Source: an optimization exercise on an open RTL-to-GDS flow (aim: small area). Production flows keep margins and buffers that such runs may drop. Where RTL was checked, it was by simulation tests only, not by an equivalence proof against the original. Some runs may be left out. An edit can pass the tests and still lose a function that they never use. Function not checked in runs 5, 6 and 10: the RTL went through the layout flow alone.

## flow/constraint.sdc

```tcl
create_clock -name core_clock -period 10.0 [get_ports {clock}]
set_input_delay 2.0000 -clock core_clock [delete_from_list [all_inputs] [get_ports {clock}]]
set_output_delay 2.0000 -clock core_clock [all_outputs]
set_load 0.01 [all_outputs]
```

## flow/run.sh

```bash
#!/bin/bash
# synth_recipe.tcl (not shown) runs the flow's synth.tcl, then flattens the netlist and writes it again
# the make line also repeats each setting of config.mk as NAME=value (left out here)
make -C /OpenROAD-flow-scripts/flow DESIGN_CONFIG=/design/flow/config.mk WORK_HOME=/design/flow/orfs CLKGATE_MAP_FILE= SYNTH_SCRIPT=/design/flow/synth_recipe.tcl finish
```

## flow/design.v

```verilog
module findNext(index, letter);
	input [3:0] index;
	output reg [6:0] letter;
	parameter H = 7'h76;
	parameter E = 7'h79;
	parameter L = 7'h38;
	parameter O = 7'h3F;
	parameter U = 7'h3E;
	parameter r = 7'h50;
	parameter d = 7'h5E;
	always @(*) begin
		case(index)
			0:letter = H;
			1:letter = E;
			2:letter = L;
			3:letter = L;
			4:letter = O;
			5:letter = 7'h0;
			6:letter = U;
			7:letter = U;
			8:letter = O;
			9:letter = r;
			10:letter = L;
			11: letter = d;
			12:letter = 7'h0;
			default:letter = 7'h0;
		endcase
	end
endmodule
module hw_scroll_fsm(reset, clock, max_count, hexs);
	input reset, clock;
	input [27:0] max_count;
	output reg [41:0] hexs;
	reg [41:0] nextHexs;
	reg [3:0] index, nextIndex;
	reg [1:0] state, nextState;
	reg Done,Donee;
	reg [27:0] Count;
	reg [27:0] Countt;
	wire [27:0] Max_Count = max_count;
	wire [6:0] nextLetter;
	wire [3:0] indexW;
	parameter S0 = 0;
	parameter S1 = 2'b01;
	parameter S2 = 2'b10;
	parameter S3 = 2'b11;
	findNext FN1(nextIndex, nextLetter);
always @(posedge clock, posedge reset) begin
		if (reset) begin
			state <= S0;
			index <= 4'b0;
			hexs <= {42{1'b1}};
			Count <= 0;
			Done <= 0;
			end  
		else begin
			state <= nextState;
			index <= nextIndex;
			hexs <= nextHexs;
			Count <= Countt;
			Done <= Donee;
			end  
	end  
always @(*) begin
	case(state)
		S0:begin
			nextState = S1;
			end  
		S1:begin
			nextState = S2;
			end  
		S2:begin
			nextState = S3;
			end  
		S3: begin
			if(Done) begin
				nextState = S1;
				end
			else begin
				nextState = S3;
				end
			end
		default:begin
			nextState = S0;
			end
		endcase 
	end  
always @(*) begin
	case(state)
		S0:begin
			nextHexs = {42{1'b1}};
			end 
		S1:begin
			nextHexs = {hexs[34:0],~nextLetter};
			end 
		S2:begin
			nextHexs = hexs;
			end 
		S3:begin
			nextHexs = hexs;
			end
		default:begin
			nextHexs = {42{1'b1}};
			end
		endcase 
	end  
always @(*) begin
	case(state)
		S0: begin
			nextIndex = 3'b0;
			end 
		S1: begin
			nextIndex = index;
			end 
		S2: begin
			if (index == 12) begin
				nextIndex = 4'b0;
				end 
			else begin
				nextIndex = index + 1'b1;
				end 
			end 
		S3: begin
			nextIndex = index;
			end
		default:begin
			nextIndex = 3'b0;
			end
		endcase 
	end 
always @(*) begin
	case (state)
		S0: begin
			Donee = 1'b0;
			end
		S1: begin
			Donee = 1'b0;
			end
		S2: begin
			Donee = 1'b0;
			end
		S3: begin
			if(Count > Max_Count) begin
				Donee = 1'b1;
				end
			else begin
				Donee = 1'b0;
				end
			end
	endcase
end
always @(*) begin
	case(state)
		S0: begin
			Countt = 0;
			end
		S1: begin
			Countt = 0;
			end
		S2: begin
			Countt = 0;
			end
		S3: begin
			if(!Done) begin
				Countt = Count + 1;
				end
			else begin
				Countt = 0;
				end
			end
		endcase
	end
endmodule
```

## flow/config.mk

```make
export PLATFORM = sky130hd
export DESIGN_NAME = hw_scroll_fsm
export DESIGN_NICKNAME = hw_scroll_fsm
export VERILOG_FILES = /design/flow/design.v
export SDC_FILE = /design/flow/constraint.sdc
export NUM_CORES = 4
export LEC_CHECK = 0
export CAP_MARGIN = 20
export CORE_MARGIN = 2
export CORE_UTILIZATION = 40
export SLEW_MARGIN = 20
```

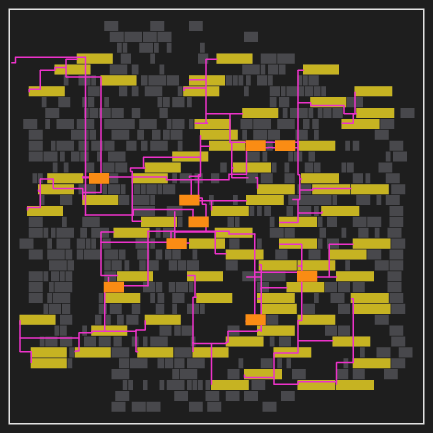
(run_1/clk_routes.png)
Drawn at 4 px/um.
- clock wires: magenta (length 964 um)
- flip-flops: yellow (count 71)
- clock drivers: orange (count 9)
- routed clock nets: 10

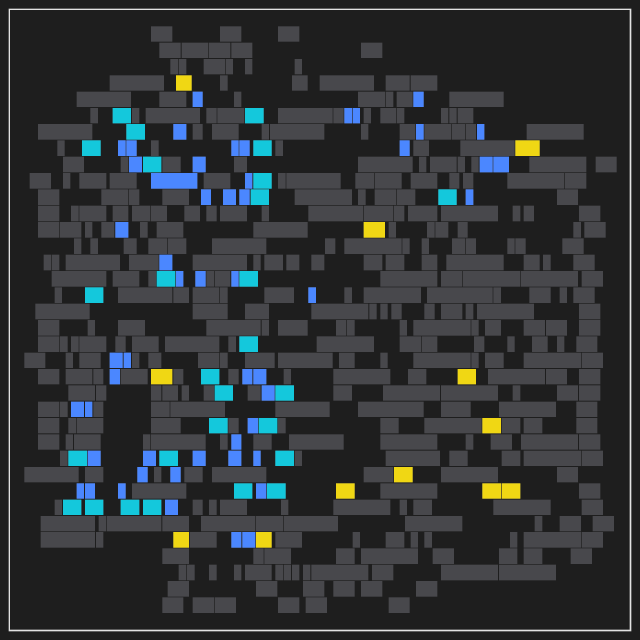
(run_1/logic_types.png)
Drawn at 6 px/um.
- XOR/XNOR gates: cyan (cells 27)
- NAND gates: blue (cells 52)
- AND-OR and OR-AND gates: yellow (cells 12)

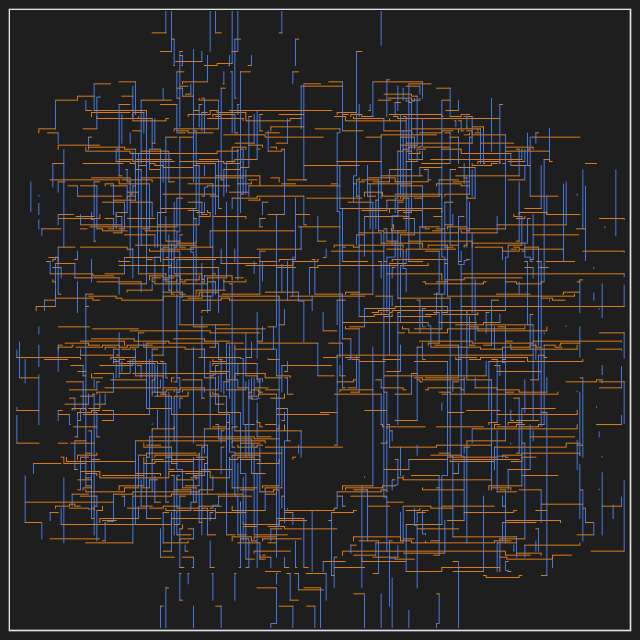
(run_1/wires.png)
Drawn at 6 px/um. Two of the layers only.
- metal 2: blue (wire length 3,980 um)
- metal 1: orange (wire length 4,040 um)
drt total wl: 8531 um
GRT Resource Usage Total: 17.11%
Routed WL per cell: 14.19 um
total via count after detailed routing: 3,040

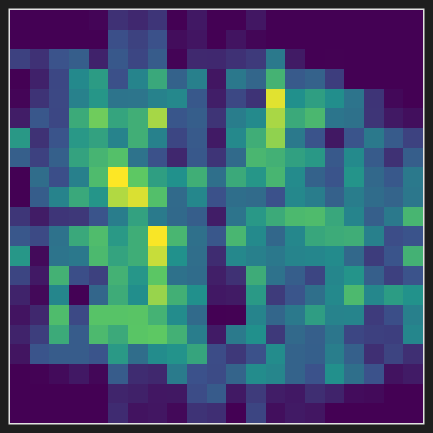
(run_1/metal_density.png)
Drawn at 4 px/um. 21 x 21 tiles, from dark purple (low) to yellow (high), scaled to the fullest tile. Values are wire area over tile area, all layers added.
- tiles over half the peak: 21%
- nearly empty tiles: 16%
- mean over tiles: 0.13
- fullest tile: 0.41

run 1: cells by family (layout without fill, tap and decap cells):
group,count (synthesis),count (layout),share of synthesized area (%)
and+or+nand+nor,121,121,15.87
buffers and inverters,74,142,7.680
DFF,71,71,46.21
AOI/OAI and AO/OA,70,70,12.60
adders and majority gates,35,35,11.11
xor gates and xnor gates,27,27,5.998
muxes,2,2,0.5395
run 1: registers in the layout, indices dropped and copies added (netlist names):
register  count
Count        28
Done          1
hexs         36
index         4
state         2
run 1: worst register-to-register path: stages (launching register included):
cell and delay, ns:
sky130_fd_sc_hd__dfrtp_1 0.77, sky130_fd_sc_hd__inv_1 0.18, sky130_fd_sc_hd__nor2_1 0.81, sky130_fd_sc_hd__inv_1 0.52, sky130_fd_sc_hd__o32ai_1 0.37, sky130_fd_sc_hd__nor2_1 0.07
run 1: metrics by stage:
stage	worst slack (ns)	util [%]
finish	6.396	51.23
global route	6.290	51.23
CTS	6.395	51.23
detailed placement	6.007	48.85
global placement	6.117	48.85
floorplan	6.263	-
run 1: final cells by class:
class,count,area share (%)
repair buffers,73,14.63
flip-flops and latches,71,36.72
inverters,53,4.010
clock buffers,9,2.497
multi-input cells,255,36.65
well taps,133,3.354
clock inverters,7,2.144
==> run summary, run 1 <==
- The run finished with no timing, DRC or antenna violations.
- Once placement completed, the tool counted placed cells totaling 585.
- The count of filler cells inserted in the layout is 920.
- The max-cap check violation count is 0.
- The post-synth design cell area is 3943 um^2.
- Dividing the final minimum period by the clock period gives 36.04%.
- The signal arrival time at the worst endpoint is 3.82 ns.
- Setup violations remaining at the end of the flow were counted as 0.
- The worst hold path terminates at hexs[24].
- 72 I/O pins were placed.
- The cell count after synthesis came out at 400.
- The post-synthesis sequential area ratio is 46.21%.
- The TritonCTS clock tree is yes.
- For met1 alone, demand over resource in global routing was 22.85%.
- The floorplan die height is 103.3 um.
- Setup repair after global routing left no endpoint under its margin.
- Walking the worst path, the cells encountered are clkdlybuf4s50_1, inv_1, ha_1, nand4_1, nor4_1, nor4b_1, a211oi_1.
- In this run the worst setup path terminates at Done.
- The via count of the first global-routing pass is 2,979.
- The finished layout cell area is 4961 um^2.
- The worst min-delay path category is reg2reg.
- After clock tree synthesis, the flow added hold-fix buffers numbering 0.
- sky130_fd_sc_hd__inv_1 is the most common cell in the netlist.
- Compared with the post-synthesis result, the final layout area differs by 25.83%.
- Leaving out filler cells and counting taps, the final layout contains 601.
- The total iterations of the first detailed-routing run is 4.
- Gates resized during post-CTS repair numbered 0.
- The routed design uses 3984 um of met2 wire.
- The floorplan step defined a die boundary enclosing 10,670 um^2.
- The summed negative setup slack over all endpoints is 0 ns.
- CTS built an H-tree with a depth of 3.
- Summed over all layers, the global routing overflow is 0.
- The die is 103.3 um wide.
- The net count after synthesis is 465.
- The first global-routing pass estimated 14,300 um of wire.
- By count the netlist is led by sky130_fd_sc_hd__inv_1 (52), sky130_fd_sc_hd__nor2_1 (47), sky130_fd_sc_hd__dfstp_2 (36), sky130_fd_sc_hd__dfrtp_1 (35), sky130_fd_sc_hd__ha_1 (35).
- The largest fanout of any net on the critical path is 3.
- The longest clock path from root to sink contains 2 buffers.
- Once detail routing completed, the nets flagged for antenna violations numbered 0.
- Entering global routing, the biggest net connects 72 pins.
- The count of pins over their slew limit is 0.
- The number of antenna diodes in the final layout is 0.
- The post-route worst hold slack is 0.4964 ns.
- In the synthesized netlist the dominant register cell turns out to be sky130_fd_sc_hd__dfstp_2.
- Dividing the synthesized area by the synthesized cell count gives 9.856 um^2.
- The final weighted congestion in routability-driven placement is 0.8448.
- The clock net in this run drives a total of 71 sinks.
- After the first detailed-routing iteration, the DRC count stood at 100.
- Across the routed clock network, the largest skew measured is 0.01264 ns.
- For met2 alone, demand over resource in global routing was 28.12%.
- The worst min-delay path startpoint is hexs[17].
- Clock tree synthesis selected as its root buffer the cell sky130_fd_sc_hd__clkbuf_8.
- The met3 layer wire length in the routed design is 430 um.
- The met1 routed wirelength after detailed routing is 4041 um.
- In this run the cell area measured after placement is 4731 um^2.
- In this run the worst setup path begins at max_count[23].
- STA classifies the critical path startpoint as an input pin.
- Buffers inserted during clock tree synthesis total 9.
- Leaving out fill and tap cells, the most frequent cell in the layout is sky130_fd_sc_hd__clkdlybuf4s50_1.
- In the final layout, the multi-input gates occupy 1818 um^2.
- The top cell type by area accounts for 23.99% of the synthesized area.
- The top layer used by detailed routing is met4.
- In the layout the commonest cells are sky130_fd_sc_hd__clkdlybuf4s50_1 (71), sky130_fd_sc_hd__inv_1 (51), sky130_fd_sc_hd__nor2_1 (47).
- The element type at the critical path end is a flip-flop.
- The master of the slowest instance on the critical path is sky130_fd_sc_hd__clkdlybuf4s50_1.
- In this run the register-to-register setup slack is 7.18 ns.
- Once detailed placement completed, the half-perimeter wirelength came to 6057 um.
- For this run, global-route usage on met3 was measured as 4.234%.
- The final net count is 528.
- The Yosys step of the flow raised 2 warnings.
- In this run the standard cell core region covers 9684 um^2.
- The number of distinct library cells after synthesis is 49.
- In the routed design, unresolved DRC markers number 0.
- The count of buffering cells on the critical path with inverters included is 2.
- The clock transition at the registers of the reported paths is 0.09 ns.
- The share of flip-flops with an asynchronous set or reset after synthesis is 100.0%.
- The largest total area in the synthesized netlist belongs to sky130_fd_sc_hd__dfstp_2.
- At the worst endpoint, the required time is 10.22 ns.
- The worst path in the final design needs a cycle of 3.604 ns, including I/O delays and setup.
- The post-route netlist has 13.03% of its cells at a drive strength greater than 1.
- The flip-flop and latch count after synthesis is 71.
- The kind of cell with the highest combined delay on the critical path is simple AND/OR/NAND/NOR gates.
- The pin slew with the least headroom to its limit is 1.027 ns.
- The number of enable-type register cells in the synthesized netlist is 0.
- The number of I/O port buffers is 71.
- For this run, the top clock speed supported by timing is 277.5 MHz.
- By area the synthesized netlist is led by sky130_fd_sc_hd__dfstp_2 (24%), sky130_fd_sc_hd__dfrtp_1 (22%), sky130_fd_sc_hd__ha_1 (11%), sky130_fd_sc_hd__inv_1 (5.0%), sky130_fd_sc_hd__xor2_1 (4.7%).
- The critical path start-end classification is in2reg.
==> run_1/clock_tree.png <==
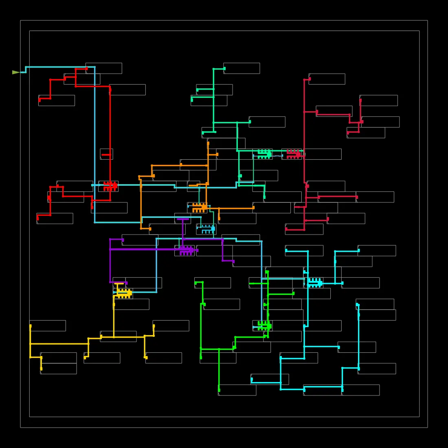

--- run 2 (diff from run 1) ---
==> flow/design.v (replaced) <==
module findNext(index, letter);
	input [3:0] index;
	output reg [6:0] letter;
	parameter H = 7'h76;
	parameter E = 7'h79;
	parameter L = 7'h38;
	parameter O = 7'h3F;
	parameter U = 7'h3E;
	parameter r = 7'h50;
	parameter d = 7'h5E;
	always @(*) begin
		case(index)
			0:letter = H;
			1:letter = E;
			2:letter = L;
			3:letter = L;
			4:letter = O;
			5:letter = 7'h0;
			6:letter = U;
			7:letter = U;
			8:letter = O;
			9:letter = r;
			10:letter = L;
			11: letter = d;
			12:letter = 7'h0;
			default:letter = 7'h0;
		endcase
	end
endmodule
module hw_scroll_fsm(reset, clock, max_count, hexs);
	input reset, clock;
	input [27:0] max_count;
	output reg [41:0] hexs;
	reg [4:0] pos;
	reg [1:0] ph;
	reg [28:0] timer;
	wire fire = (ph == 2'd3);
	wire stall = &max_count;
	wire run = (ph != 2'd0) | (timer[28] & ~stall);
	always @(posedge clock, posedge reset) begin
		if (reset) begin
			pos <= 5'd0;
			ph <= 2'd2;
		end else begin
			if (run)
				ph <= ph + 2'd1;
			if (fire)
				pos <= (pos == 5'd17) ? 5'd5 : pos + 5'd1;
		end
	end
	always @(posedge clock) begin
		if (fire)
			timer <= {1'b0, ~max_count};
		else
			timer <= timer + 29'd1;
	end
	always @(*) begin
		case (pos)
			5'd0: hexs = 42'h3ffffffffff;
			5'd1: hexs = 42'h3ffffffff89;
			5'd2: hexs = 42'h3ffffffc486;
			5'd3: hexs = 42'h3ffffe24347;
			5'd4: hexs = 42'h3fff121a3c7;
			5'd5: hexs = 42'h3f890d1e3c0;
			5'd6: hexs = 42'h04868f1e07f;
			5'd7: hexs = 42'h03478f03fc1;
			5'd8: hexs = 42'h23c781fe0c1;
			5'd9: hexs = 42'h23c0ff060c0;
			5'd10: hexs = 42'h207f830602f;
			5'd11: hexs = 42'h3fc183017c7;
			5'd12: hexs = 42'h20c180be3a1;
			5'd13: hexs = 42'h20c05f1d0ff;
			5'd14: hexs = 42'h202f8e87f89;
			5'd15: hexs = 42'h17c743fc486;
			5'd16: hexs = 42'h23a1fe24347;
			5'd17: hexs = 42'h10ff121a3c7;
			default: hexs = {42{1'bx}};
		endcase
	end
endmodule
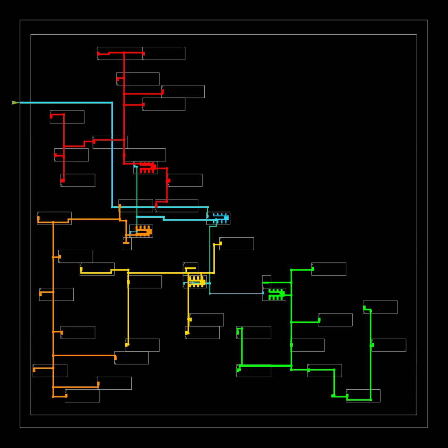
(run_2/clock_tree.png)
number of flip-flops and latches: 36
Sink Count: 36
cell at the root of the clock tree: sky130_fd_sc_hd__clkbuf_8
Inserted Clock Buffers: 5

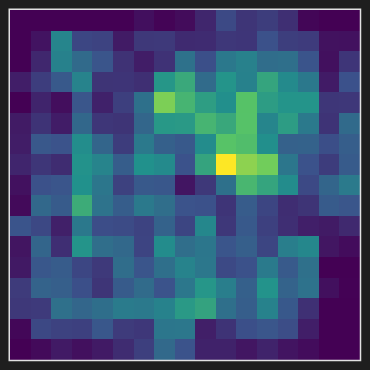
(run_2/metal_density.png)
Drawn at 4 px/um. 17 x 17 tiles, from dark purple (low) to yellow (high), scaled to the fullest tile. Values are wire area over tile area, all layers added.
- nearly empty tiles: 8.3%
- emptiest ninth of the die: north-west
- fullest tile: 0.60
- tiles over half the peak: 12%
- mean over tiles: 0.16
- densest ninth of the die: center
total via count after detailed routing: 2,941
drt total wl: 7782 um
GRT Resource Usage Total: 20.68%

==> run summary, run 2 <==
- The flow ran to the end and the layout has no timing, DRC or antenna violations.
- In this run the worst hold path is classified as reg2reg.
- Counting flops with a built-in enable in the synthesized netlist gives 0.
- In the layout the commonest cells are sky130_fd_sc_hd__clkdlybuf4s50_1 (71), sky130_fd_sc_hd__nand2_1 (43), sky130_fd_sc_hd__dfxtp_1 (29).
- The slowest stage of the critical path is the sky130_fd_sc_hd__dfrtp_1 cell.
- The combined area of the multi-input logic cells is 1823 um^2.
- The signal arrival time at the worst endpoint is 3.04 ns.
- The sequential standard cell area is 757.0 um^2.
- The post-synthesis sequential area ratio is 27.19%.
- Setup repair after global routing left no endpoint under its margin.
- The signal on the critical path passes through inv_1, ha_1, nand2b_1, inv_1, nand2_1, a21o_1, clkdlybuf4s50_1.
- The cell type with the highest occurrence count on the critical path is sky130_fd_sc_hd__inv_1.
- The count of pins over their slew limit is 0.
- For this design, the CTS-stage hold fixing added 0 buffers.
- The core occupancy in the finished layout is 52.70%.
- The count of filler cells inserted in the layout is 662.
- Dividing the detail-routed wire length by the instance count gives 15.44 um.
- The share of the synthesized area in the top cell type is 20.85%.
- Compared with the post-synthesis result, the final layout area differs by 27.91%.
- The worst endpoint required time is 8.00 ns.
- From left edge to right edge, the die measures 87.43 um.
- The post-detailed-route DRC marker count is 0.
- In this run, placement finished with an instance count of 496.
- The number of I/O port buffers is 71.
- Across all setup checks in the final design, the least slack found is 4.958 ns.
- Detailed placement finished with a half-perimeter wire length of 5879 um.
- The dominant cell type by area after synthesis is sky130_fd_sc_hd__dfxtp_1.
- The final cell count without fillers is 504.
- After routing the design area is 3561 um^2.
- The critical path crosses 7 cells after its start point.
- The number of antenna violations at the first check in global routing is 0.
- The total number of H-tree levels is 2.
- The global route total overflow is 0.
- The via count of the first global-routing pass is 2,646.
- Across the run, the number of max-cap violations was 0.
- The maximum clock path buffer count is 2.
- After clock tree synthesis, the repair step resized 0 gates.
- After synthesis the netlist holds a flip-flop and latch count of 36.
- The most used standard cell by instance count after synthesis is sky130_fd_sc_hd__nand2_1.
- The detailed router finished its first iteration with 174 violations.
- The first global-routing pass estimated 12,750 um of wire.
- Counting every instance in the synthesized netlist gives 371.
- The clock transition at the registers of the reported paths is 0.08 ns.
- The number of routed nets with antenna violations is 0.
- The kind of cell with the highest combined delay on the critical path is buffers and inverters.
- The register with the most flip-flops in the final layout is timer.
- After synthesis the cells add up to 2784 um^2.
- The die is 87.43 um tall.
- The worst setup path is of the reg2out kind.
- The count of endpoints failing setup in the final report is 0.
- The number of vias per cell is 5.835.
- Counting instances, the worst hold path has a depth of 1.
- The commonest cells after synthesis are sky130_fd_sc_hd__nand2_1 (43), sky130_fd_sc_hd__dfxtp_1 (29), sky130_fd_sc_hd__o21ai_0 (28), sky130_fd_sc_hd__nor2_1 (25), sky130_fd_sc_hd__clkbuf_1 (19).
- The repair_antennas step left the layout with diodes totalling 0.
- A synthesized cell averages 7.504 um^2.
- The headroom to the max-slew limit is 29.35%.
- The critical path's largest stage delay is 1.00 ns.
- For the worst flop-to-flop path, the logic depth is 4.
- The die covers 7643 um^2.
- The minimum clock period is 5.042 ns.
- After layout, the worst path uses 50.42% of the clock period.
- The final-report hold violation count is 0.
- Along the worst path, the maximum fanout reaches 34.
- Counting every net in the synthesized netlist gives 412.
- The TritonCTS clock tree is yes.
- The most common library cell in the layout ignoring fill and taps is sky130_fd_sc_hd__clkdlybuf4s50_1.
- The highest clock rate is 198.3 MHz.
- In the final layout, the registers with the most flip-flops are timer: 29 flops, pos: 5 flops, ph: 2 flops.
- For this run, the post-layout net count is 464.
- The post-route worst hold slack is 0.4914 ns.
- During I/O placement, the number of pins put on the boundary was 72.
- At the placement stage, the worst setup path has a slack of 5.316 ns.
- Row generation in the floorplan step produced 30 rows.
- The instance area at placement is 3473 um^2.
- The worst setup path is launched from a flip-flop.
- The share of final-layout standard cells stronger than drive strength 1 is 4.009%.
- The primary flip-flop cell chosen by synthesis mapping is sky130_fd_sc_hd__dfxtp_1.
- Routability-driven placement finished with a final weighted congestion of 0.8924.
- For this run, asynchronously set or reset flops after synthesis account for 19.44%.
- For this run, the number of Yosys warnings is 1.
- Yosys attributes the largest share of cell area to sky130_fd_sc_hd__dfxtp_1 (21%), sky130_fd_sc_hd__nand2_1 (5.8%), sky130_fd_sc_hd__dfrtp_1 (5.4%), sky130_fd_sc_hd__o21ai_0 (5.0%), sky130_fd_sc_hd__ha_1 (4.9%).
- The register with the most flip-flops in the layout has 29 of them.
- The initial core utilization is 41.20%.
- Clock latency on the worst-skew pair, taken at its later pin, is 0.29 ns.
- The count of buffering cells on the critical path with inverters included is 3.
- The pin slew with the least headroom to its limit is 1.050 ns.
- The summed negative setup slack over all endpoints is 0 ns.
- STA classifies the critical path endpoint as an output port.
- In this run the standard cell core region covers 6756 um^2.
- For this run, the detailed router's first-pass iteration total came to 4.
- Entering global routing, the biggest net connects 42 pins.
- In this run, distinct cell masters in the synthesized netlist total 52.
- Post-CTS timing repair inserted 0 buffers for setup.
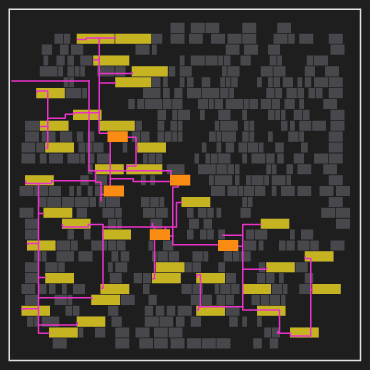
(run_2/clk_routes.png)
Drawn at 4 px/um.
- clock drivers: orange (count 5)
- clock wires: magenta (length 522 um)
- flip-flops: yellow (count 36)
- routed clock nets: 6
Worst Clk Skew: 0.008349 ns

## run 2: kinds of logic (layout without fill, tap and decap cells)
group / Yosys count / count (layout) / share of synthesized area (%)
fa+ha+maj: 11 / 11 / 4.944
buf+inv: 46 / 99 / 7.325
simple gates: 157 / 157 / 29.39
mux: 10 / 10 / 3.641
compound gates: 100 / 100 / 24.04
flops: 36 / 36 / 27.19
xor+xnor: 11 / 11 / 3.461
## run 2: final cells by class
type                    instances  share of cell area, %
clock buffers                   5                  1.933
repair buffers                 73                  20.38
inverters                      18                  1.897
clock inverters                 3                 0.5271
well taps                      80                  2.811
multi-input cells             289                  51.19
flip-flops and latches         36                  21.26
## run 2: worst paths after layout
check | slack (ns) | end | start
max | 4.96 | hexs[9] | pos[2]
min | 0.49 | timer[0] | timer[0]
max reg2reg | 7.74 | pos[4] | pos[2]
min reg2reg | 0.49 | timer[0] | timer[0]
max in group asynchronous | 7.79 | ph[1] | reset
min in group asynchronous | 1.94 | pos[4] | reset
## run 2: routing by layer
metal / vias up / GRT usage [%] / part of all wire [%]
met2: 83 / 32.85 / 44
met3: 10 / 3.507 / 4.9
met5: - / 0 / 0
met4: 0 / 6.154 / 1.7
met1: 1370 / 28.65 / 49
li1: 1478 / - / -
==> run_2/logic_types.png <==
Drawn at 6 px/um.
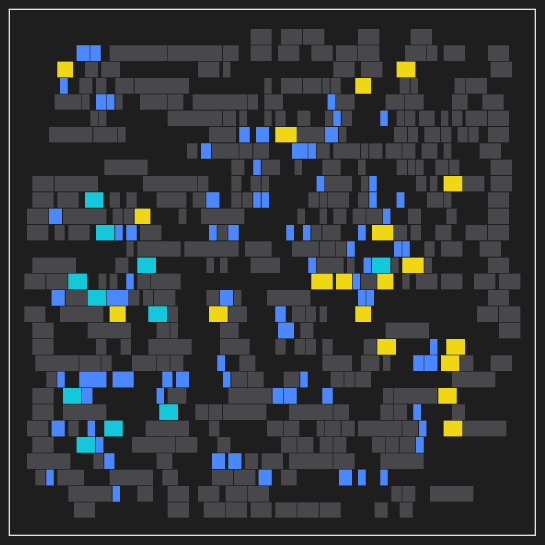

--- run 3 (diff from run 2) ---
--- a/flow/design.v
+++ b/flow/design.v
@@ -48,11 +48,19 @@
 				pos <= (pos == 5'd17) ? 5'd5 : pos + 5'd1;
 		end
 	end
+	wire [29:0] carry;
+	assign carry[0] = 1'b1;
+	genvar k;
+	generate
+		for (k = 0; k < 29; k = k + 1) begin : inc
+			assign carry[k+1] = carry[k] & timer[k];
+		end
+	endgenerate
 	always @(posedge clock) begin
 		if (fire)
 			timer <= {1'b0, ~max_count};
 		else
-			timer <= timer + 29'd1;
+			timer <= timer ^ carry[28:0];
 	end
 	always @(*) begin
 		case (pos)
==> flow/flow/run.sh (new file) <==
#!/bin/bash
# Standard ORFS layout, except that the port buffers use the smallest buffer
# cell instead of the one buffer_ports picks by default.
set -euo pipefail
bash standard.sh BUFFER_PORTS_ARGS="-buffer_cell sky130_fd_sc_hd__buf_1" finish > standard_flow.log 2>&1
==> flow/standard.sh (new file) <==
#!/bin/bash
# synth_recipe.tcl (not shown) runs the flow's synth.tcl, then flattens the netlist and writes it again
# the make line also repeats each setting of config.mk as NAME=value (left out here)
make -C /OpenROAD-flow-scripts/flow DESIGN_CONFIG=/design/flow/config.mk WORK_HOME=/design/flow/orfs CLKGATE_MAP_FILE= SYNTH_SCRIPT=/design/flow/synth_recipe.tcl "${@:-finish}"
--- a/flow/config.mk
+++ b/flow/config.mk
@@ -5,6 +5,7 @@
 export SDC_FILE = /design/flow/constraint.sdc
 export NUM_CORES = 4
 export LEC_CHECK = 0
+export ABC_AREA = 1
 export CAP_MARGIN = 20
 export CORE_MARGIN = 2
 export CORE_UTILIZATION = 40
removed: flow/run.sh
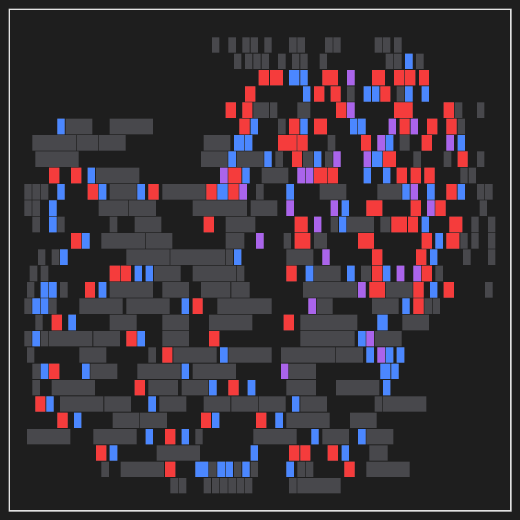
(run_3/logic_types.png)
Drawn at 6 px/um.
- inverting AOI/OAI gates: red (cells 87; where widely spread)
- NAND gates: blue (cells 91; where widely spread)
- inverters: purple (cells 26)

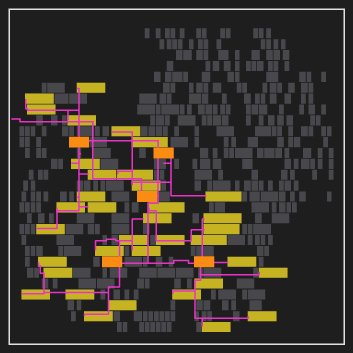
(run_3/clk_routes.png)
Drawn at 4 px/um.
- flip-flops: yellow (count 36)
- clock wires: magenta (length 440 um)
- clock drivers: orange (count 5)
- routed clock nets: 6
clock insertion delay at the later pin of the skew report: 0.29 ns
Worst Clk Skew: 0.009271 ns

==> run summary, run 3 <==
- The run finished with no timing, DRC or antenna violations.
- Measured against its own limit, the worst slew margin works out to 43.68%.
- The floorplan die height is 83.35 um.
- The largest fanout of any net on the critical path is 1.
- The largest total area in the synthesized netlist belongs to sky130_fd_sc_hd__dfxtp_1.
- The critical path's largest stage delay is 0.30 ns.
- The post-synthesis to final-layout area growth is 11.57%.
- Synthesis handed over a netlist of 339 instances.
- The synthesized netlist devotes 0.6955% of its cell area to XOR and XNOR gates.
- The worst min-delay path startpoint is timer[0].
- The share of the synthesized area in compound gates (AO/OA/AOI/OAI) is 18.93%.
- The cell type with the highest occurrence count on the critical path is sky130_fd_sc_hd__ha_1.
- 72 I/O pins were placed.
- The number of antenna violations at the first check in global routing came to 0.
- The register with the most flip-flops in the layout has 29 of them.
- The share of synthesized cell area in and, or, nand and nor gates is 19.27%.
- The total iterations of the first detailed-routing run is 4.
- Prior to clock tree synthesis, the placed netlist has a worst setup slack of 4.514 ns.
- The max-cap check violation count is 0.
- On the critical path, the stage with the largest delay is an instance of sky130_fd_sc_hd__dfxtp_1.
- The number of buffers created by CTS is 5.
- The core occupancy in the finished layout is 46.91%.
- The met1 routed wirelength after detailed routing is 2771 um.
- The dominant combinational cell family by area after synthesis is adder cells.
- The maximum clock path buffer count is 2.
- For met3 alone, demand over resource in global routing was 3.479%.
- The worst register-to-register path begins at timer[1].
- In the synthesized netlist the async set-or-reset flop fraction comes to 19.44%.
- The final cell count without fillers is 471.
- For this run, the register share of the synthesized area comes to 30.05%.
- The number of vias per cell is 5.053.
- Of the total synthesized cell area, the portion taken by full adders, half adders and majority gates is 20.37%.
- The number of cells on the worst reg-to-reg path is 29.
- In this run the most used layer during global routing was met2.
- The path with the worst hold slack has its endpoint at timer[0].
- The synthesized netlist occupies a cell area of 2519 um^2.
- The post-detailed-route DRC marker count is 0.
- The share of the synthesized area in the top cell type is 23.05%.
- Global routing finished with a remaining overflow of 0.
- The critical path start-end classification is reg2reg.
- The iteration-0 DRC count of the detailed router is 143.
- The total number of vias is 2,380.
- The number of placed instances, taps included, is 463.
- The pin slew with the least headroom to its limit is 0.8448 ns.
- The worst flop-to-flop path endpoint is timer[27].
- 0 antenna diodes ended up in the layout.
- The worst hold path stage count is 1.
- The core region area is 5991 um^2.
- Buffers added to address setup during post-CTS repair amount to 0.
- After synthesis the netlist holds a flip-flop and latch count of 36.
- Yosys attributes the largest share of cell area to sky130_fd_sc_hd__dfxtp_1 (23%), sky130_fd_sc_hd__ha_1 (20%), sky130_fd_sc_hd__nand2_1 (13%), sky130_fd_sc_hd__o21ai_0 (8.9%), sky130_fd_sc_hd__dfrtp_1 (6.0%).
- The final-report hold violation count is 0.
- The count of pins over their slew limit is 0.
- The global-route wire length before repair is 10,350 um.
- In the final routed layout, each cell accounts on average for 12.41 um.
- Counting I/O delays and the setup requirement, the final critical path takes 5.453 ns.
- The number of buffers and inverters on the critical path is 0.
- The via count of the first global-routing pass came to 2,255.
- In the layout the commonest cells are sky130_fd_sc_hd__nand2_1 (84), sky130_fd_sc_hd__buf_1 (71), sky130_fd_sc_hd__o21ai_0 (45).
- Setup slack on the worst reg-to-reg path comes out at 4.55 ns.
- Once routing completed, OpenROAD measured the worst setup slack at 4.547 ns.
- For this design, the CTS-stage hold fixing added 0 buffers.
- The post-route netlist has 3.535% of its cells at a drive strength greater than 1.
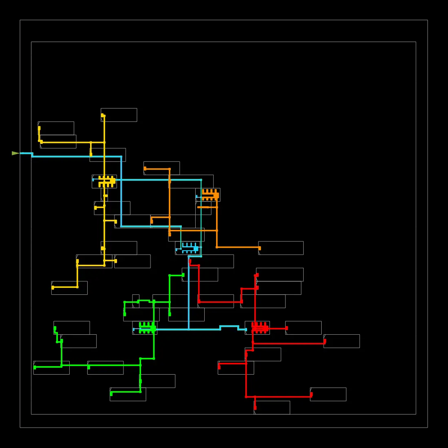
(run_3/clock_tree.png)
depth of the CTS H-tree: 2

## run 3: changes by cell type after synthesis, moves of 10 or more
cell | previous run | this run
sky130_fd_sc_hd__nor3_1 | 14 | 4
sky130_fd_sc_hd__ha_1 | 11 | 41
sky130_fd_sc_hd__a21oi_1 | 11 | 23
sky130_fd_sc_hd__nand4_1 | 13 | 1
sky130_fd_sc_hd__clkbuf_1 | 19 | 1
sky130_fd_sc_hd__nand2_1 | 43 | 84
sky130_fd_sc_hd__o21ai_0 | 28 | 45
## run 3: worst max path at each step
stage                   from        end  slack [ns]  cells past startpoint
global route        timer[1]  timer[28]        4.23                     29
CTS                 timer[1]  timer[27]        4.49                     29
finish              timer[1]  timer[27]        4.55                     29
detailed placement  timer[1]  timer[27]        4.51                     29
global placement    timer[1]  timer[27]        4.59                     29
floorplan           timer[1]  timer[27]        4.76                     29
## run 3: final cells by class
cell class,instances,area [um^2],area share [%]
multi-input combinational,254,1503,53.47
sequential,36,757.0,26.94
timing repair buffer,72,274.0,9.751
inverter,26,97.59,3.473
clock inverter,1,8.758,0.3117
tap,75,93.84,3.339
clock buffer,7,76.32,2.716
==> run_3/metal_density.png <==
Drawn at 4 px/um. 17 x 17 tiles, from dark purple (low) to yellow (high), scaled to the fullest tile. Values are wire area over tile area, all layers added.
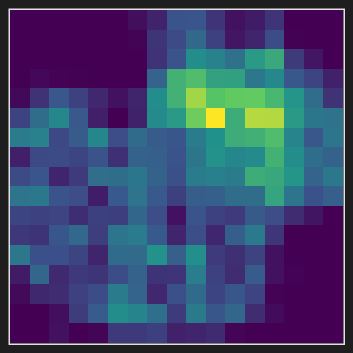

--- run 4 (diff from run 3) ---
==> flow/flow/run.sh (replaced) <==
#!/bin/bash
# The standard ORFS layout (standard.sh) with three changes:
#  - synthesis runs ABC with the area script flow/area.abc instead of ORFS's
#    (flow/my_synth.tcl is synth_recipe.tcl plus that one substitution), and
#    without ORFS's half/full-adder extraction (ADDER_MAP_FILE empty);
#  - the port buffers use the smallest buffer cell, sky130_fd_sc_hd__buf_1.
# Registers, their names and cell types are those of the standard synthesis.
set -euo pipefail
W=$(pwd)
export MY_ABC_SCRIPT=$W/flow/area.abc
bash standard.sh SYNTH_SCRIPT=$W/flow/my_synth.tcl ADDER_MAP_FILE= \
  BUFFER_PORTS_ARGS="-buffer_cell sky130_fd_sc_hd__buf_1" finish > standard_flow.log 2>&1
==> flow/flow/area.abc (new file) <==
strash
balance -l; resub -K 6 -l; rewrite -l; resub -K 6 -N 2 -l; refactor -l; resub -K 8 -l; balance -l; resub -K 8 -N 2 -l; rewrite -l; resub -K 10 -l; rewrite -z -l; resub -K 10 -N 2 -l; balance -l; resub -K 12 -l; refactor -z -l; resub -K 12 -N 2 -l; rewrite -z -l; balance -l
balance -l; resub -K 6 -l; rewrite -l; resub -K 6 -N 2 -l; refactor -l; resub -K 8 -l; balance -l; resub -K 8 -N 2 -l; rewrite -l; resub -K 10 -l; rewrite -z -l; resub -K 10 -N 2 -l; balance -l; resub -K 12 -l; refactor -z -l; resub -K 12 -N 2 -l; rewrite -z -l; balance -l
dch -f
map -a
mfs2
strash
balance -l; resub -K 6 -l; rewrite -l; resub -K 6 -N 2 -l; refactor -l; resub -K 8 -l; balance -l; resub -K 8 -N 2 -l; rewrite -l; resub -K 10 -l; rewrite -z -l; resub -K 10 -N 2 -l; balance -l; resub -K 12 -l; refactor -z -l; resub -K 12 -N 2 -l; rewrite -z -l; balance -l
dch -f
map -a
topo
==> flow/flow/my_synth.tcl (new file) <==
proc synth {args} { yosys synth -nofsm -noshare {*}$args }
# Run ABC with our own, area-oriented script in place of ORFS's.
proc abc {args} {
  set i [lsearch -exact $args -script]
  if { $i >= 0 } { set args [lreplace $args [expr {$i + 1}] [expr {$i + 1}] $::env(MY_ABC_SCRIPT)] }
  yosys abc {*}$args
}
source $::env(SCRIPTS_DIR)/synth.tcl
# left out here: clear keep_hierarchy, flatten, clean up, hide names made inside functions, write 1_2_yosys.v
--- a/flow/config.mk
+++ b/flow/config.mk
@@ -9,4 +9,5 @@
 export CAP_MARGIN = 20
 export CORE_MARGIN = 2
 export CORE_UTILIZATION = 40
+export CTS_BUF_LIST = sky130_fd_sc_hd__clkbuf_4
 export SLEW_MARGIN = 20
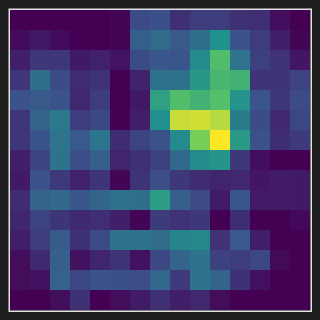
(run_4/metal_density.png)
Drawn at 4 px/um. 15 x 15 tiles, from dark purple (low) to yellow (high), scaled to the fullest tile. Values are wire area over tile area, all layers added.
- mean over tiles: 0.16
- nearly empty tiles: 15%
- emptiest ninth of the die: south-east
- fullest tile: 0.74
- tiles over half the peak: 8.0%
GRT Resource Usage Total: 19.44%
drt total wl: 5267 um
Routed WL per cell: 11.58 um
total via count after detailed routing: 2,307

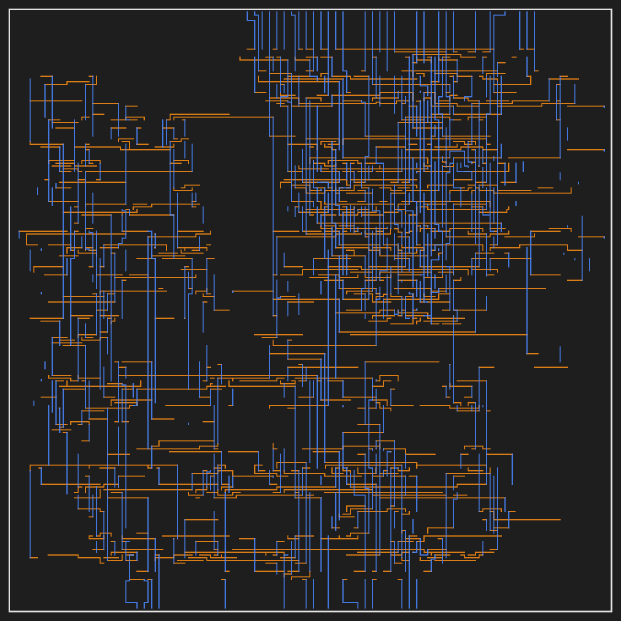
(run_4/wires.png)
Drawn at 8 px/um. Two of the layers only.
- metal 1: orange (wire length 2,340 um)
- metal 2: blue (wire length 2,390 um)

==> run summary, run 4 <==
- The run finished with no timing, DRC or antenna violations.
- The count of buffering cells on the critical path with inverters included is 3.
- The data-path buffer share of cell area in the final layout is 11.44%.
- After synthesis, the largest area contributor takes up 28.71% of total cell area.
- The busiest layer in global routing is met2.
- The number of standard cells after synthesis is 314.
- The master of the slowest instance on the critical path is sky130_fd_sc_hd__dfrtp_1.
- Relative to the synthesized area, the layout overhead comes to 18.50%.
- The sequential standard cell area is 757.0 um^2.
- Measured in cells, the most critical reg-to-reg path has a length of 46.
- Subtracting the final worst setup slack from the clock period gives 4.988 ns.
- The via count of the first global-routing pass is 1,928.
- The length of routed met2 wiring is 2389 um.
- The final critical path takes up 49.88% of the cycle.
- The critical path crosses 14 cells after its start point.
- The biggest cell category by area in the final layout is multi-input gates.
- Global routing finished with a remaining overflow of 0.
- The instance area at placement is 2335 um^2.
- After clock tree synthesis, the clock-pin slew on the worst setup and hold paths is 0.12 ns.
- Across the run, the number of max-cap violations was 0.
- The proportion of cell area occupied by multi-input gates is 42.92%.
- After the last flow step, the layout net total stands at 417.
- The register with the most flip-flops is timer.
- After synthesis the netlist holds a flip-flop and latch count of 36.
- The flip-flop count of the largest register, all copies and words added is 29.
- The hold path endpoint is ph[0].
- The floorplan step defined a die boundary enclosing 5639 um^2.
- Fill cells in the final layout number 497.
- The share of the Yosys chip area taken by registers is 37.44%.
- The setup check on the worst reg-to-reg path leaves a slack of 5.73 ns.
- The fraction of met2 tracks used by global routing is 29.92%.
- At the pin with the least slew margin, the transition time is 0.6180 ns.
- Summed over all nets, wire length on met3 after detailed routing comes to 434 um.
- At the end of routability-driven placement, the weighted congestion stood at 1.014.
- The first global-routing pass estimated 8445 um of wire.
- The multi-input combinational cells in the finished layout cover a total of 1028 um^2.
- After clock tree synthesis, the setup repair step added 0 buffers.
- Setup violations remaining at the end of the flow were counted as 0.
- In the final layout, the registers with the most flip-flops are timer: 29 flops, pos: 5 flops, ph: 2 flops.
- STA puts the critical path data required time at 8.00 ns.
- Ranked by instance count, the synthesized netlist is headed by sky130_fd_sc_hd__nand2_1 (73), sky130_fd_sc_hd__nor2_1 (55), sky130_fd_sc_hd__clkinv_1 (51), sky130_fd_sc_hd__dfxtp_1 (29), sky130_fd_sc_hd__o22ai_1 (24).
- The top cell types in the final layout, fill and taps aside, are sky130_fd_sc_hd__nand2_1 (73), sky130_fd_sc_hd__buf_1 (71), sky130_fd_sc_hd__nor2_1 (55).
- The worst hold path stage count is 1.
- The I/O pin count is 72.
- The core occupancy in the finished layout is 50.07%.
- Counting the clock-network buffers in the layout gives 7.
- Setup total negative slack on the finished layout was measured at 0 ns.
- The root cell of the clock tree is sky130_fd_sc_hd__clkbuf_4.
- The count of pins over their slew limit is 0.
- Global routing used 26.58% of the available met1 tracks.
- The number of I/O port buffers is 71.
- The post-detailed-route DRC marker count is 0.
- The worst setup path is captured at an output port.
- The site row count is 25.
- The worst pin sits at a relative slew slack of 58.70%.
- Once the clock tree was built, the resizer swapped 0 gates to a different size.
- The detailed router used layers up to and including met4.
- The critical path launch point is pos[0].
- The number of distinct library cells after synthesis is 24.
- Leaving out fill and tap cells, the most frequent cell in the layout is sky130_fd_sc_hd__nand2_1.
- In this run the cell area of the synthesized design comes to 2022 um^2.
- The largest fanout of any net on the critical path is 8.
- After detailed placement, the design holds a cell count of 447.
- The initial utilization of the core area, before any placement, comes to 42.25%.
- The cell type with the highest occurrence count on the critical path is sky130_fd_sc_hd__nor2_1.
- Synthesis produced a netlist with a net count of 344.
- In this run the critical register-to-register path is launched from timer[0].
- Derived from the worst setup path, the maximum achievable clock frequency is 200.5 MHz.
- During tapcell insertion the tool placed 67 well taps.
- The number of vias per cell is 5.070.
- After legalization and detailed placement, the total HPWL measured 4149 um.
- Entering global routing, the biggest net connects 40 pins.
- The die is 75.10 um tall.
- Counting flops with an async set or reset pin after synthesis yields a share of 19.44%.
- The final-report hold violation count came to 0.
- The H-tree was split into 2 levels.
- The signal on the critical path passes through clkinv_1, nor2_1, nor2_1, nor2_1, nor2_1, o21ai_0, clkinv_1, nor2_1, a21oi_1, nand2_1, nand2_1, nand2_1, nand3_1, buf_1.
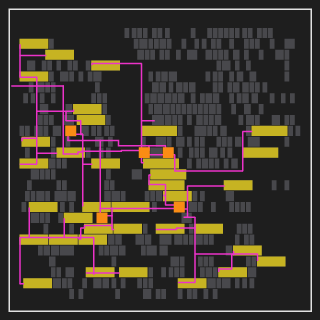
(run_4/clk_routes.png)
Drawn at 4 px/um.
- flip-flops: yellow (count 36)
- clock wires: magenta (length 474 um)
- clock drivers: orange (count 5)
- routed clock nets: 6
clock insertion delay at the later pin of the skew report: 0.33 ns
Worst Clk Skew: 0.01107 ns

run 4: changes by cell type after synthesis, moves of 9 or more:
cell                       before  now
sky130_fd_sc_hd__nand2_1       84   73
sky130_fd_sc_hd__ha_1          41    0
sky130_fd_sc_hd__clkinv_1       0   51
sky130_fd_sc_hd__o22ai_1        1   24
sky130_fd_sc_hd__nor2_1        24   55
sky130_fd_sc_hd__buf_2          9    0
sky130_fd_sc_hd__inv_1         24    0
sky130_fd_sc_hd__o21ai_0       45   17
run 4: cells by family (layout without fill, tap and decap cells):
| kind of cell | Yosys count | after routing | synth area share, % |
|---|---|---|---|
| AO/OA/AOI/OAI | 70 | 70 | 19.86 |
| XOR/XNOR | 2 | 2 | 0.8665 |
| buffers and inverters | 57 | 131 | 11.70 |
| flip-flops | 36 | 36 | 37.44 |
| multiplexers | 1 | 1 | 0.4951 |
| AND/OR/NAND/NOR | 148 | 148 | 29.64 |
==> run_4/logic_types.png <==
Drawn at 8 px/um.
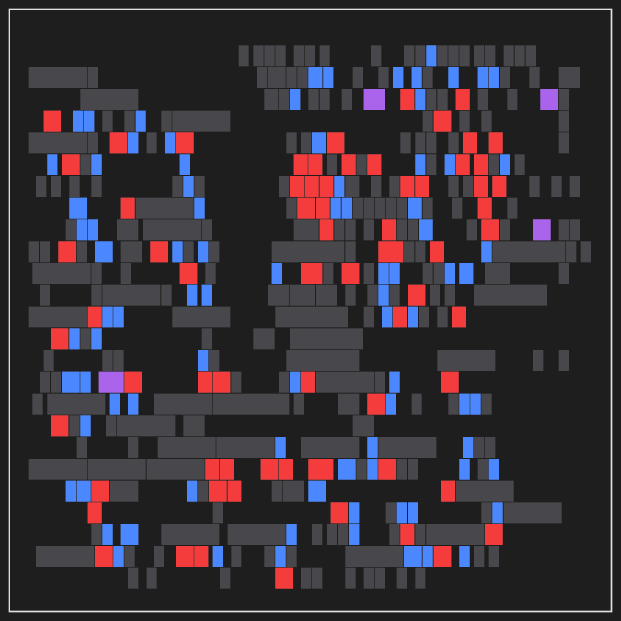

--- run 5 (diff from run 4) ---
==> flow/design.v (replaced) <==
module findNext(index, letter);
	input [3:0] index;
	output reg [6:0] letter;
	parameter H = 7'h76;
	parameter E = 7'h79;
	parameter L = 7'h38;
	parameter O = 7'h3F;
	parameter U = 7'h3E;
	parameter r = 7'h50;
	parameter d = 7'h5E;
	always @(*) begin
		case(index)
			0:letter = H;
			1:letter = E;
			2:letter = L;
			3:letter = L;
			4:letter = O;
			5:letter = 7'h0;
			6:letter = U;
			7:letter = U;
			8:letter = O;
			9:letter = r;
			10:letter = L;
			11: letter = d;
			12:letter = 7'h0;
			default:letter = 7'h0;
		endcase
	end
endmodule
module hw_scroll_fsm(reset, clock, max_count, hexs);
	input reset, clock;
	input [27:0] max_count;
	output reg [41:0] hexs;
	reg [4:0] pos;
	localparam [4:0] S0 = 5'd30;
	localparam [4:0] S1 = 5'd8;
	localparam [4:0] S2 = 5'd9;
	localparam [4:0] S3 = 5'd10;
	localparam [4:0] S4 = 5'd11;
	localparam [4:0] S5 = 5'd12;
	localparam [4:0] S6 = 5'd7;
	localparam [4:0] S7 = 5'd6;
	localparam [4:0] S8 = 5'd23;
	localparam [4:0] S9 = 5'd16;
	localparam [4:0] S10 = 5'd1;
	localparam [4:0] S11 = 5'd18;
	localparam [4:0] S12 = 5'd25;
	localparam [4:0] S13 = 5'd20;
	localparam [4:0] S14 = 5'd0;
	localparam [4:0] S15 = 5'd17;
	localparam [4:0] S16 = 5'd2;
	localparam [4:0] S17 = 5'd3;
	localparam [4:0] S18 = 5'd4;
	reg [28:0] timer;
	reg [4:0] pos_next;
	wire stall = &max_count;
	wire fire = (pos == S1) | (timer[28] & timer[1] & timer[0] & ~stall);
	always @(posedge clock, posedge reset) begin
		if (reset)
			pos <= S0;
		else if (fire | (pos == S0))
			pos <= pos_next;
	end
	wire [29:0] carry;
	assign carry[0] = 1'b1;
	genvar k;
	generate
		for (k = 0; k < 29; k = k + 1) begin : inc
			assign carry[k+1] = carry[k] & timer[k];
		end
	endgenerate
	always @(posedge clock) begin
		if (fire)
			timer <= {1'b0, ~max_count};
		else
			timer <= timer ^ carry[28:0];
	end
	always @(*) begin
		case (pos)
			S0: pos_next = S1;
			S1: pos_next = S2;
			S2: pos_next = S3;
			S3: pos_next = S4;
			S4: pos_next = S5;
			S5: pos_next = S6;
			S6: pos_next = S7;
			S7: pos_next = S8;
			S8: pos_next = S9;
			S9: pos_next = S10;
			S10: pos_next = S11;
			S11: pos_next = S12;
			S12: pos_next = S13;
			S13: pos_next = S14;
			S14: pos_next = S15;
			S15: pos_next = S16;
			S16: pos_next = S17;
			S17: pos_next = S18;
			S18: pos_next = S6;
			default: pos_next = 5'bxxxxx;
		endcase
	end
	always @(*) begin
		case (pos)
			S0: hexs = 42'h3ffffffffff;
			S1: hexs = 42'h3ffffffffff;
			S2: hexs = 42'h3ffffffff89;
			S3: hexs = 42'h3ffffffc486;
			S4: hexs = 42'h3ffffe24347;
			S5: hexs = 42'h3fff121a3c7;
			S6: hexs = 42'h3f890d1e3c0;
			S7: hexs = 42'h04868f1e07f;
			S8: hexs = 42'h03478f03fc1;
			S9: hexs = 42'h23c781fe0c1;
			S10: hexs = 42'h23c0ff060c0;
			S11: hexs = 42'h207f830602f;
			S12: hexs = 42'h3fc183017c7;
			S13: hexs = 42'h20c180be3a1;
			S14: hexs = 42'h20c05f1d0ff;
			S15: hexs = 42'h202f8e87f89;
			S16: hexs = 42'h17c743fc486;
			S17: hexs = 42'h23a1fe24347;
			S18: hexs = 42'h10ff121a3c7;
			default: hexs = {42{1'bx}};
		endcase
	end
endmodule
--- a/flow/config.mk
+++ b/flow/config.mk
@@ -10,4 +10,6 @@
 export CORE_MARGIN = 2
 export CORE_UTILIZATION = 40
 export CTS_BUF_LIST = sky130_fd_sc_hd__clkbuf_4
+export CTS_CLUSTER_DIAMETER = 200
+export CTS_CLUSTER_SIZE = 50
 export SLEW_MARGIN = 20
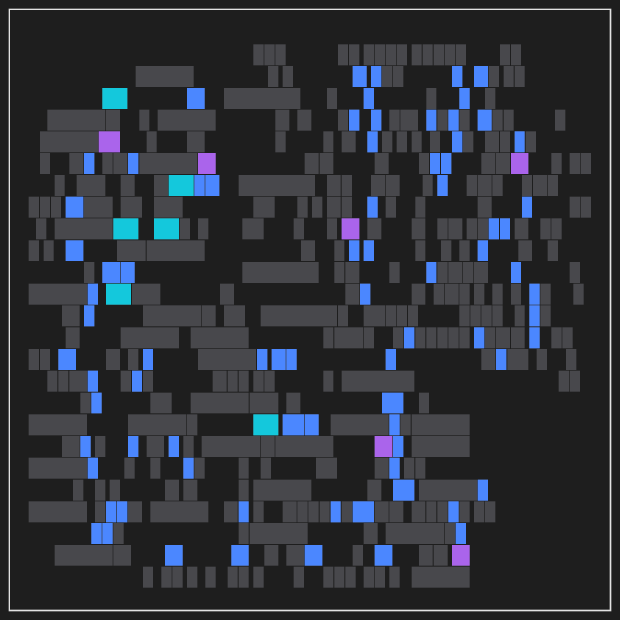
(run_5/logic_types.png)
Drawn at 8 px/um.
- AND and OR gates: purple (cells 6)
- NAND gates: blue (cells 79; where widely spread)
- XOR/XNOR gates: cyan (cells 6)

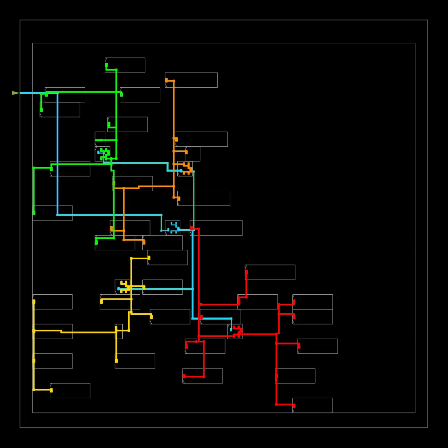
(run_5/clock_tree.png)
cell at the root of the clock tree: sky130_fd_sc_hd__clkbuf_4
Sink Count: 34

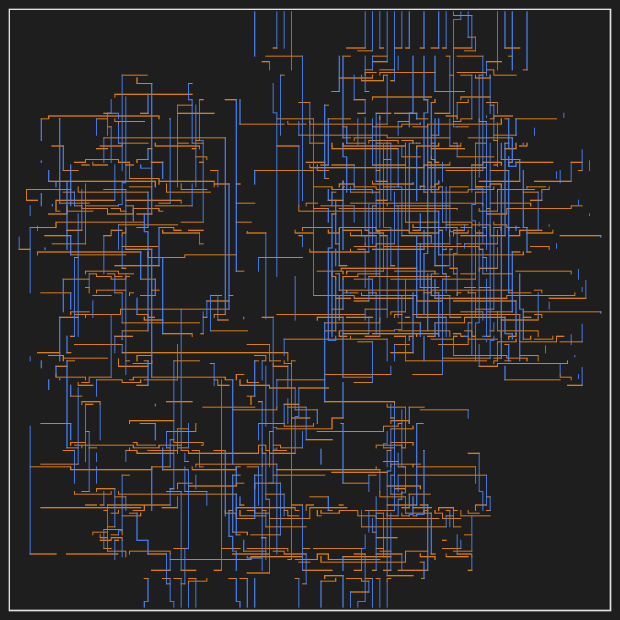
(run_5/wires.png)
Drawn at 8 px/um. Two of the layers only.
- metal 2: blue (wire length 2,340 um)
- metal 1: orange (wire length 2,310 um)
drt total wl: 5033 um
Routed WL per cell: 11.11 um
total via count after detailed routing: 2,203
GRT Resource Usage Total: 18.78%

==> run summary, run 5 <==
- The number of buffers created by CTS is 5.
- After Yosys synthesis, XOR and XNOR cells account for 2.609% of the synthesized area.
- The count of buffering cells on the critical path with inverters included is 4.
- The logic depth of the worst path, buffers included is 12.
- The register fraction of the total cell area is 29.94%.
- After detailed routing, no signal wire sits above met4.
- For this configuration, the core starts out at a cell density of 42.09%.
- Counting instances, the worst hold path has a depth of 1.
- The met1 routed wirelength after detailed routing is 2306 um.
- The element type at the critical path end is an output port.
- The post-synthesis sequential area ratio is 35.28%.
- The worst register-to-register path has a setup slack of 5.69 ns.
- The H-tree was split into 2 levels.
- The clock latency on the worst-skew pair is 0.34 ns.
- The highest clock rate is 203.1 MHz.
- The signal arrival time at the worst endpoint is 2.92 ns.
- Summing all multi-input logic gate instances after layout gives 1086 um^2.
- Summing all flip-flop and latch instances after layout gives 710.7 um^2.
- The dominant cell type by area after synthesis is sky130_fd_sc_hd__dfxtp_1.
- Compared with the post-synthesis result, the final layout area differs by 17.83%.
- The design received a total of 67 well taps at floorplan.
- The pin slew with the least headroom to its limit is 0.9366 ns.
- Averaged over all synthesized cells, the footprint is 6.436 um^2.
- The floorplan die height is 74.97 um.
- Setup violations remaining at the end of the flow were counted as 0.
- The I/O pin count is 72.
- The worst min-delay path category is reg2reg.
- The slowest stage of the critical path belongs to the cell sky130_fd_sc_hd__dfstp_2.
- The horizontal die dimension is 74.97 um.
- The non-clock buffer instance count of the final layout is 71.
- The number of antenna violations at the first check in global routing is 0.
- The hold path endpoint is timer[28].
- The detailed placer's ending HPWL is 3998 um.
- The cell type with the highest occurrence count on the critical path is sky130_fd_sc_hd__nor2_1.
- The post-synthesis share of cell area spent on full adders, half adders and majority gates is 0%.
- Routability-driven placement finished with a final weighted congestion of 0.9132.
- The library cells used most frequently in the layout, excluding fill and tap cells, are sky130_fd_sc_hd__buf_1 (71), sky130_fd_sc_hd__nor2_1 (63), sky130_fd_sc_hd__nand2_1 (59).
- The post-CTS setup repair buffer count is 0.
- The die covers 5620 um^2.
- The site row count is 25.
- The core region area is 4786 um^2.
- After layout, the worst path uses 49.24% of the clock period.
- The share of the synthesized area in the top cell type is 28.82%.
- Setup repair after global routing left no endpoint under its margin.
- The fraction of final cell area spent on clock buffers and inverters in this run is 2.267%.
- The pre-antenna-repair detailed-routing pass consisted of 4 iterations.
- For this run, the number of Yosys warnings is 1.
- The number of routed nets with antenna violations is 0.
- The startpoint of the most critical register-to-register path is pos[2].
- After the first detailed-routing iteration, the DRC count stood at 162.
- Following the worst setup path forward leads to its endpoint at hexs[7].
- Traced cell by cell, the critical path runs through clkinv_1, nor2_1, clkinv_1, nor2_1, a21oi_1, o21ai_0, nor2_1, nor2_1, clkinv_1, o21ai_0, o21bai_1, buf_1.
- In this design, the largest share of critical-path delay is due to simple AND/OR/NAND/NOR gates.
- Input and output buffers added on the ports amount to 71.
- The flow ran to the end and the layout has no timing, DRC or antenna violations.
- The headroom to the max-slew limit is 37.41%.
- The number of vias per cell is 4.863.
- The critical path's largest stage delay is 0.64 ns.
- The clock tree buffer count of the final layout is 5.
- After Yosys synthesis, and, or, nand and nor cells account for 31.49% of the synthesized area.
- Cells with a size suffix above 1 make up 4.663% of the layout.
- Synthesis produced 313 cells.
- The largest fanout of any net on the critical path is 9.
## run 5: cell count changes after synthesis, sizes merged, moves of 3 or more
cell    before  now
dfrtp        6    1
clkinv      51   46
dfstp        1    4
xor2         2    5
nand3b       0    4
nor2        55   63
o22ai       24    6
a31oi        5    1
or2          2    5
a21oi       19   23
o21ai       17   31
mux2i        1    6
nand2       73   59
## run 5: through the flow
step	area [um^2]	hold slack (ns)	cells
finish	2374	0.4671	453
floorplan	2014	0.4255	313
CTS	2374	0.4718	453
detailed placement	2320	0.4546	445
global placement	2320	0.4556	445
global route	2374	0.4930	453
## run 5: per-layer routing
layer	vias up	GRT usage, %
li1	1166	-
met1	954	25.04
met2	73	30.41
met3	10	3.213
met4	0	7.143
met5	-	0
==> run_5/clk_routes.png <==
Drawn at 4 px/um.
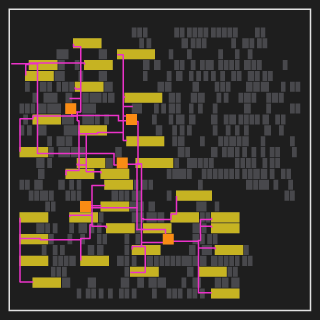

--- run 6 (diff from run 5) ---
--- a/flow/config.mk
+++ b/flow/config.mk
@@ -9,7 +9,7 @@
 export CAP_MARGIN = 20
 export CORE_MARGIN = 2
 export CORE_UTILIZATION = 40
-export CTS_BUF_LIST = sky130_fd_sc_hd__clkbuf_4
+export CTS_BUF_LIST = sky130_fd_sc_hd__clkbuf_8
 export CTS_CLUSTER_DIAMETER = 200
 export CTS_CLUSTER_SIZE = 50
 export SLEW_MARGIN = 20
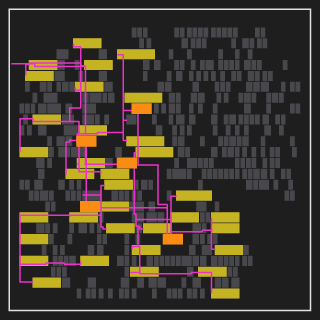
(run_6/clk_routes.png)
Drawn at 4 px/um.
- clock drivers: orange (count 5)
- clock wires: magenta (length 464 um)
- flip-flops: yellow (count 34)
- flops lie: widely spread

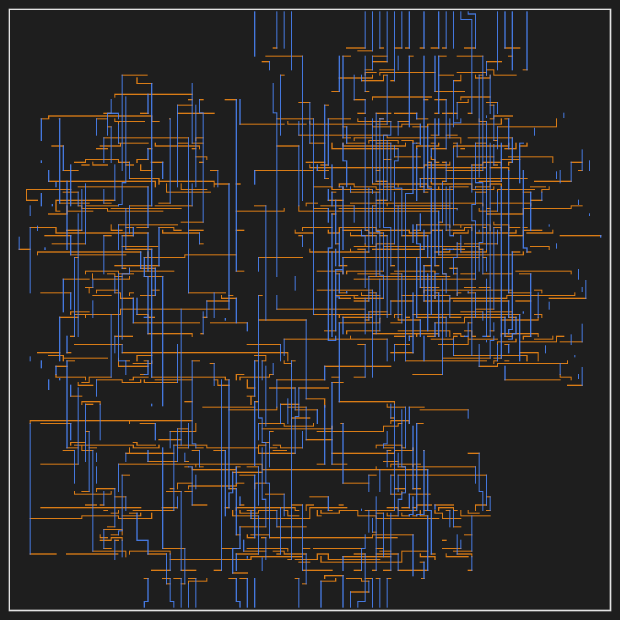
(run_6/wires.png)
Drawn at 8 px/um. Two of the layers only.
- metal 1: orange (wire length 2,290 um)
- metal 2: blue (wire length 2,350 um)

==> run summary, run 6 <==
- Before antenna repair, the detailed router went through 4 iterations.
- The most numerous cell type found on the critical path is sky130_fd_sc_hd__nor2_1.
- The final net count is 415.
- The startpoint of the most critical register-to-register path is pos[2].
- Subtracting the final worst setup slack from the clock period gives 4.849 ns.
- The largest net degree at the start of global routing is 30.
- For this configuration, the core starts out at a cell density of 42.09%.
- The flip-flop and latch count after synthesis is 34.
- The top cell types in the final layout, fill and taps aside, are sky130_fd_sc_hd__buf_1 (71), sky130_fd_sc_hd__nor2_1 (63), sky130_fd_sc_hd__nand2_1 (59).
- The via count of the first global-routing pass is 1,887.
- Once routing completed, OpenROAD measured the worst setup slack at 5.151 ns.
- The number of distinct library cells after synthesis is 24.
- By count the netlist is led by sky130_fd_sc_hd__nor2_1 (63), sky130_fd_sc_hd__nand2_1 (59), sky130_fd_sc_hd__clkinv_1 (46), sky130_fd_sc_hd__o21ai_0 (31), sky130_fd_sc_hd__dfxtp_1 (29).
- The core region area is 4786 um^2.
- The post-synth design cell area is 2014 um^2.
- The core occupancy in the finished layout is 50.46%.
- The floorplan die height is 74.97 um.
- The count of pins over their slew limit is 0.
- The summed negative setup slack over all endpoints is 0 ns.
- The horizontal die dimension is 74.97 um.
- Of the cells placed in the final design, the portion with a size suffix greater than 1 is 4.922%.
- The die covers 5620 um^2.
- The global route total overflow is 0.
- The post-place setup slack is 5.359 ns.
- The synthesized design devotes to its leading area cell type 28.82% of total area.
- The largest fanout of any net on the critical path is 9.
- The root cell of the clock tree is sky130_fd_sc_hd__clkbuf_8.
- The iteration-0 DRC count of the detailed router is 175.
- Data arrives at the worst endpoint at 2.85 ns.
- sky130_fd_sc_hd__nor2_1 is the most common cell in the netlist.
- The run finished with no timing, DRC or antenna violations.
- The instance area at placement is 2320 um^2.
- The register with the most flip-flops in the layout has 29 of them.
- Detailed placement ended at an HPWL of 3998 um.
- The number of I/O port buffers is 71.
- The primary flip-flop cell chosen by synthesis mapping is sky130_fd_sc_hd__dfxtp_1.
- Each instance of the synthesized netlist takes up on average 6.436 um^2.
- Setup repair after global routing left no endpoint under its margin.
- For this run, asynchronously set or reset flops after synthesis account for 14.71%.
- The clock arrives with 0.01043 ns of skew.
- The most common library cell in the layout ignoring fill and taps is sky130_fd_sc_hd__buf_1.
- The post-CTS setup repair buffer count is 0.
- The number of vias per cell is 4.839.
- At the pin with the least slew margin, the transition time is 0.9284 ns.
- The largest registers in the layout are timer: 29 flops, pos: 5 flops.
- In the routed design, unresolved DRC markers number 0.
- The largest single stage delay on the critical path is 0.63 ns.
- The element type at the critical path end is an output port.
- The path class of the tightest hold or removal check is reg2reg.
- The master of the slowest instance on the critical path is sky130_fd_sc_hd__dfstp_2.
- The site row count is 25.
- Hold is met by 0.4629 ns.
- The count of endpoints failing setup in the final report is 0.
- The count of hold buffers inserted by post-cts repair is 0.
- In this run the most critical hold path is launched from timer[28].
- The number of antenna violations at the first check in global routing was 0.
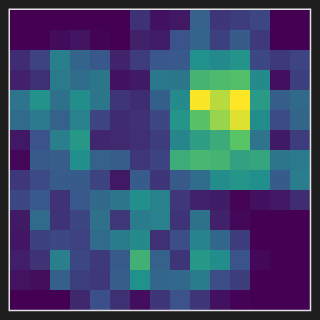
(run_6/metal_density.png)
Drawn at 4 px/um. 15 x 15 tiles, from dark purple (low) to yellow (high), scaled to the fullest tile. Values are wire area over tile area, all layers added.
- emptiest ninth of the die: south-east
- tiles over half the peak: 12%
- mean over tiles: 0.14
- fullest tile: 0.56
drt total wl: 5018 um
total via count after detailed routing: 2,192
Routed WL per cell: 11.08 um
GRT Resource Usage Total: 18.86%

## run 6: worst paths after layout
check / end / slack, ns / cells past startpoint
hold / removal: timer[28] / 0.46 / 1
min in group asynchronous: pos[0] / 1.55 / 2
setup / recovery: hexs[7] / 5.15 / 12
setup reg to reg: timer[4] / 5.69 / 15
hold reg to reg: timer[28] / 0.46 / 1
max in group asynchronous: pos[2] / 8.22 / 2
## run 6: area by class of cell
cell class	instances	area [um^2]
clock buffers	6	82.58
clock inverters	2	12.51
fillers	520	2371
inverters	46	172.7
multi-input cells	227	1086
flip-flops and latches	34	710.7
well taps	67	83.83
repair buffers	71	266.5
## run 6: per-layer routing
metal | global-route usage [%] | part of all wire [%] | up-vias
li1 | - | - | 1171
met3 | 2.410 | 6.1 | 9
met1 | 25.04 | 46 | 946
met2 | 30.41 | 47 | 66
met5 | 0 | 0 | -
met4 | 8.929 | 1.3 | 0
## run 6: kinds of logic after synthesis
logic type | synth area share (%)
xor gates and xnor gates | 2.609
buffers and inverters | 10.81
and+or+nand+nor | 31.49
muxes | 2.981
DFF | 35.28
AOI/OAI and AO/OA | 16.83
==> run_6/clock_tree.png <==
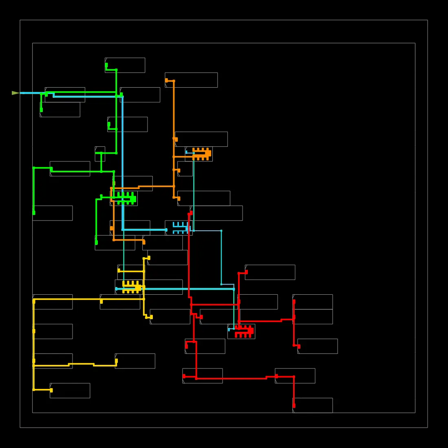

--- run 7 (diff from run 6) ---
--- a/flow/design.v
+++ b/flow/design.v
@@ -32,7 +32,7 @@
 	input [27:0] max_count;
 	output reg [41:0] hexs;
 	reg [4:0] pos;
-	localparam [4:0] S0 = 5'd30;
+	localparam [4:0] S0 = 5'd0;
 	localparam [4:0] S1 = 5'd8;
 	localparam [4:0] S2 = 5'd9;
 	localparam [4:0] S3 = 5'd10;
@@ -40,17 +40,17 @@
 	localparam [4:0] S5 = 5'd12;
 	localparam [4:0] S6 = 5'd7;
 	localparam [4:0] S7 = 5'd6;
-	localparam [4:0] S8 = 5'd23;
+	localparam [4:0] S8 = 5'd19;
 	localparam [4:0] S9 = 5'd16;
 	localparam [4:0] S10 = 5'd1;
 	localparam [4:0] S11 = 5'd18;
 	localparam [4:0] S12 = 5'd25;
-	localparam [4:0] S13 = 5'd20;
-	localparam [4:0] S14 = 5'd0;
-	localparam [4:0] S15 = 5'd17;
+	localparam [4:0] S13 = 5'd22;
+	localparam [4:0] S14 = 5'd30;
+	localparam [4:0] S15 = 5'd23;
 	localparam [4:0] S16 = 5'd2;
 	localparam [4:0] S17 = 5'd3;
-	localparam [4:0] S18 = 5'd4;
+	localparam [4:0] S18 = 5'd15;
 	reg [28:0] timer;
 	reg [4:0] pos_next;
 	wire stall = &max_count;
@@ -96,7 +96,7 @@
 			S16: pos_next = S17;
 			S17: pos_next = S18;
 			S18: pos_next = S6;
-			default: pos_next = 5'bxxxxx;
+			default: pos_next = {5{1'bx}};
 		endcase
 	end
 	always @(*) begin
--- a/flow/config.mk
+++ b/flow/config.mk
@@ -9,7 +9,7 @@
 export CAP_MARGIN = 20
 export CORE_MARGIN = 2
 export CORE_UTILIZATION = 40
-export CTS_BUF_LIST = sky130_fd_sc_hd__clkbuf_8
+export CTS_BUF_LIST = sky130_fd_sc_hd__clkbuf_16
 export CTS_CLUSTER_DIAMETER = 200
 export CTS_CLUSTER_SIZE = 50
 export SLEW_MARGIN = 20
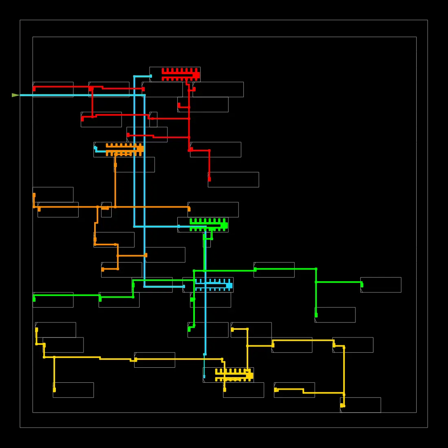
(run_7/clock_tree.png)
number of flip-flops and latches: 34
cell at the root of the clock tree: sky130_fd_sc_hd__clkbuf_16

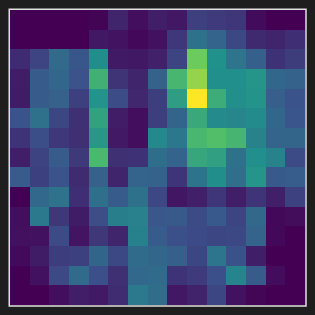
(run_7/metal_density.png)
Drawn at 4 px/um. 15 x 15 tiles, from dark purple (low) to yellow (high), scaled to the fullest tile. Values are wire area over tile area, all layers added.
- tiles over half the peak: 8.9%
- nearly empty tiles: 9.8%
- mean over tiles: 0.15
- fullest tile: 0.62

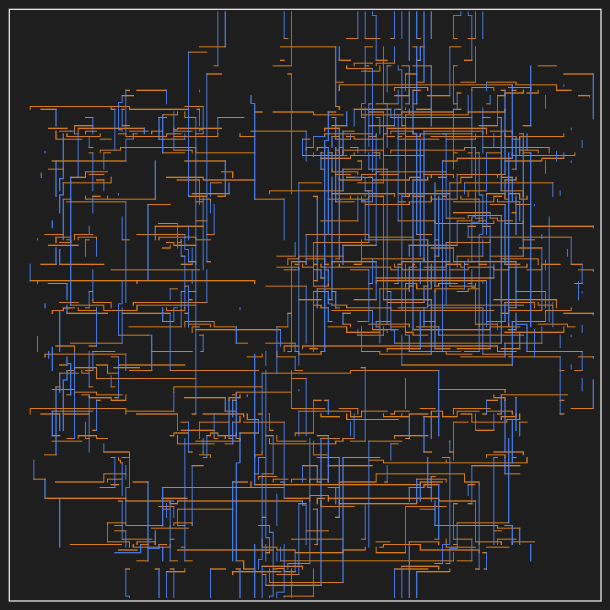
(run_7/wires.png)
Drawn at 8 px/um. Two of the layers only.
- metal 2: blue (wire length 2,240 um)
- metal 1: orange (wire length 2,460 um)

==> run summary, run 7 <==
- The critical path in this run is classified as reg2out.
- The share of the synthesized area in the top cell type is 29.80%.
- For the worst flop-to-flop path, the logic depth is 42.
- The detailed placer's ending HPWL is 4016 um.
- The number of multi-input logic gates is 219.
- The proportion of cell area spent on the clock network is 5.738%.
- The core occupancy in the finished layout is 50.78%.
- Detailed routing inserted a total of 2,214 vias.
- The flow ran to the end and the layout has no timing, DRC or antenna violations.
- The non-clock inverter count in the final layout is 46.
- During tapcell insertion the tool placed 67 well taps.
- Timing analysis after detailed placement gives a worst setup slack of 5.269 ns.
- The hold path endpoint is timer[28].
- By area the synthesized netlist is led by sky130_fd_sc_hd__dfxtp_1 (30%), sky130_fd_sc_hd__nand2_1 (13%), sky130_fd_sc_hd__nor2_1 (9.4%), sky130_fd_sc_hd__clkinv_1 (8.9%), sky130_fd_sc_hd__o21ai_0 (8.0%).
- The startpoint of the most critical register-to-register path is timer[0].
- The final weighted congestion in routability-driven placement is 0.9942.
- Data arrives at the worst endpoint at 3.03 ns.
- Summing all non-filler instances in the final layout gives an area of 2399 um^2.
- The total number of H-tree levels is 2.
- The smallest setup slack after layout is 4.973 ns.
- On the final layout, the worst hold slack is 0.4570 ns.
- In this run, the number of DRC markers left after iteration 0 of detailed routing was 189.
- The first global-routing pass estimated 8687 um of wire.
- Sorting the synthesized cells by how often they occur yields sky130_fd_sc_hd__nand2_1 (66), sky130_fd_sc_hd__nor2_1 (49), sky130_fd_sc_hd__clkinv_1 (46), sky130_fd_sc_hd__o21ai_0 (31), sky130_fd_sc_hd__dfxtp_1 (29).
- The number of gates resized after CTS was 0.
- Setup violations remaining at the end of the flow were counted as 0.
- The via count of the first global-routing pass is 1,965.
- The initial utilization of the core area, before any placement, comes to 41.25%.
- In the final layout, the registers with the most flip-flops are timer: 29 flops, pos: 5 flops.
- From left edge to right edge, the die measures 73.79 um.
- The synthesized design contains 34 register bits.
- The minimum clock period is 5.027 ns.
- In this run the core area contains 25 standard-cell rows.
- For this run, the number of Yosys warnings is 1.
- The number of I/O port buffers is 71.
- The worst setup path is launched from a flip-flop.
- The master of the slowest instance on the critical path is sky130_fd_sc_hd__dfrtp_1.
- The worst hold path stage count is 1.
- In the layout the commonest cells are sky130_fd_sc_hd__buf_1 (71), sky130_fd_sc_hd__nand2_1 (66), sky130_fd_sc_hd__nor2_1 (49).
- Counting the clock-network buffers in the layout gives 5.
- The net count after synthesis is 335.
- Clock-pin slew was measured on the worst setup and hold paths at 0.05 ns.
- Counting flops with an async set or reset pin after synthesis yields a share of 14.71%.
- In this run, distinct cell masters in the synthesized netlist total 22.
- Non-clock buffering takes up 11.42% of total cell area after layout.
-- run 7: per-layer routing --
metal / global-route usage (%) / vias to the layer above / routed length [um]
met3: 3.704 / 12 / 253
met4: 10.30 / 0 / 131
li1: - / 1161 / -
met2: 31.45 / 63 / 2242
met5: 0 / - / 0
met1: 28.11 / 978 / 2464
-- run 7: logic make-up (layout without fill, tap and decap cells) --
kind of cell	after synthesis	count (layout)	synth area share (%)
buffers and inverters	52	126	11.18
DFF	34	34	36.22
AOI/OAI and AO/OA	76	76	21.52
xor gates and xnor gates	1	1	0.4497
and+or+nand+nor	141	141	30.12
muxes	1	1	0.5138
-- run 7: how the worst max path moves through the flow --
stage | to | slack, ns | depth (start not counted) | from
6_report | hexs[7] | 4.97 | 13 | pos[2]
5_1_grt | hexs[7] | 4.63 | 13 | pos[2]
4_1_cts | hexs[7] | 4.97 | 13 | pos[2]
3_5_place_dp | hexs[7] | 5.27 | 13 | pos[2]
3_3_place_gp | hexs[7] | 5.30 | 13 | pos[2]
2_1_floorplan | hexs[7] | 5.35 | 12 | pos[2]
==> run_7/logic_types.png <==
Drawn at 8 px/um.
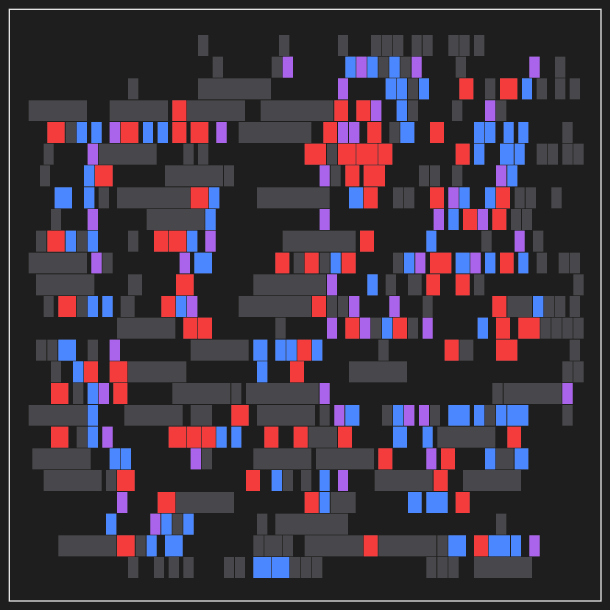

--- run 8 (diff from run 7) ---
--- a/flow/config.mk
+++ b/flow/config.mk
@@ -9,7 +9,7 @@
 export CAP_MARGIN = 20
 export CORE_MARGIN = 2
 export CORE_UTILIZATION = 40
-export CTS_BUF_LIST = sky130_fd_sc_hd__clkbuf_16
+export CTS_BUF_LIST = sky130_fd_sc_hd__clkbuf_4
 export CTS_CLUSTER_DIAMETER = 200
 export CTS_CLUSTER_SIZE = 50
 export SLEW_MARGIN = 20
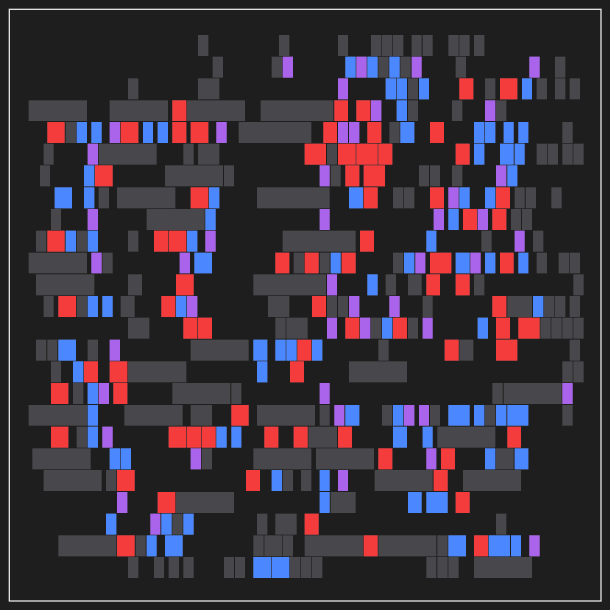
(run_8/logic_types.png)
Drawn at 8 px/um.
- inverters: purple (cells 46; where widely spread)
- NAND gates: blue (cells 86; where widely spread)
- inverting AOI/OAI gates: red (cells 76)
multi-input gate share of the layout cell area: 44.27%
final cell count without fillers: 446
most common cell after layout, fill and taps aside: sky130_fd_sc_hd__buf_1

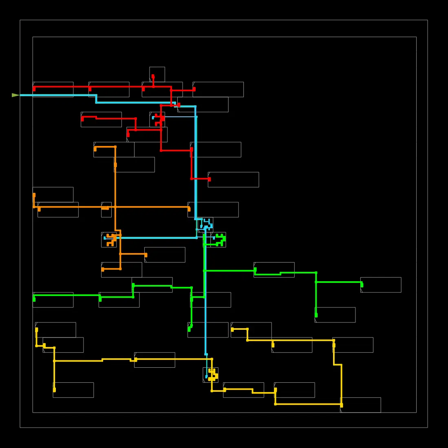
(run_8/clock_tree.png)
cell at the root of the clock tree: sky130_fd_sc_hd__clkbuf_4

==> run summary, run 8 <==
- The flow ran to the end and the layout has no timing, DRC or antenna violations.
- The clock latency on the worst-skew pair is 0.34 ns.
- The largest registers in the layout are timer: 29 flops, pos: 5 flops.
- In this run the worst path has a maximum fanout of 10.
- The top layer used by detailed routing is met4.
- The core region area is 4723 um^2.
- After clock tree synthesis, the clock-pin slew on the worst setup and hold paths is 0.09 ns.
- Synthesis produced a netlist whose cell count is 305.
- The horizontal die dimension is 73.79 um.
- The site row count is 25.
- The core occupancy in the finished layout is 49.01%.
- For met1 alone, demand over resource in global routing was 28.22%.
- The post-synthesis to final-layout area growth is 18.82%.
- The critical path start-end classification is reg2out.
- The count of pins over their slew limit is 0.
- The initial core utilization is 41.25%.
- The register with the most flip-flops in the layout has 29 of them.
- The finished layout cell area is 2315 um^2.
- Once routing completed, OpenROAD measured the worst setup slack at 4.901 ns.
- The congestion estimate from routability-driven global placement came to 0.9942.
- The number of routed nets with antenna violations is 0.
- The routed design could run at a clock period as short as 5.099 ns.
- The dominant cell type by area after synthesis is sky130_fd_sc_hd__dfxtp_1.
- The master of the slowest instance on the critical path is sky130_fd_sc_hd__dfrtp_1.
- For the final routed database, the setup TNS stands at 0 ns.
- For this block, wires on met1 add up to 2424 um.
- The detailed placer's ending HPWL is 4016 um.
- Counting the buffers created by CTS gives 5.
- In the layout the commonest cells are sky130_fd_sc_hd__buf_1 (71), sky130_fd_sc_hd__nand2_1 (66), sky130_fd_sc_hd__nor2_1 (49).
- The floorplan die height is 73.79 um.
- Across the run, the number of max-cap violations was 0.
- The largest net degree at the start of global routing is 31.
- The post-CTS setup repair buffer count is 0.
- The number of antenna violations at the first check in global routing came to 0.
- The worst endpoint required time is 8.00 ns.
- The headroom to the max-slew limit is 49.88%.
- Among the stages of the critical path, the cell type that occurs most often is sky130_fd_sc_hd__nor2_1.
- After synthesis, the cell types taking the most area are sky130_fd_sc_hd__dfxtp_1 (30%), sky130_fd_sc_hd__nand2_1 (13%), sky130_fd_sc_hd__nor2_1 (9.4%), sky130_fd_sc_hd__clkinv_1 (8.9%), sky130_fd_sc_hd__o21ai_0 (8.0%).
- The first global-routing pass estimated 8680 um of wire.
- In this run the biggest area consumer among cell types represents 29.80% of the synthesized area.
- The primary flip-flop cell chosen by synthesis mapping is sky130_fd_sc_hd__dfxtp_1.
- Buffers placed on the I/O ports in this run total 71.
- The number of gates resized after CTS was 0.
- The iteration-0 DRC count of the detailed router is 182.
- Based on the critical path, the design can be clocked at up to 196.1 MHz.
- CTS saw 34 sinks.
- In the global route stage, met3 resource usage came out at 3.292%.
- Counting flops and latches in the post-synthesis netlist gives 34.
- The final-report hold violation count is 0.
- The tightest min-delay check is of the reg2reg type.
- Summed over all nets, wire length on met2 after detailed routing comes to 2299 um.
- Clock skew on the completed layout was measured at 0.01538 ns.
- The signal arrival time at the worst endpoint is 3.10 ns.
- The sequential standard cell area is 705.7 um^2.
- The worst setup path is captured at an output port.
- Setup repair after global routing left no endpoint under its margin.
- The TritonCTS clock tree is yes.
- Setup violations remaining at the end of the flow were counted as 0.
- The net count after synthesis is 335.
- At the pin with the least slew margin, the transition time is 0.7499 ns.
- The first TritonRoute pass finished after 4 iterations.
- The share of flip-flops with an asynchronous set or reset after synthesis is 14.71%.
- The mapped netlist covers 1948 um^2.
- The count of hold buffers inserted by post-cts repair is 0.
- The number of antenna diodes is 0.
- The layout has 516 filler cells.
- The global routing stage identified its most utilized layer as met2.
- Dividing the detail-routed via count by the number of cells gives 4.993.
- The instance area at placement is 2261 um^2.
- The clock tree synthesis step divided the H-tree into 2 levels.
- The maximum clock path buffer count is 2.
- The number of warning messages in the yosys log is 1.
- The average instance in the mapped netlist occupies 6.387 um^2.
- For this run the aggregate overflow at the end of global routing stands at 0.
- The met3 layer wire length in the routed design is 287 um.
- The post-synthesis sequential area ratio is 36.22%.
- The number of distinct library cells after synthesis is 22.
- In the finished design, the share of the clock period the worst path needs comes to 50.99%.
- The total instance count after detailed placement is 438.
- STA classifies the critical path startpoint as a flip-flop.
- Of the cells placed in the final design, the portion with a size suffix greater than 1 is 2.639%.
- Sorting the synthesized cells by how often they occur yields sky130_fd_sc_hd__nand2_1 (66), sky130_fd_sc_hd__nor2_1 (49), sky130_fd_sc_hd__clkinv_1 (46), sky130_fd_sc_hd__o21ai_0 (31), sky130_fd_sc_hd__dfxtp_1 (29).
- The post-route worst hold slack is 0.4641 ns.
- Traced cell by cell, the critical path runs through nor2_1, clkinv_1, nor2_1, nor2_1, nor2_1, clkinv_1, nand2_1, nand3_1, or3b_2, o21ai_0, a21boi_0, o211ai_1, buf_1.
- The post-detailed-route DRC marker count is 0.
- The number of enable-type register cells in the synthesized netlist is 0.
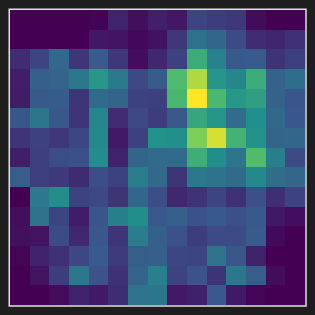
(run_8/metal_density.png)
Drawn at 4 px/um. 15 x 15 tiles, from dark purple (low) to yellow (high), scaled to the fullest tile. Values are wire area over tile area, all layers added.
- fullest tile: 0.60
- nearly empty tiles: 10%
- densest ninth of the die: east
- mean over tiles: 0.15
Routed WL per cell: 11.44 um
GRT Resource Usage Total: 20.52%
total via count after detailed routing: 2,227
drt total wl: 5101 um

[run 8: cell counts after synthesis]
No cell type changed its count.
[run 8: final cells by class]
cell class              instances  share of cell area [%]
multi-input cells             219                   44.27
repair buffers                 72                   11.84
well taps                      67                   3.622
inverters                      46                   7.459
clock inverters                 2                  0.3784
clock buffers                   6                   1.946
flip-flops and latches         34                   30.49
[run 8: path summary, 6_finish.rpt]
path                                start        end  cells after the start  slack, ns
worst max register to register   timer[0]  timer[28]                     42       5.75
worst min register to register  timer[28]  timer[28]                      1       0.46
worst max-delay path               pos[2]    hexs[7]                     13       4.90
max in group asynchronous           reset     pos[2]                      2       8.37
min in group asynchronous           reset     pos[4]                      2       1.49
worst min-delay path            timer[28]  timer[28]                      1       0.46
[run 8: cells by family after synthesis]
family | after synthesis | share of synthesized area, %
AO/OA/AOI/OAI | 76 | 21.52
flip-flops | 34 | 36.22
AND/OR/NAND/NOR | 141 | 30.12
XOR/XNOR | 1 | 0.4497
buffers and inverters | 52 | 11.18
multiplexers | 1 | 0.5138
[run 8: critical path, delay by kind of cell, from the launching register on]
kind	cells	cell delay, ns
and+or+nand+nor	7	1.41
buffers and inverters	3	0.45
DFF	1	0.51
AOI/OAI and AO/OA	3	0.41
==> run_8/clk_routes.png <==
Drawn at 4 px/um.
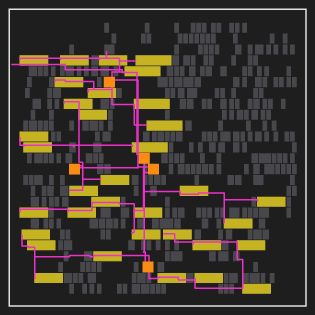

--- run 9 (diff from run 8) ---
==> flow/flow/run.sh (replaced) <==
#!/bin/bash
# The standard ORFS layout (standard.sh) with these changes:
#  - synthesis maps the logic with ABC using each of the area scripts
#    flow/*.abc in place of ORFS's script and keeps the smallest result
#    (flow/my_synth.tcl is synth_recipe.tcl plus that substitution), without
#    ORFS's half/full-adder extraction (ADDER_MAP_FILE empty);
#  - the port buffers use the smallest buffer cell, sky130_fd_sc_hd__buf_1;
#  - CTS builds the tree from clkbuf_4 and inserts no dummy loads.
# Registers, their names and cell types are those of the standard synthesis.
set -euo pipefail
W=$(pwd)
export MY_ABC_SCRIPTS="$W/flow/s10.abc $W/flow/d1.abc $W/flow/d5.abc $W/flow/s14.abc"
bash standard.sh SYNTH_SCRIPT=$W/flow/my_synth.tcl ADDER_MAP_FILE= \
  BUFFER_PORTS_ARGS="-buffer_cell sky130_fd_sc_hd__buf_1" \
  CTS_ARGS="-sink_clustering_enable -repair_clock_nets -buf_list sky130_fd_sc_hd__clkbuf_4 -sink_clustering_size 50 -sink_clustering_max_diameter 200 -dont_use_dummy_load" \
  finish > standard_flow.log 2>&1
==> flow/flow/d1.abc (new file) <==
strash
&get -n
&deepsyn -T 60
&put
dch -f
map -a
mfs2
strash
dch -f
map -a
topo
==> flow/flow/d5.abc (new file) <==
strash
&get -n
&deepsyn -T 60 -S 7
&put
dch -f
map -a
mfs2
strash
dch -f
map -a
topo
==> flow/flow/my_synth.tcl (replaced) <==
proc synth {args} { yosys synth -nofsm -noshare {*}$args }
# Run ABC with each of our own area-oriented scripts (MY_ABC_SCRIPTS) in
# place of ORFS's, and keep the mapping with the smallest cell area.
proc abc {args} {
  set i [lsearch -exact $args -script]
  set lib [lindex $args [expr {[lsearch -exact $args -liberty] + 1}]]
  yosys design -save my_pre_abc
  set best ""
  set best_area 1e30
  foreach s $::env(MY_ABC_SCRIPTS) {
    yosys design -load my_pre_abc
    yosys abc {*}[lreplace $args [expr {$i + 1}] [expr {$i + 1}] $s]
    set rpt [tee -q -s result.string stat -liberty $lib]
    if { [regexp {Chip area for module[^:]*:\s*([0-9.]+)} $rpt -> area] } {
      puts "ABC script $s: area $area"
      if { $area < $best_area } { set best_area $area; set best $s }
    }
  }
  puts "Using ABC script $best (area $best_area)"
  yosys design -load my_pre_abc
  yosys abc {*}[lreplace $args [expr {$i + 1}] [expr {$i + 1}] $best]
}
source $::env(SCRIPTS_DIR)/synth.tcl
# left out here: clear keep_hierarchy, flatten, clean up, hide names made inside functions, write 1_2_yosys.v
==> flow/flow/s10.abc (new file) <==
strash
balance -l; resub -K 6 -l; rewrite -l; resub -K 6 -N 2 -l; refactor -l; resub -K 8 -l; balance -l; resub -K 8 -N 2 -l; rewrite -l; resub -K 10 -l; rewrite -z -l; resub -K 10 -N 2 -l; balance -l; resub -K 12 -l; refactor -z -l; resub -K 12 -N 2 -l; rewrite -z -l; balance -l
balance -l; resub -K 6 -l; rewrite -l; resub -K 6 -N 2 -l; refactor -l; resub -K 8 -l; balance -l; resub -K 8 -N 2 -l; rewrite -l; resub -K 10 -l; rewrite -z -l; resub -K 10 -N 2 -l; balance -l; resub -K 12 -l; refactor -z -l; resub -K 12 -N 2 -l; rewrite -z -l; balance -l
dch -f
map -a
mfs2
strash
balance -l; resub -K 6 -l; rewrite -l; resub -K 6 -N 2 -l; refactor -l; resub -K 8 -l; balance -l; resub -K 8 -N 2 -l; rewrite -l; resub -K 10 -l; rewrite -z -l; resub -K 10 -N 2 -l; balance -l; resub -K 12 -l; refactor -z -l; resub -K 12 -N 2 -l; rewrite -z -l; balance -l
dch -f
map -a
topo
==> flow/flow/s14.abc (new file) <==
strash
balance -l; resub -K 6 -l; rewrite -l; resub -K 6 -N 2 -l; refactor -l; resub -K 8 -l; balance -l; resub -K 8 -N 2 -l; rewrite -l; resub -K 10 -l; rewrite -z -l; resub -K 10 -N 2 -l; balance -l; resub -K 12 -l; refactor -z -l; resub -K 12 -N 2 -l; rewrite -z -l; balance -l
balance -l; resub -K 6 -l; rewrite -l; resub -K 6 -N 2 -l; refactor -l; resub -K 8 -l; balance -l; resub -K 8 -N 2 -l; rewrite -l; resub -K 10 -l; rewrite -z -l; resub -K 10 -N 2 -l; balance -l; resub -K 12 -l; refactor -z -l; resub -K 12 -N 2 -l; rewrite -z -l; balance -l
dch -f
map -a
mfs2
strash
balance -l; resub -K 6 -l; rewrite -l; resub -K 6 -N 2 -l; refactor -l; resub -K 8 -l; balance -l; resub -K 8 -N 2 -l; rewrite -l; resub -K 10 -l; rewrite -z -l; resub -K 10 -N 2 -l; balance -l; resub -K 12 -l; refactor -z -l; resub -K 12 -N 2 -l; rewrite -z -l; balance -l
dch -f
map -a
mfs2
strash
dch -f
map -a
topo
removed: flow/flow/area.abc
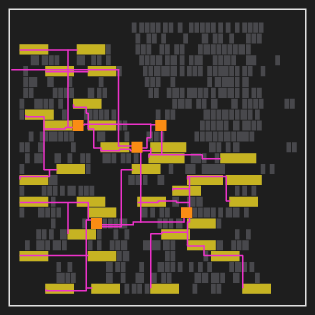
(run_9/clk_routes.png)
Drawn at 4 px/um.
- clock drivers: orange (count 5)
- clock wires: magenta (length 470 um)
- flip-flops: yellow (count 34)
- flops lie: widely spread
- routed clock nets: 6

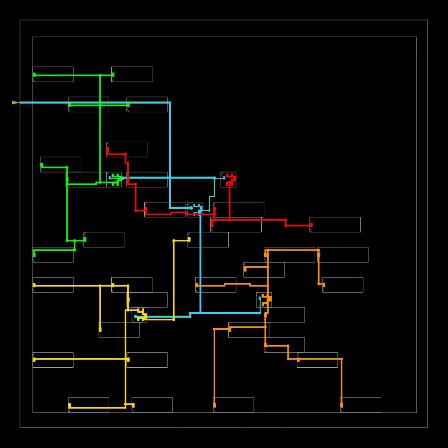
(run_9/clock_tree.png)

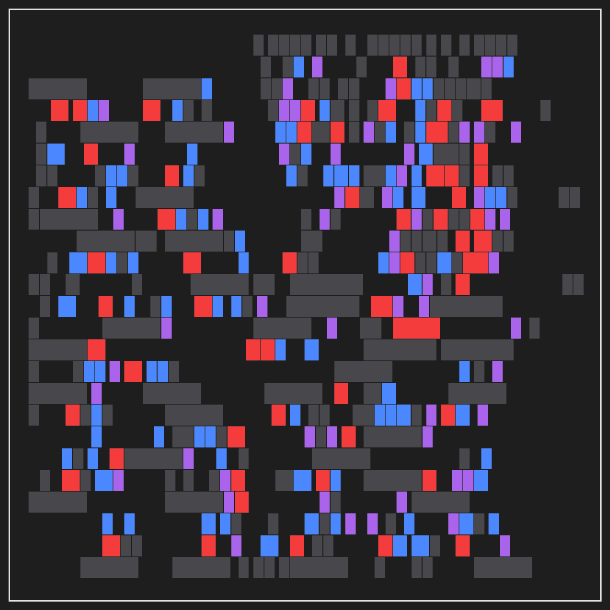
(run_9/logic_types.png)
Drawn at 8 px/um.
- NAND gates: blue (cells 85; where widely spread)
- inverters: purple (cells 58)
- inverting AOI/OAI gates: red (cells 58; where widely spread)
multi-input gate share of the layout cell area: 42.87%
final cell count without fillers: 454

==> run summary, run 9 <==
- The number of antenna diodes is 0.
- Counting distinct cell types in the post-synthesis netlist gives 21.
- The type of element launching the critical path is a flip-flop.
- The post-synthesis to final-layout area growth is 18.57%.
- The synthesized netlist devotes 17.29% of its cell area to compound gates.
- The total of cells resized after clock tree synthesis is 0.
- The total instance count after detailed placement is 449.
- The critical path start-end classification is reg2out.
- The core region area is 4723 um^2.
- Of the total synthesized cell area, the portion taken by full adders, half adders and majority gates is 0%.
- sky130_fd_sc_hd__dfxtp_1 takes more of the synthesized area than any other cell.
- The floorplan die area is 5441 um^2.
- The share of synthesized cell area in and, or, nand and nor gates is 32.97%.
- Counting instances, the worst hold path has a depth of 1.
- The multi-input combinational cells in the finished layout cover a total of 989.7 um^2.
- The run finished with no timing, DRC or antenna violations.
- The total iterations of the first detailed-routing run is 5.
- The TritonCTS clock tree is yes.
- STA puts the critical path data required time at 8.00 ns.
- Once layout is done, the placed cells without fillers occupy 2308 um^2.
- The headroom to the max-slew limit is 69.05%.
- The largest registers in the layout are timer: 29 flops, pos: 5 flops.
- For this run, global-route usage on met2 was measured as 30.36%.
- Synthesis inferred 34 register bits.
- Summing every instance area after synthesis gives 1947 um^2.
- The count of endpoints failing setup in the final report is 0.
- After layout, the minimum clock period comes to 7.233 ns.
- The final net count is 419.
- Wire segments on met3 add up to 235 um in the final route.
- Counting the buffers created by CTS gives 5.
- The endpoint identified for the worst register-to-register timing path is timer[28].
- The startpoint identified for the worst hold timing path is timer[28].
- After clock tree synthesis, the clock-pin slew on the worst setup and hold paths is 0.11 ns.
- The commonest cells after synthesis are sky130_fd_sc_hd__nor2_1 (65), sky130_fd_sc_hd__nand2_1 (64), sky130_fd_sc_hd__clkinv_1 (58), sky130_fd_sc_hd__dfxtp_1 (29), sky130_fd_sc_hd__o21ai_0 (24).
- The mux cell area share after synthesis is 0%.
- In the global route stage, met1 resource usage came out at 23.74%.
- The sequential standard cell area is 705.7 um^2.
- Once detail routing completed, the nets flagged for antenna violations numbered 0.
- The final-report hold violation count is 0.
- The net count after synthesis is 346.
- The number of vias per cell is 4.817.
- The busiest layer in global routing is met2.
- The count of hold buffers inserted by post-cts repair is 0.
- The met3 track demand over resource is 4.527%.
- The synthesized area per cell is 6.161 um^2.
- At the worst endpoint, the arrival time is 5.23 ns.
- The iteration-0 DRC count of the detailed router is 165.
- During I/O placement, the number of pins put on the boundary was 72.
- The horizontal die dimension is 73.77 um.
- The site row count is 25.
- The total number of vias is 2,187.
- CTS placed an instance of sky130_fd_sc_hd__clkbuf_4 at the clock tree root.
- Input and output buffers added on the ports amount to 71.
- The clock passes through at most 2 buffers.
- By area the synthesized netlist is led by sky130_fd_sc_hd__dfxtp_1 (30%), sky130_fd_sc_hd__nor2_1 (13%), sky130_fd_sc_hd__nand2_1 (12%), sky130_fd_sc_hd__clkinv_1 (11%), sky130_fd_sc_hd__dfrtp_1 (6.4%).
- Across the run, the number of max-cap violations was 0.
- The number of enable-type register cells in the synthesized netlist is 0.
- The H-tree was split into 2 levels.
- The post-synthesis sequential area ratio is 36.25%.
- In this run the critical register-to-register path is launched from timer[0].
- The clock sink total is 34.
- The final worst-path cycle share is 72.33%.
- The instance area at placement is 2271 um^2.
- The dominant combinational cell family by area after synthesis is simple AND/OR/NAND/NOR gates.
- The cell count after synthesis came out at 316.
- The largest net degree at the start of global routing is 54.
- At the pin with the least slew margin, the transition time is 0.4642 ns.
- After synthesis, the share of flip-flops with an asynchronous set or reset is 14.71%.
- The most used standard cell by instance count after synthesis is sky130_fd_sc_hd__nor2_1.
- The first global-routing pass estimated 7997 um of wire.
- The xor-xnor portion of the synthesized cell area is 0%.
- After detailed routing, no signal wire sits above met4.
- The critical path's largest stage delay is 0.54 ns.
- Leaving out fill and tap cells, the most frequent cells in the layout are sky130_fd_sc_hd__buf_1 (71), sky130_fd_sc_hd__nor2_1 (65), sky130_fd_sc_hd__nand2_1 (64).
- In the final routing, the length of wire on met1 measures 2232 um.
-- run 9: final cells by class --
cell class                 instances  share of cell area, %
inverter                          58                  9.431
clock buffer                       5                  1.626
multi-input combinational        218                  42.87
sequential                        34                  30.57
tap                               67                  3.631
timing repair buffer              72                  11.87
-- run 9: worst max-delay path by stage --
stage | slack, ns | to | cells after the start | startpoint
2_1_floorplan | 3.16 | hexs[23] | 28 | pos[3]
3_3_place_gp | 3.57 | hexs[6] | 29 | pos[3]
3_5_place_dp | 3.30 | hexs[6] | 29 | pos[3]
4_1_cts | 2.86 | hexs[6] | 29 | pos[3]
5_1_grt | 2.08 | hexs[6] | 29 | pos[3]
6_report | 2.77 | hexs[6] | 29 | pos[3]
-- run 9: critical path, delay by kind of cell (launching register included) --
kind | cells | cell delay, ns
flip-flops | 1 | 0.54
AND/OR/NAND/NOR | 15 | 2.24
AO/OA/AOI/OAI | 6 | 1.01
buffers and inverters | 8 | 1.10
-- run 9: per-stage QoR --
step / setup slack, ns / util [%]
after floorplan: 3.165 / -
after global placement: 3.570 / 48.08
after detailed placement: 3.296 / 48.08
after CTS: 2.858 / 48.87
after global routing: 2.082 / 48.87
final: 2.767 / 48.87
==> run_9/metal_density.png <==
Drawn at 4 px/um. 15 x 15 tiles, from dark purple (low) to yellow (high), scaled to the fullest tile. Values are wire area over tile area, all layers added.
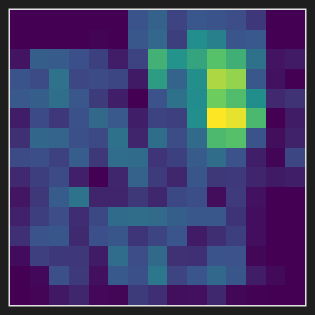

--- run 10 (diff from run 9) ---
--- a/flow/design.v
+++ b/flow/design.v
@@ -30,19 +30,71 @@
 module hw_scroll_fsm(reset, clock, max_count, hexs);
 	input reset, clock;
 	input [27:0] max_count;
+	output [41:0] hexs;
+	reg [4:0] pos;
+	wire [4:0] pos_d;
+	wire in_s1;
+	wire fire;
+	hw_scroll_decode dec(.pos(pos), .fire(fire), .pos_d(pos_d), .in_s1(in_s1), .hexs(hexs));
+	localparam [28:0] TPOL = 29'h0aaaaaaa;
+	reg [28:0] tq;
+	wire [28:0] timer = tq ^ TPOL;
+	wire stall = &max_count;
+	assign fire = in_s1 | (timer[28] & timer[1] & timer[0] & ~stall);
+	always @(posedge clock, posedge reset) begin
+		if (reset)
+			pos <= 5'd0;
+		else
+			pos <= pos_d;
+	end
+	wire [28:0] tq_next;
+	wire [28:0] cc;       
+	assign tq_next[0] = fire ? ~max_count[0] : ~tq[0];
+	assign cc[1] = ~tq[0];
+	genvar k;
+	generate
+		for (k = 1; k < 28; k = k + 1) begin : inc
+			if (k % 2 == 0) begin : e
+				timer_even b(.t(tq[k]), .c(cc[k]), .load(fire), .m(max_count[k]), .d(tq_next[k]), .cn(cc[k+1]));
+			end else begin : o
+				timer_odd b(.u(tq[k]), .cn(cc[k]), .load(fire), .m(max_count[k]), .du(tq_next[k]), .c(cc[k+1]));
+			end
+		end
+	endgenerate
+	assign tq_next[28] = ~fire & (tq[28] | cc[28]);
+	always @(posedge clock)
+		tq <= tq_next;
+endmodule
+module timer_even(t, c, load, m, d, cn);
+	input t, c, load, m;
+	output d, cn;
+	assign d = load ? ~m : t ^ c;
+	assign cn = ~(t & c);
+endmodule
+module timer_odd(u, cn, load, m, du, c);
+	input u, cn, load, m;
+	output du, c;
+	assign du = load ? m : ~(u ^ cn);
+	assign c = ~(u | cn);
+endmodule
+module hw_scroll_decode(pos, fire, pos_d, in_s1, hexs);
+	input [4:0] pos;
+	input fire;
+	output [4:0] pos_d;
+	output in_s1;
 	output reg [41:0] hexs;
-	reg [4:0] pos;
+	reg [4:0] pos_next;
 	localparam [4:0] S0 = 5'd0;
 	localparam [4:0] S1 = 5'd8;
 	localparam [4:0] S2 = 5'd9;
-	localparam [4:0] S3 = 5'd10;
-	localparam [4:0] S4 = 5'd11;
-	localparam [4:0] S5 = 5'd12;
+	localparam [4:0] S3 = 5'd11;
+	localparam [4:0] S4 = 5'd10;
+	localparam [4:0] S5 = 5'd15;
 	localparam [4:0] S6 = 5'd7;
-	localparam [4:0] S7 = 5'd6;
+	localparam [4:0] S7 = 5'd28;
 	localparam [4:0] S8 = 5'd19;
 	localparam [4:0] S9 = 5'd16;
-	localparam [4:0] S10 = 5'd1;
+	localparam [4:0] S10 = 5'd31;
 	localparam [4:0] S11 = 5'd18;
 	localparam [4:0] S12 = 5'd25;
 	localparam [4:0] S13 = 5'd22;
@@ -50,31 +102,9 @@
 	localparam [4:0] S15 = 5'd23;
 	localparam [4:0] S16 = 5'd2;
 	localparam [4:0] S17 = 5'd3;
-	localparam [4:0] S18 = 5'd15;
-	reg [28:0] timer;
-	reg [4:0] pos_next;
-	wire stall = &max_count;
-	wire fire = (pos == S1) | (timer[28] & timer[1] & timer[0] & ~stall);
-	always @(posedge clock, posedge reset) begin
-		if (reset)
-			pos <= S0;
-		else if (fire | (pos == S0))
-			pos <= pos_next;
-	end
-	wire [29:0] carry;
-	assign carry[0] = 1'b1;
-	genvar k;
-	generate
-		for (k = 0; k < 29; k = k + 1) begin : inc
-			assign carry[k+1] = carry[k] & timer[k];
-		end
-	endgenerate
-	always @(posedge clock) begin
-		if (fire)
-			timer <= {1'b0, ~max_count};
-		else
-			timer <= timer ^ carry[28:0];
-	end
+	localparam [4:0] S18 = 5'd12;
+	assign in_s1 = (pos == S1);
+	assign pos_d = (fire | (pos == S0)) ? pos_next : pos;
 	always @(*) begin
 		case (pos)
 			S0: pos_next = S1;
--- a/flow/config.mk
+++ b/flow/config.mk
@@ -13,3 +13,4 @@
 export CTS_CLUSTER_DIAMETER = 200
 export CTS_CLUSTER_SIZE = 50
 export SLEW_MARGIN = 20
+export SYNTH_HIERARCHICAL = 1
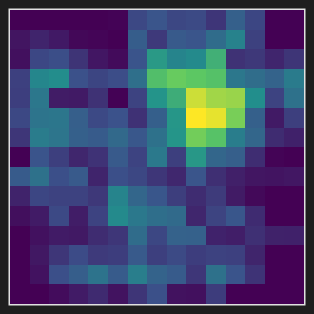
(run_10/metal_density.png)
Drawn at 4 px/um. 15 x 15 tiles, from dark purple (low) to yellow (high), scaled to the fullest tile. Values are wire area over tile area, all layers added.
- tiles over half the peak: 8.4%
- mean over tiles: 0.14
- nearly empty tiles: 15%
- fullest tile: 0.60
drt total wl: 4617 um
Routed WL per cell: 11.18 um
GRT Resource Usage Total: 18.36%

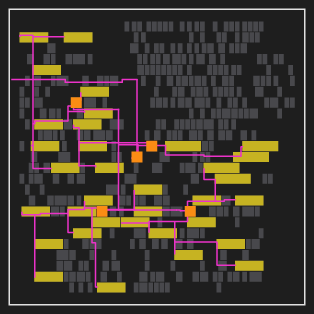
(run_10/clk_routes.png)
Drawn at 4 px/um.
- clock wires: magenta (length 413 um)
- flip-flops: yellow (count 34)
- clock drivers: orange (count 5)
- routed clock nets: 6

==> run summary, run 10 <==
- In the synthesized netlist the dominant register cell turns out to be sky130_fd_sc_hd__dfxtp_1.
- The highest clock rate is 155.7 MHz.
- In the global route stage, met2 resource usage came out at 29.46%.
- The maximum clock path buffer count is 2.
- The final net count is 391.
- STA classifies the critical path endpoint as an output port.
- The final-report hold violation count came to 0.
- Detailed routing placed a total of 306 um of wire on met3.
- Summing all placed instances gives a cell area of 2227 um^2.
- The total number of H-tree levels is 2.
- Of all nets on the critical path, the largest fanout is 10.
- From synthesis to final layout, the design area changed by 17.30%.
- Leaving out fill and tap cells, the most frequent cell in the layout is sky130_fd_sc_hd__buf_1.
- The count of buffers added on input and output ports is 71.
- The number of antenna violations at the first check in global routing is 0.
- The pin slew with the least headroom to its limit is 0.4906 ns.
- The iteration-0 DRC count of the detailed router is 232.
- The type of element launching the critical path is a flip-flop.
- Setup violations remaining at the end of the flow were counted as 0.
- The synthesized area per cell is 6.703 um^2.
- The cell sitting at the root of the clock tree is a sky130_fd_sc_hd__clkbuf_4.
- After detailed routing, the number of remaining DRC violations is 0.
- The global route total overflow is 0.
- The post-CTS setup repair buffer count is 0.
- The via count of the first global-routing pass is 1,831.
- In the global route stage, met1 resource usage came out at 24.21%.
- Setup repair after global routing left no endpoint under its margin.
- The largest net degree at the start of global routing is 58.
- In the routed layout, each cell is associated on average with a via count of 5.065.
- For this block, the via count after detailed routing is 2,092.
- The run finished with no timing, DRC or antenna violations.
- From left edge to right edge, the die measures 73.48 um.
- At the worst endpoint, the required time is 8.00 ns.
- The congestion estimate from routability-driven global placement came to 1.030.
- Once detail routing completed, the nets flagged for antenna violations numbered 0.
- The clock sink total is 34.
- The hold path endpoint is tq[28].
- The finished layout holds 413 standard cells, fillers aside.
- The core region area is 4692 um^2.
- The largest registers in the layout are tq: 29 flops, pos: 5 flops.
- The post-place setup slack is 4.048 ns.
- The cell count after synthesis came out at 288.
- The min-delay analysis places its worst path in the category reg2reg.
- The share of the synthesized area in the top cell type is 30.07%.
- The worst hold path was traced through 2 stages.
- In the global route stage, met3 resource usage came out at 4.390%.
- The critical path's largest stage delay is 0.53 ns.
- After routing, the total negative slack on setup checks comes to 0 ns.
- The post-synth design cell area is 1931 um^2.
- Sorting the synthesized cells by area gives the leading types as sky130_fd_sc_hd__dfxtp_1 (30%), sky130_fd_sc_hd__nor2_1 (11%), sky130_fd_sc_hd__a21oi_1 (9.1%), sky130_fd_sc_hd__nand2_1 (7.8%), sky130_fd_sc_hd__dfrtp_1 (6.5%).
- The most common cell in the synthesized netlist is sky130_fd_sc_hd__nor2_1.
- The clock transition at the registers of the reported paths is 0.07 ns.
- The worst flop-to-flop path endpoint is tq[27].
- The termination of the worst setup path is hexs[1].
- After legalization and detailed placement, the total HPWL measured 3661 um.
- The max-cap check violation count is 0.
- The signal arrival time at the worst endpoint is 4.42 ns.
- The busiest layer in global routing is met2.
- Ranked by instance count, the synthesized netlist is headed by sky130_fd_sc_hd__nor2_1 (59), sky130_fd_sc_hd__nand2_1 (40), sky130_fd_sc_hd__a21oi_1 (35), sky130_fd_sc_hd__clkinv_1 (33), sky130_fd_sc_hd__dfxtp_1 (29).
- The floorplan step set the die height to 73.48 um.
- The floorplan has 25 rows.
- Detailed routing placed a total of 2197 um of wire on met2.
- The minimum clock period is 6.422 ns.
- The synthesized netlist contains 20 unique library cells.
- The initial core utilization is 41.15%.
- The slowest stage of the critical path is the sky130_fd_sc_hd__dfrtp_1 cell.
- The core occupancy in the finished layout is 48.27%.
- After layout, the worst path uses 64.22% of the clock period.
- The first global-routing pass estimated 7803 um of wire.
- Ranked by flip-flop count, first place goes to tq.
- The finished cells cover 2265 um^2.
- The number of nets handed over by synthesis was 318.
- The number of warning messages in the yosys log is 8.
- After filler insertion, the fill cell instance count of the layout stands at 528.
- The share of flip-flops with an asynchronous set or reset after synthesis is 14.71%.
- Clock latency on the worst-skew pair, taken at its later pin, is 0.32 ns.
- The count of pins over their slew limit is 0.
- The cell type with the highest occurrence count on the critical path is sky130_fd_sc_hd__nor2_1.
- For this run, the detailed router's first-pass iteration total came to 4.
- 0 antenna diodes ended up in the layout.
- For flop-to-flop paths, the worst setup slack is 5.83 ns.
- The worst register-to-register path begins at tq[0].
- Once routing completed, OpenROAD measured the worst setup slack at 3.578 ns.
- The top layer used by detailed routing is met4.
- The synthesized design contains 0 enable-type register cells.
- The I/O pin count is 72.
- Tracing the worst setup path back leads to its startpoint at pos[2].
- The number of buffers created by CTS is 5.
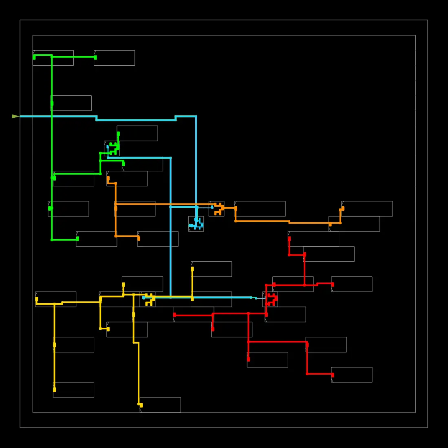
(run_10/clock_tree.png)

## run 10: area by class of cell
cell class	instances	area, um^2	share of cell area [%]
clock buffers	5	37.54	1.657
multi-input cells	215	1056	46.63
inverters	33	123.9	5.470
flip-flops and latches	34	705.7	31.16
repair buffers	72	274.0	12.10
well taps	54	67.56	2.983
## run 10: cells by family after synthesis
logic type      synth area share [%]
compound gates                 18.08
xor+xnor                       6.351
buf+inv                        8.749
flops                          36.55
simple gates                   30.27
## run 10: critical path: cells and delay by family, from the launching register on
kind,cells,cell delay [ns]
and+or+nand+nor,15,1.98
buffers and inverters,10,1.14
DFF,1,0.53
AOI/OAI and AO/OA,4,0.47
## run 10: modules after synthesis (local to each module, per instance)
| module | flip-flops and latches | cells inside |
|---|---|---|
| hw_scroll_decode | 0 | 128 |
| hw_scroll_fsm | 34 | 52 |
| timer_even | 0 | 4 |
| timer_odd | 0 | 4 |

==> notes/layouts.md <==
Pictures saved along the way, in no particular order.

Routed metal, one color a layer.
shot_01.png
Drawn at 6 px/um. Two of the layers only.
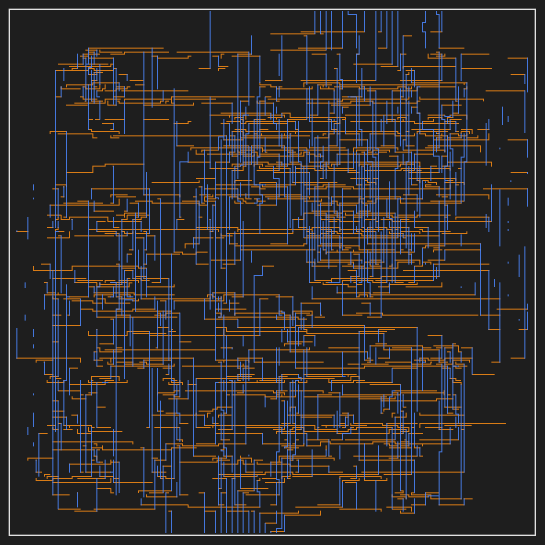
shot_02.png
Drawn at 6 px/um. Two of the layers only.
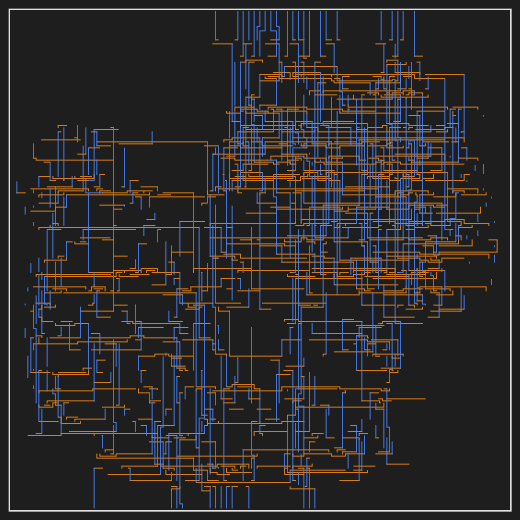
shot_03.png
Drawn at 8 px/um. Two of the layers only.
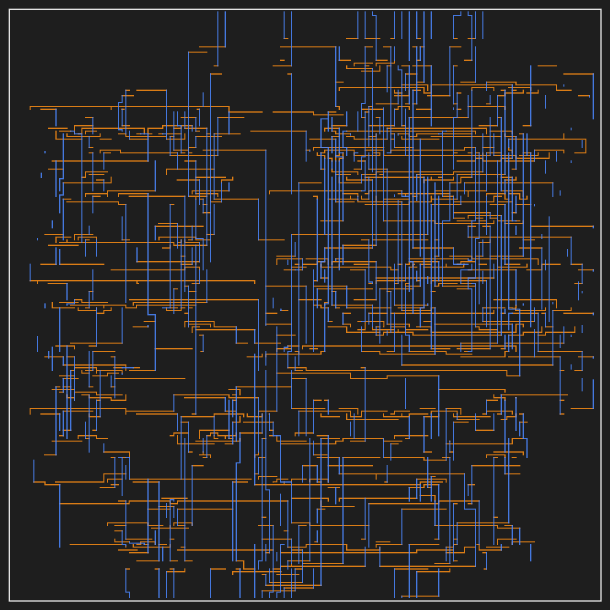
shot_04.png
Drawn at 8 px/um. Two of the layers only.
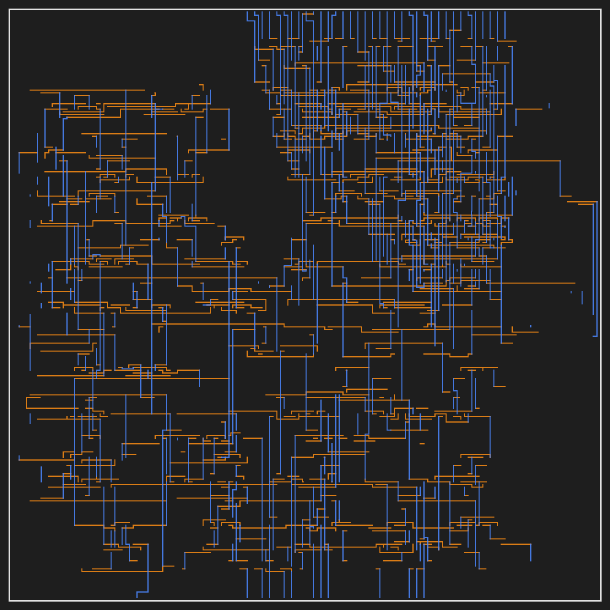
shot_05.png
Drawn at 8 px/um. Two of the layers only.
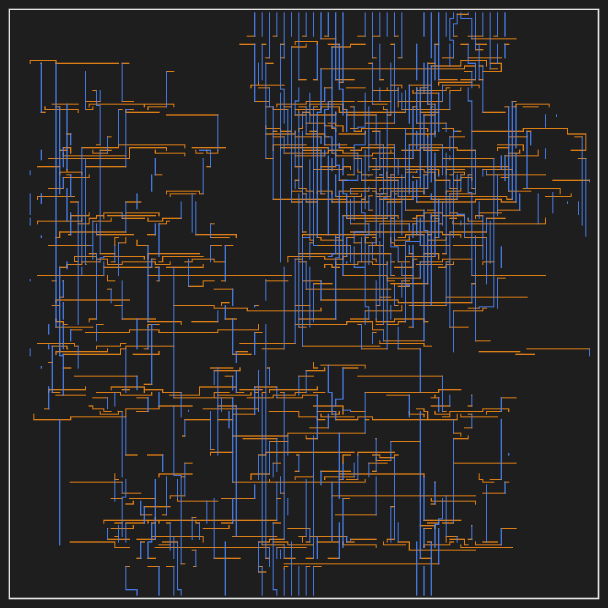
- run 10 = shot_05.png
- run 8 = shot_03.png
- run 3 = shot_02.png
- run 2 = shot_01.png
- run 9 = shot_04.png
- most wire: shot_01.png

Key to shot_04.png:
- metal 1: orange (wire length 2,230 um)
- metal 2: blue (wire length 2,230 um)

==> separate check: timing with driven ports <==
In the flow no input, the clock included, has a driving cell. The finished layouts below were timed again as built, in two steps.
Step 1 sets driving cells, clkbuf_16 on the clock port and buf_2 on the other inputs (assumed; they add their load-dependent delay and slew).
Step 2 times the ports against the registers' clock, not the clock port: input delays grow and output delays shrink by t, the midpoint of the rising clock arrivals with the driver on.
Slacks: no drivers / after step 1 / after step 2; pairs: no drivers / after step 1.
run | t, ns | setup slack, ns | worst register clock-pin slew, ns | worst data-port slew with drivers (ns)
run 1 | 0.382 | 6.396 / 6.406 / 6.024 | 0.09 / 0.09 | 0.03
run 2 | 0.309 | 4.958 / 4.931 / 5.240 | 0.08 / 0.08 | 0.04
run 3 | 0.306 | 4.547 / 4.547 / 4.547 | 0.07 / 0.07 | 0.03
run 4 | 0.352 | 5.012 / 4.989 / 5.342 | 0.12 / 0.12 | 0.03
run 5 | 0.353 | 5.076 / 5.053 / 5.403 | 0.12 / 0.12 | 0.03
run 6 | 0.305 | 5.151 / 5.125 / 5.411 | 0.08 / 0.08 | 0.03
run 7 | 0.306 | 4.973 / 4.939 / 5.245 | 0.05 / 0.05 | 0.03
run 8 | 0.353 | 4.901 / 4.876 / 5.229 | 0.11 / 0.11 | 0.03
run 9 | 0.344 | 2.767 / 2.745 / 3.088 | 0.11 / 0.11 | 0.03
run 10 | 0.339 | 3.578 / 3.554 / 3.893 | 0.10 / 0.10 | 0.03
After both steps setup and hold are still met in every run listed. For run 1, which loses most, drivers alone change the setup slack by +0.010 ns; drivers and shift together by -0.372 ns.
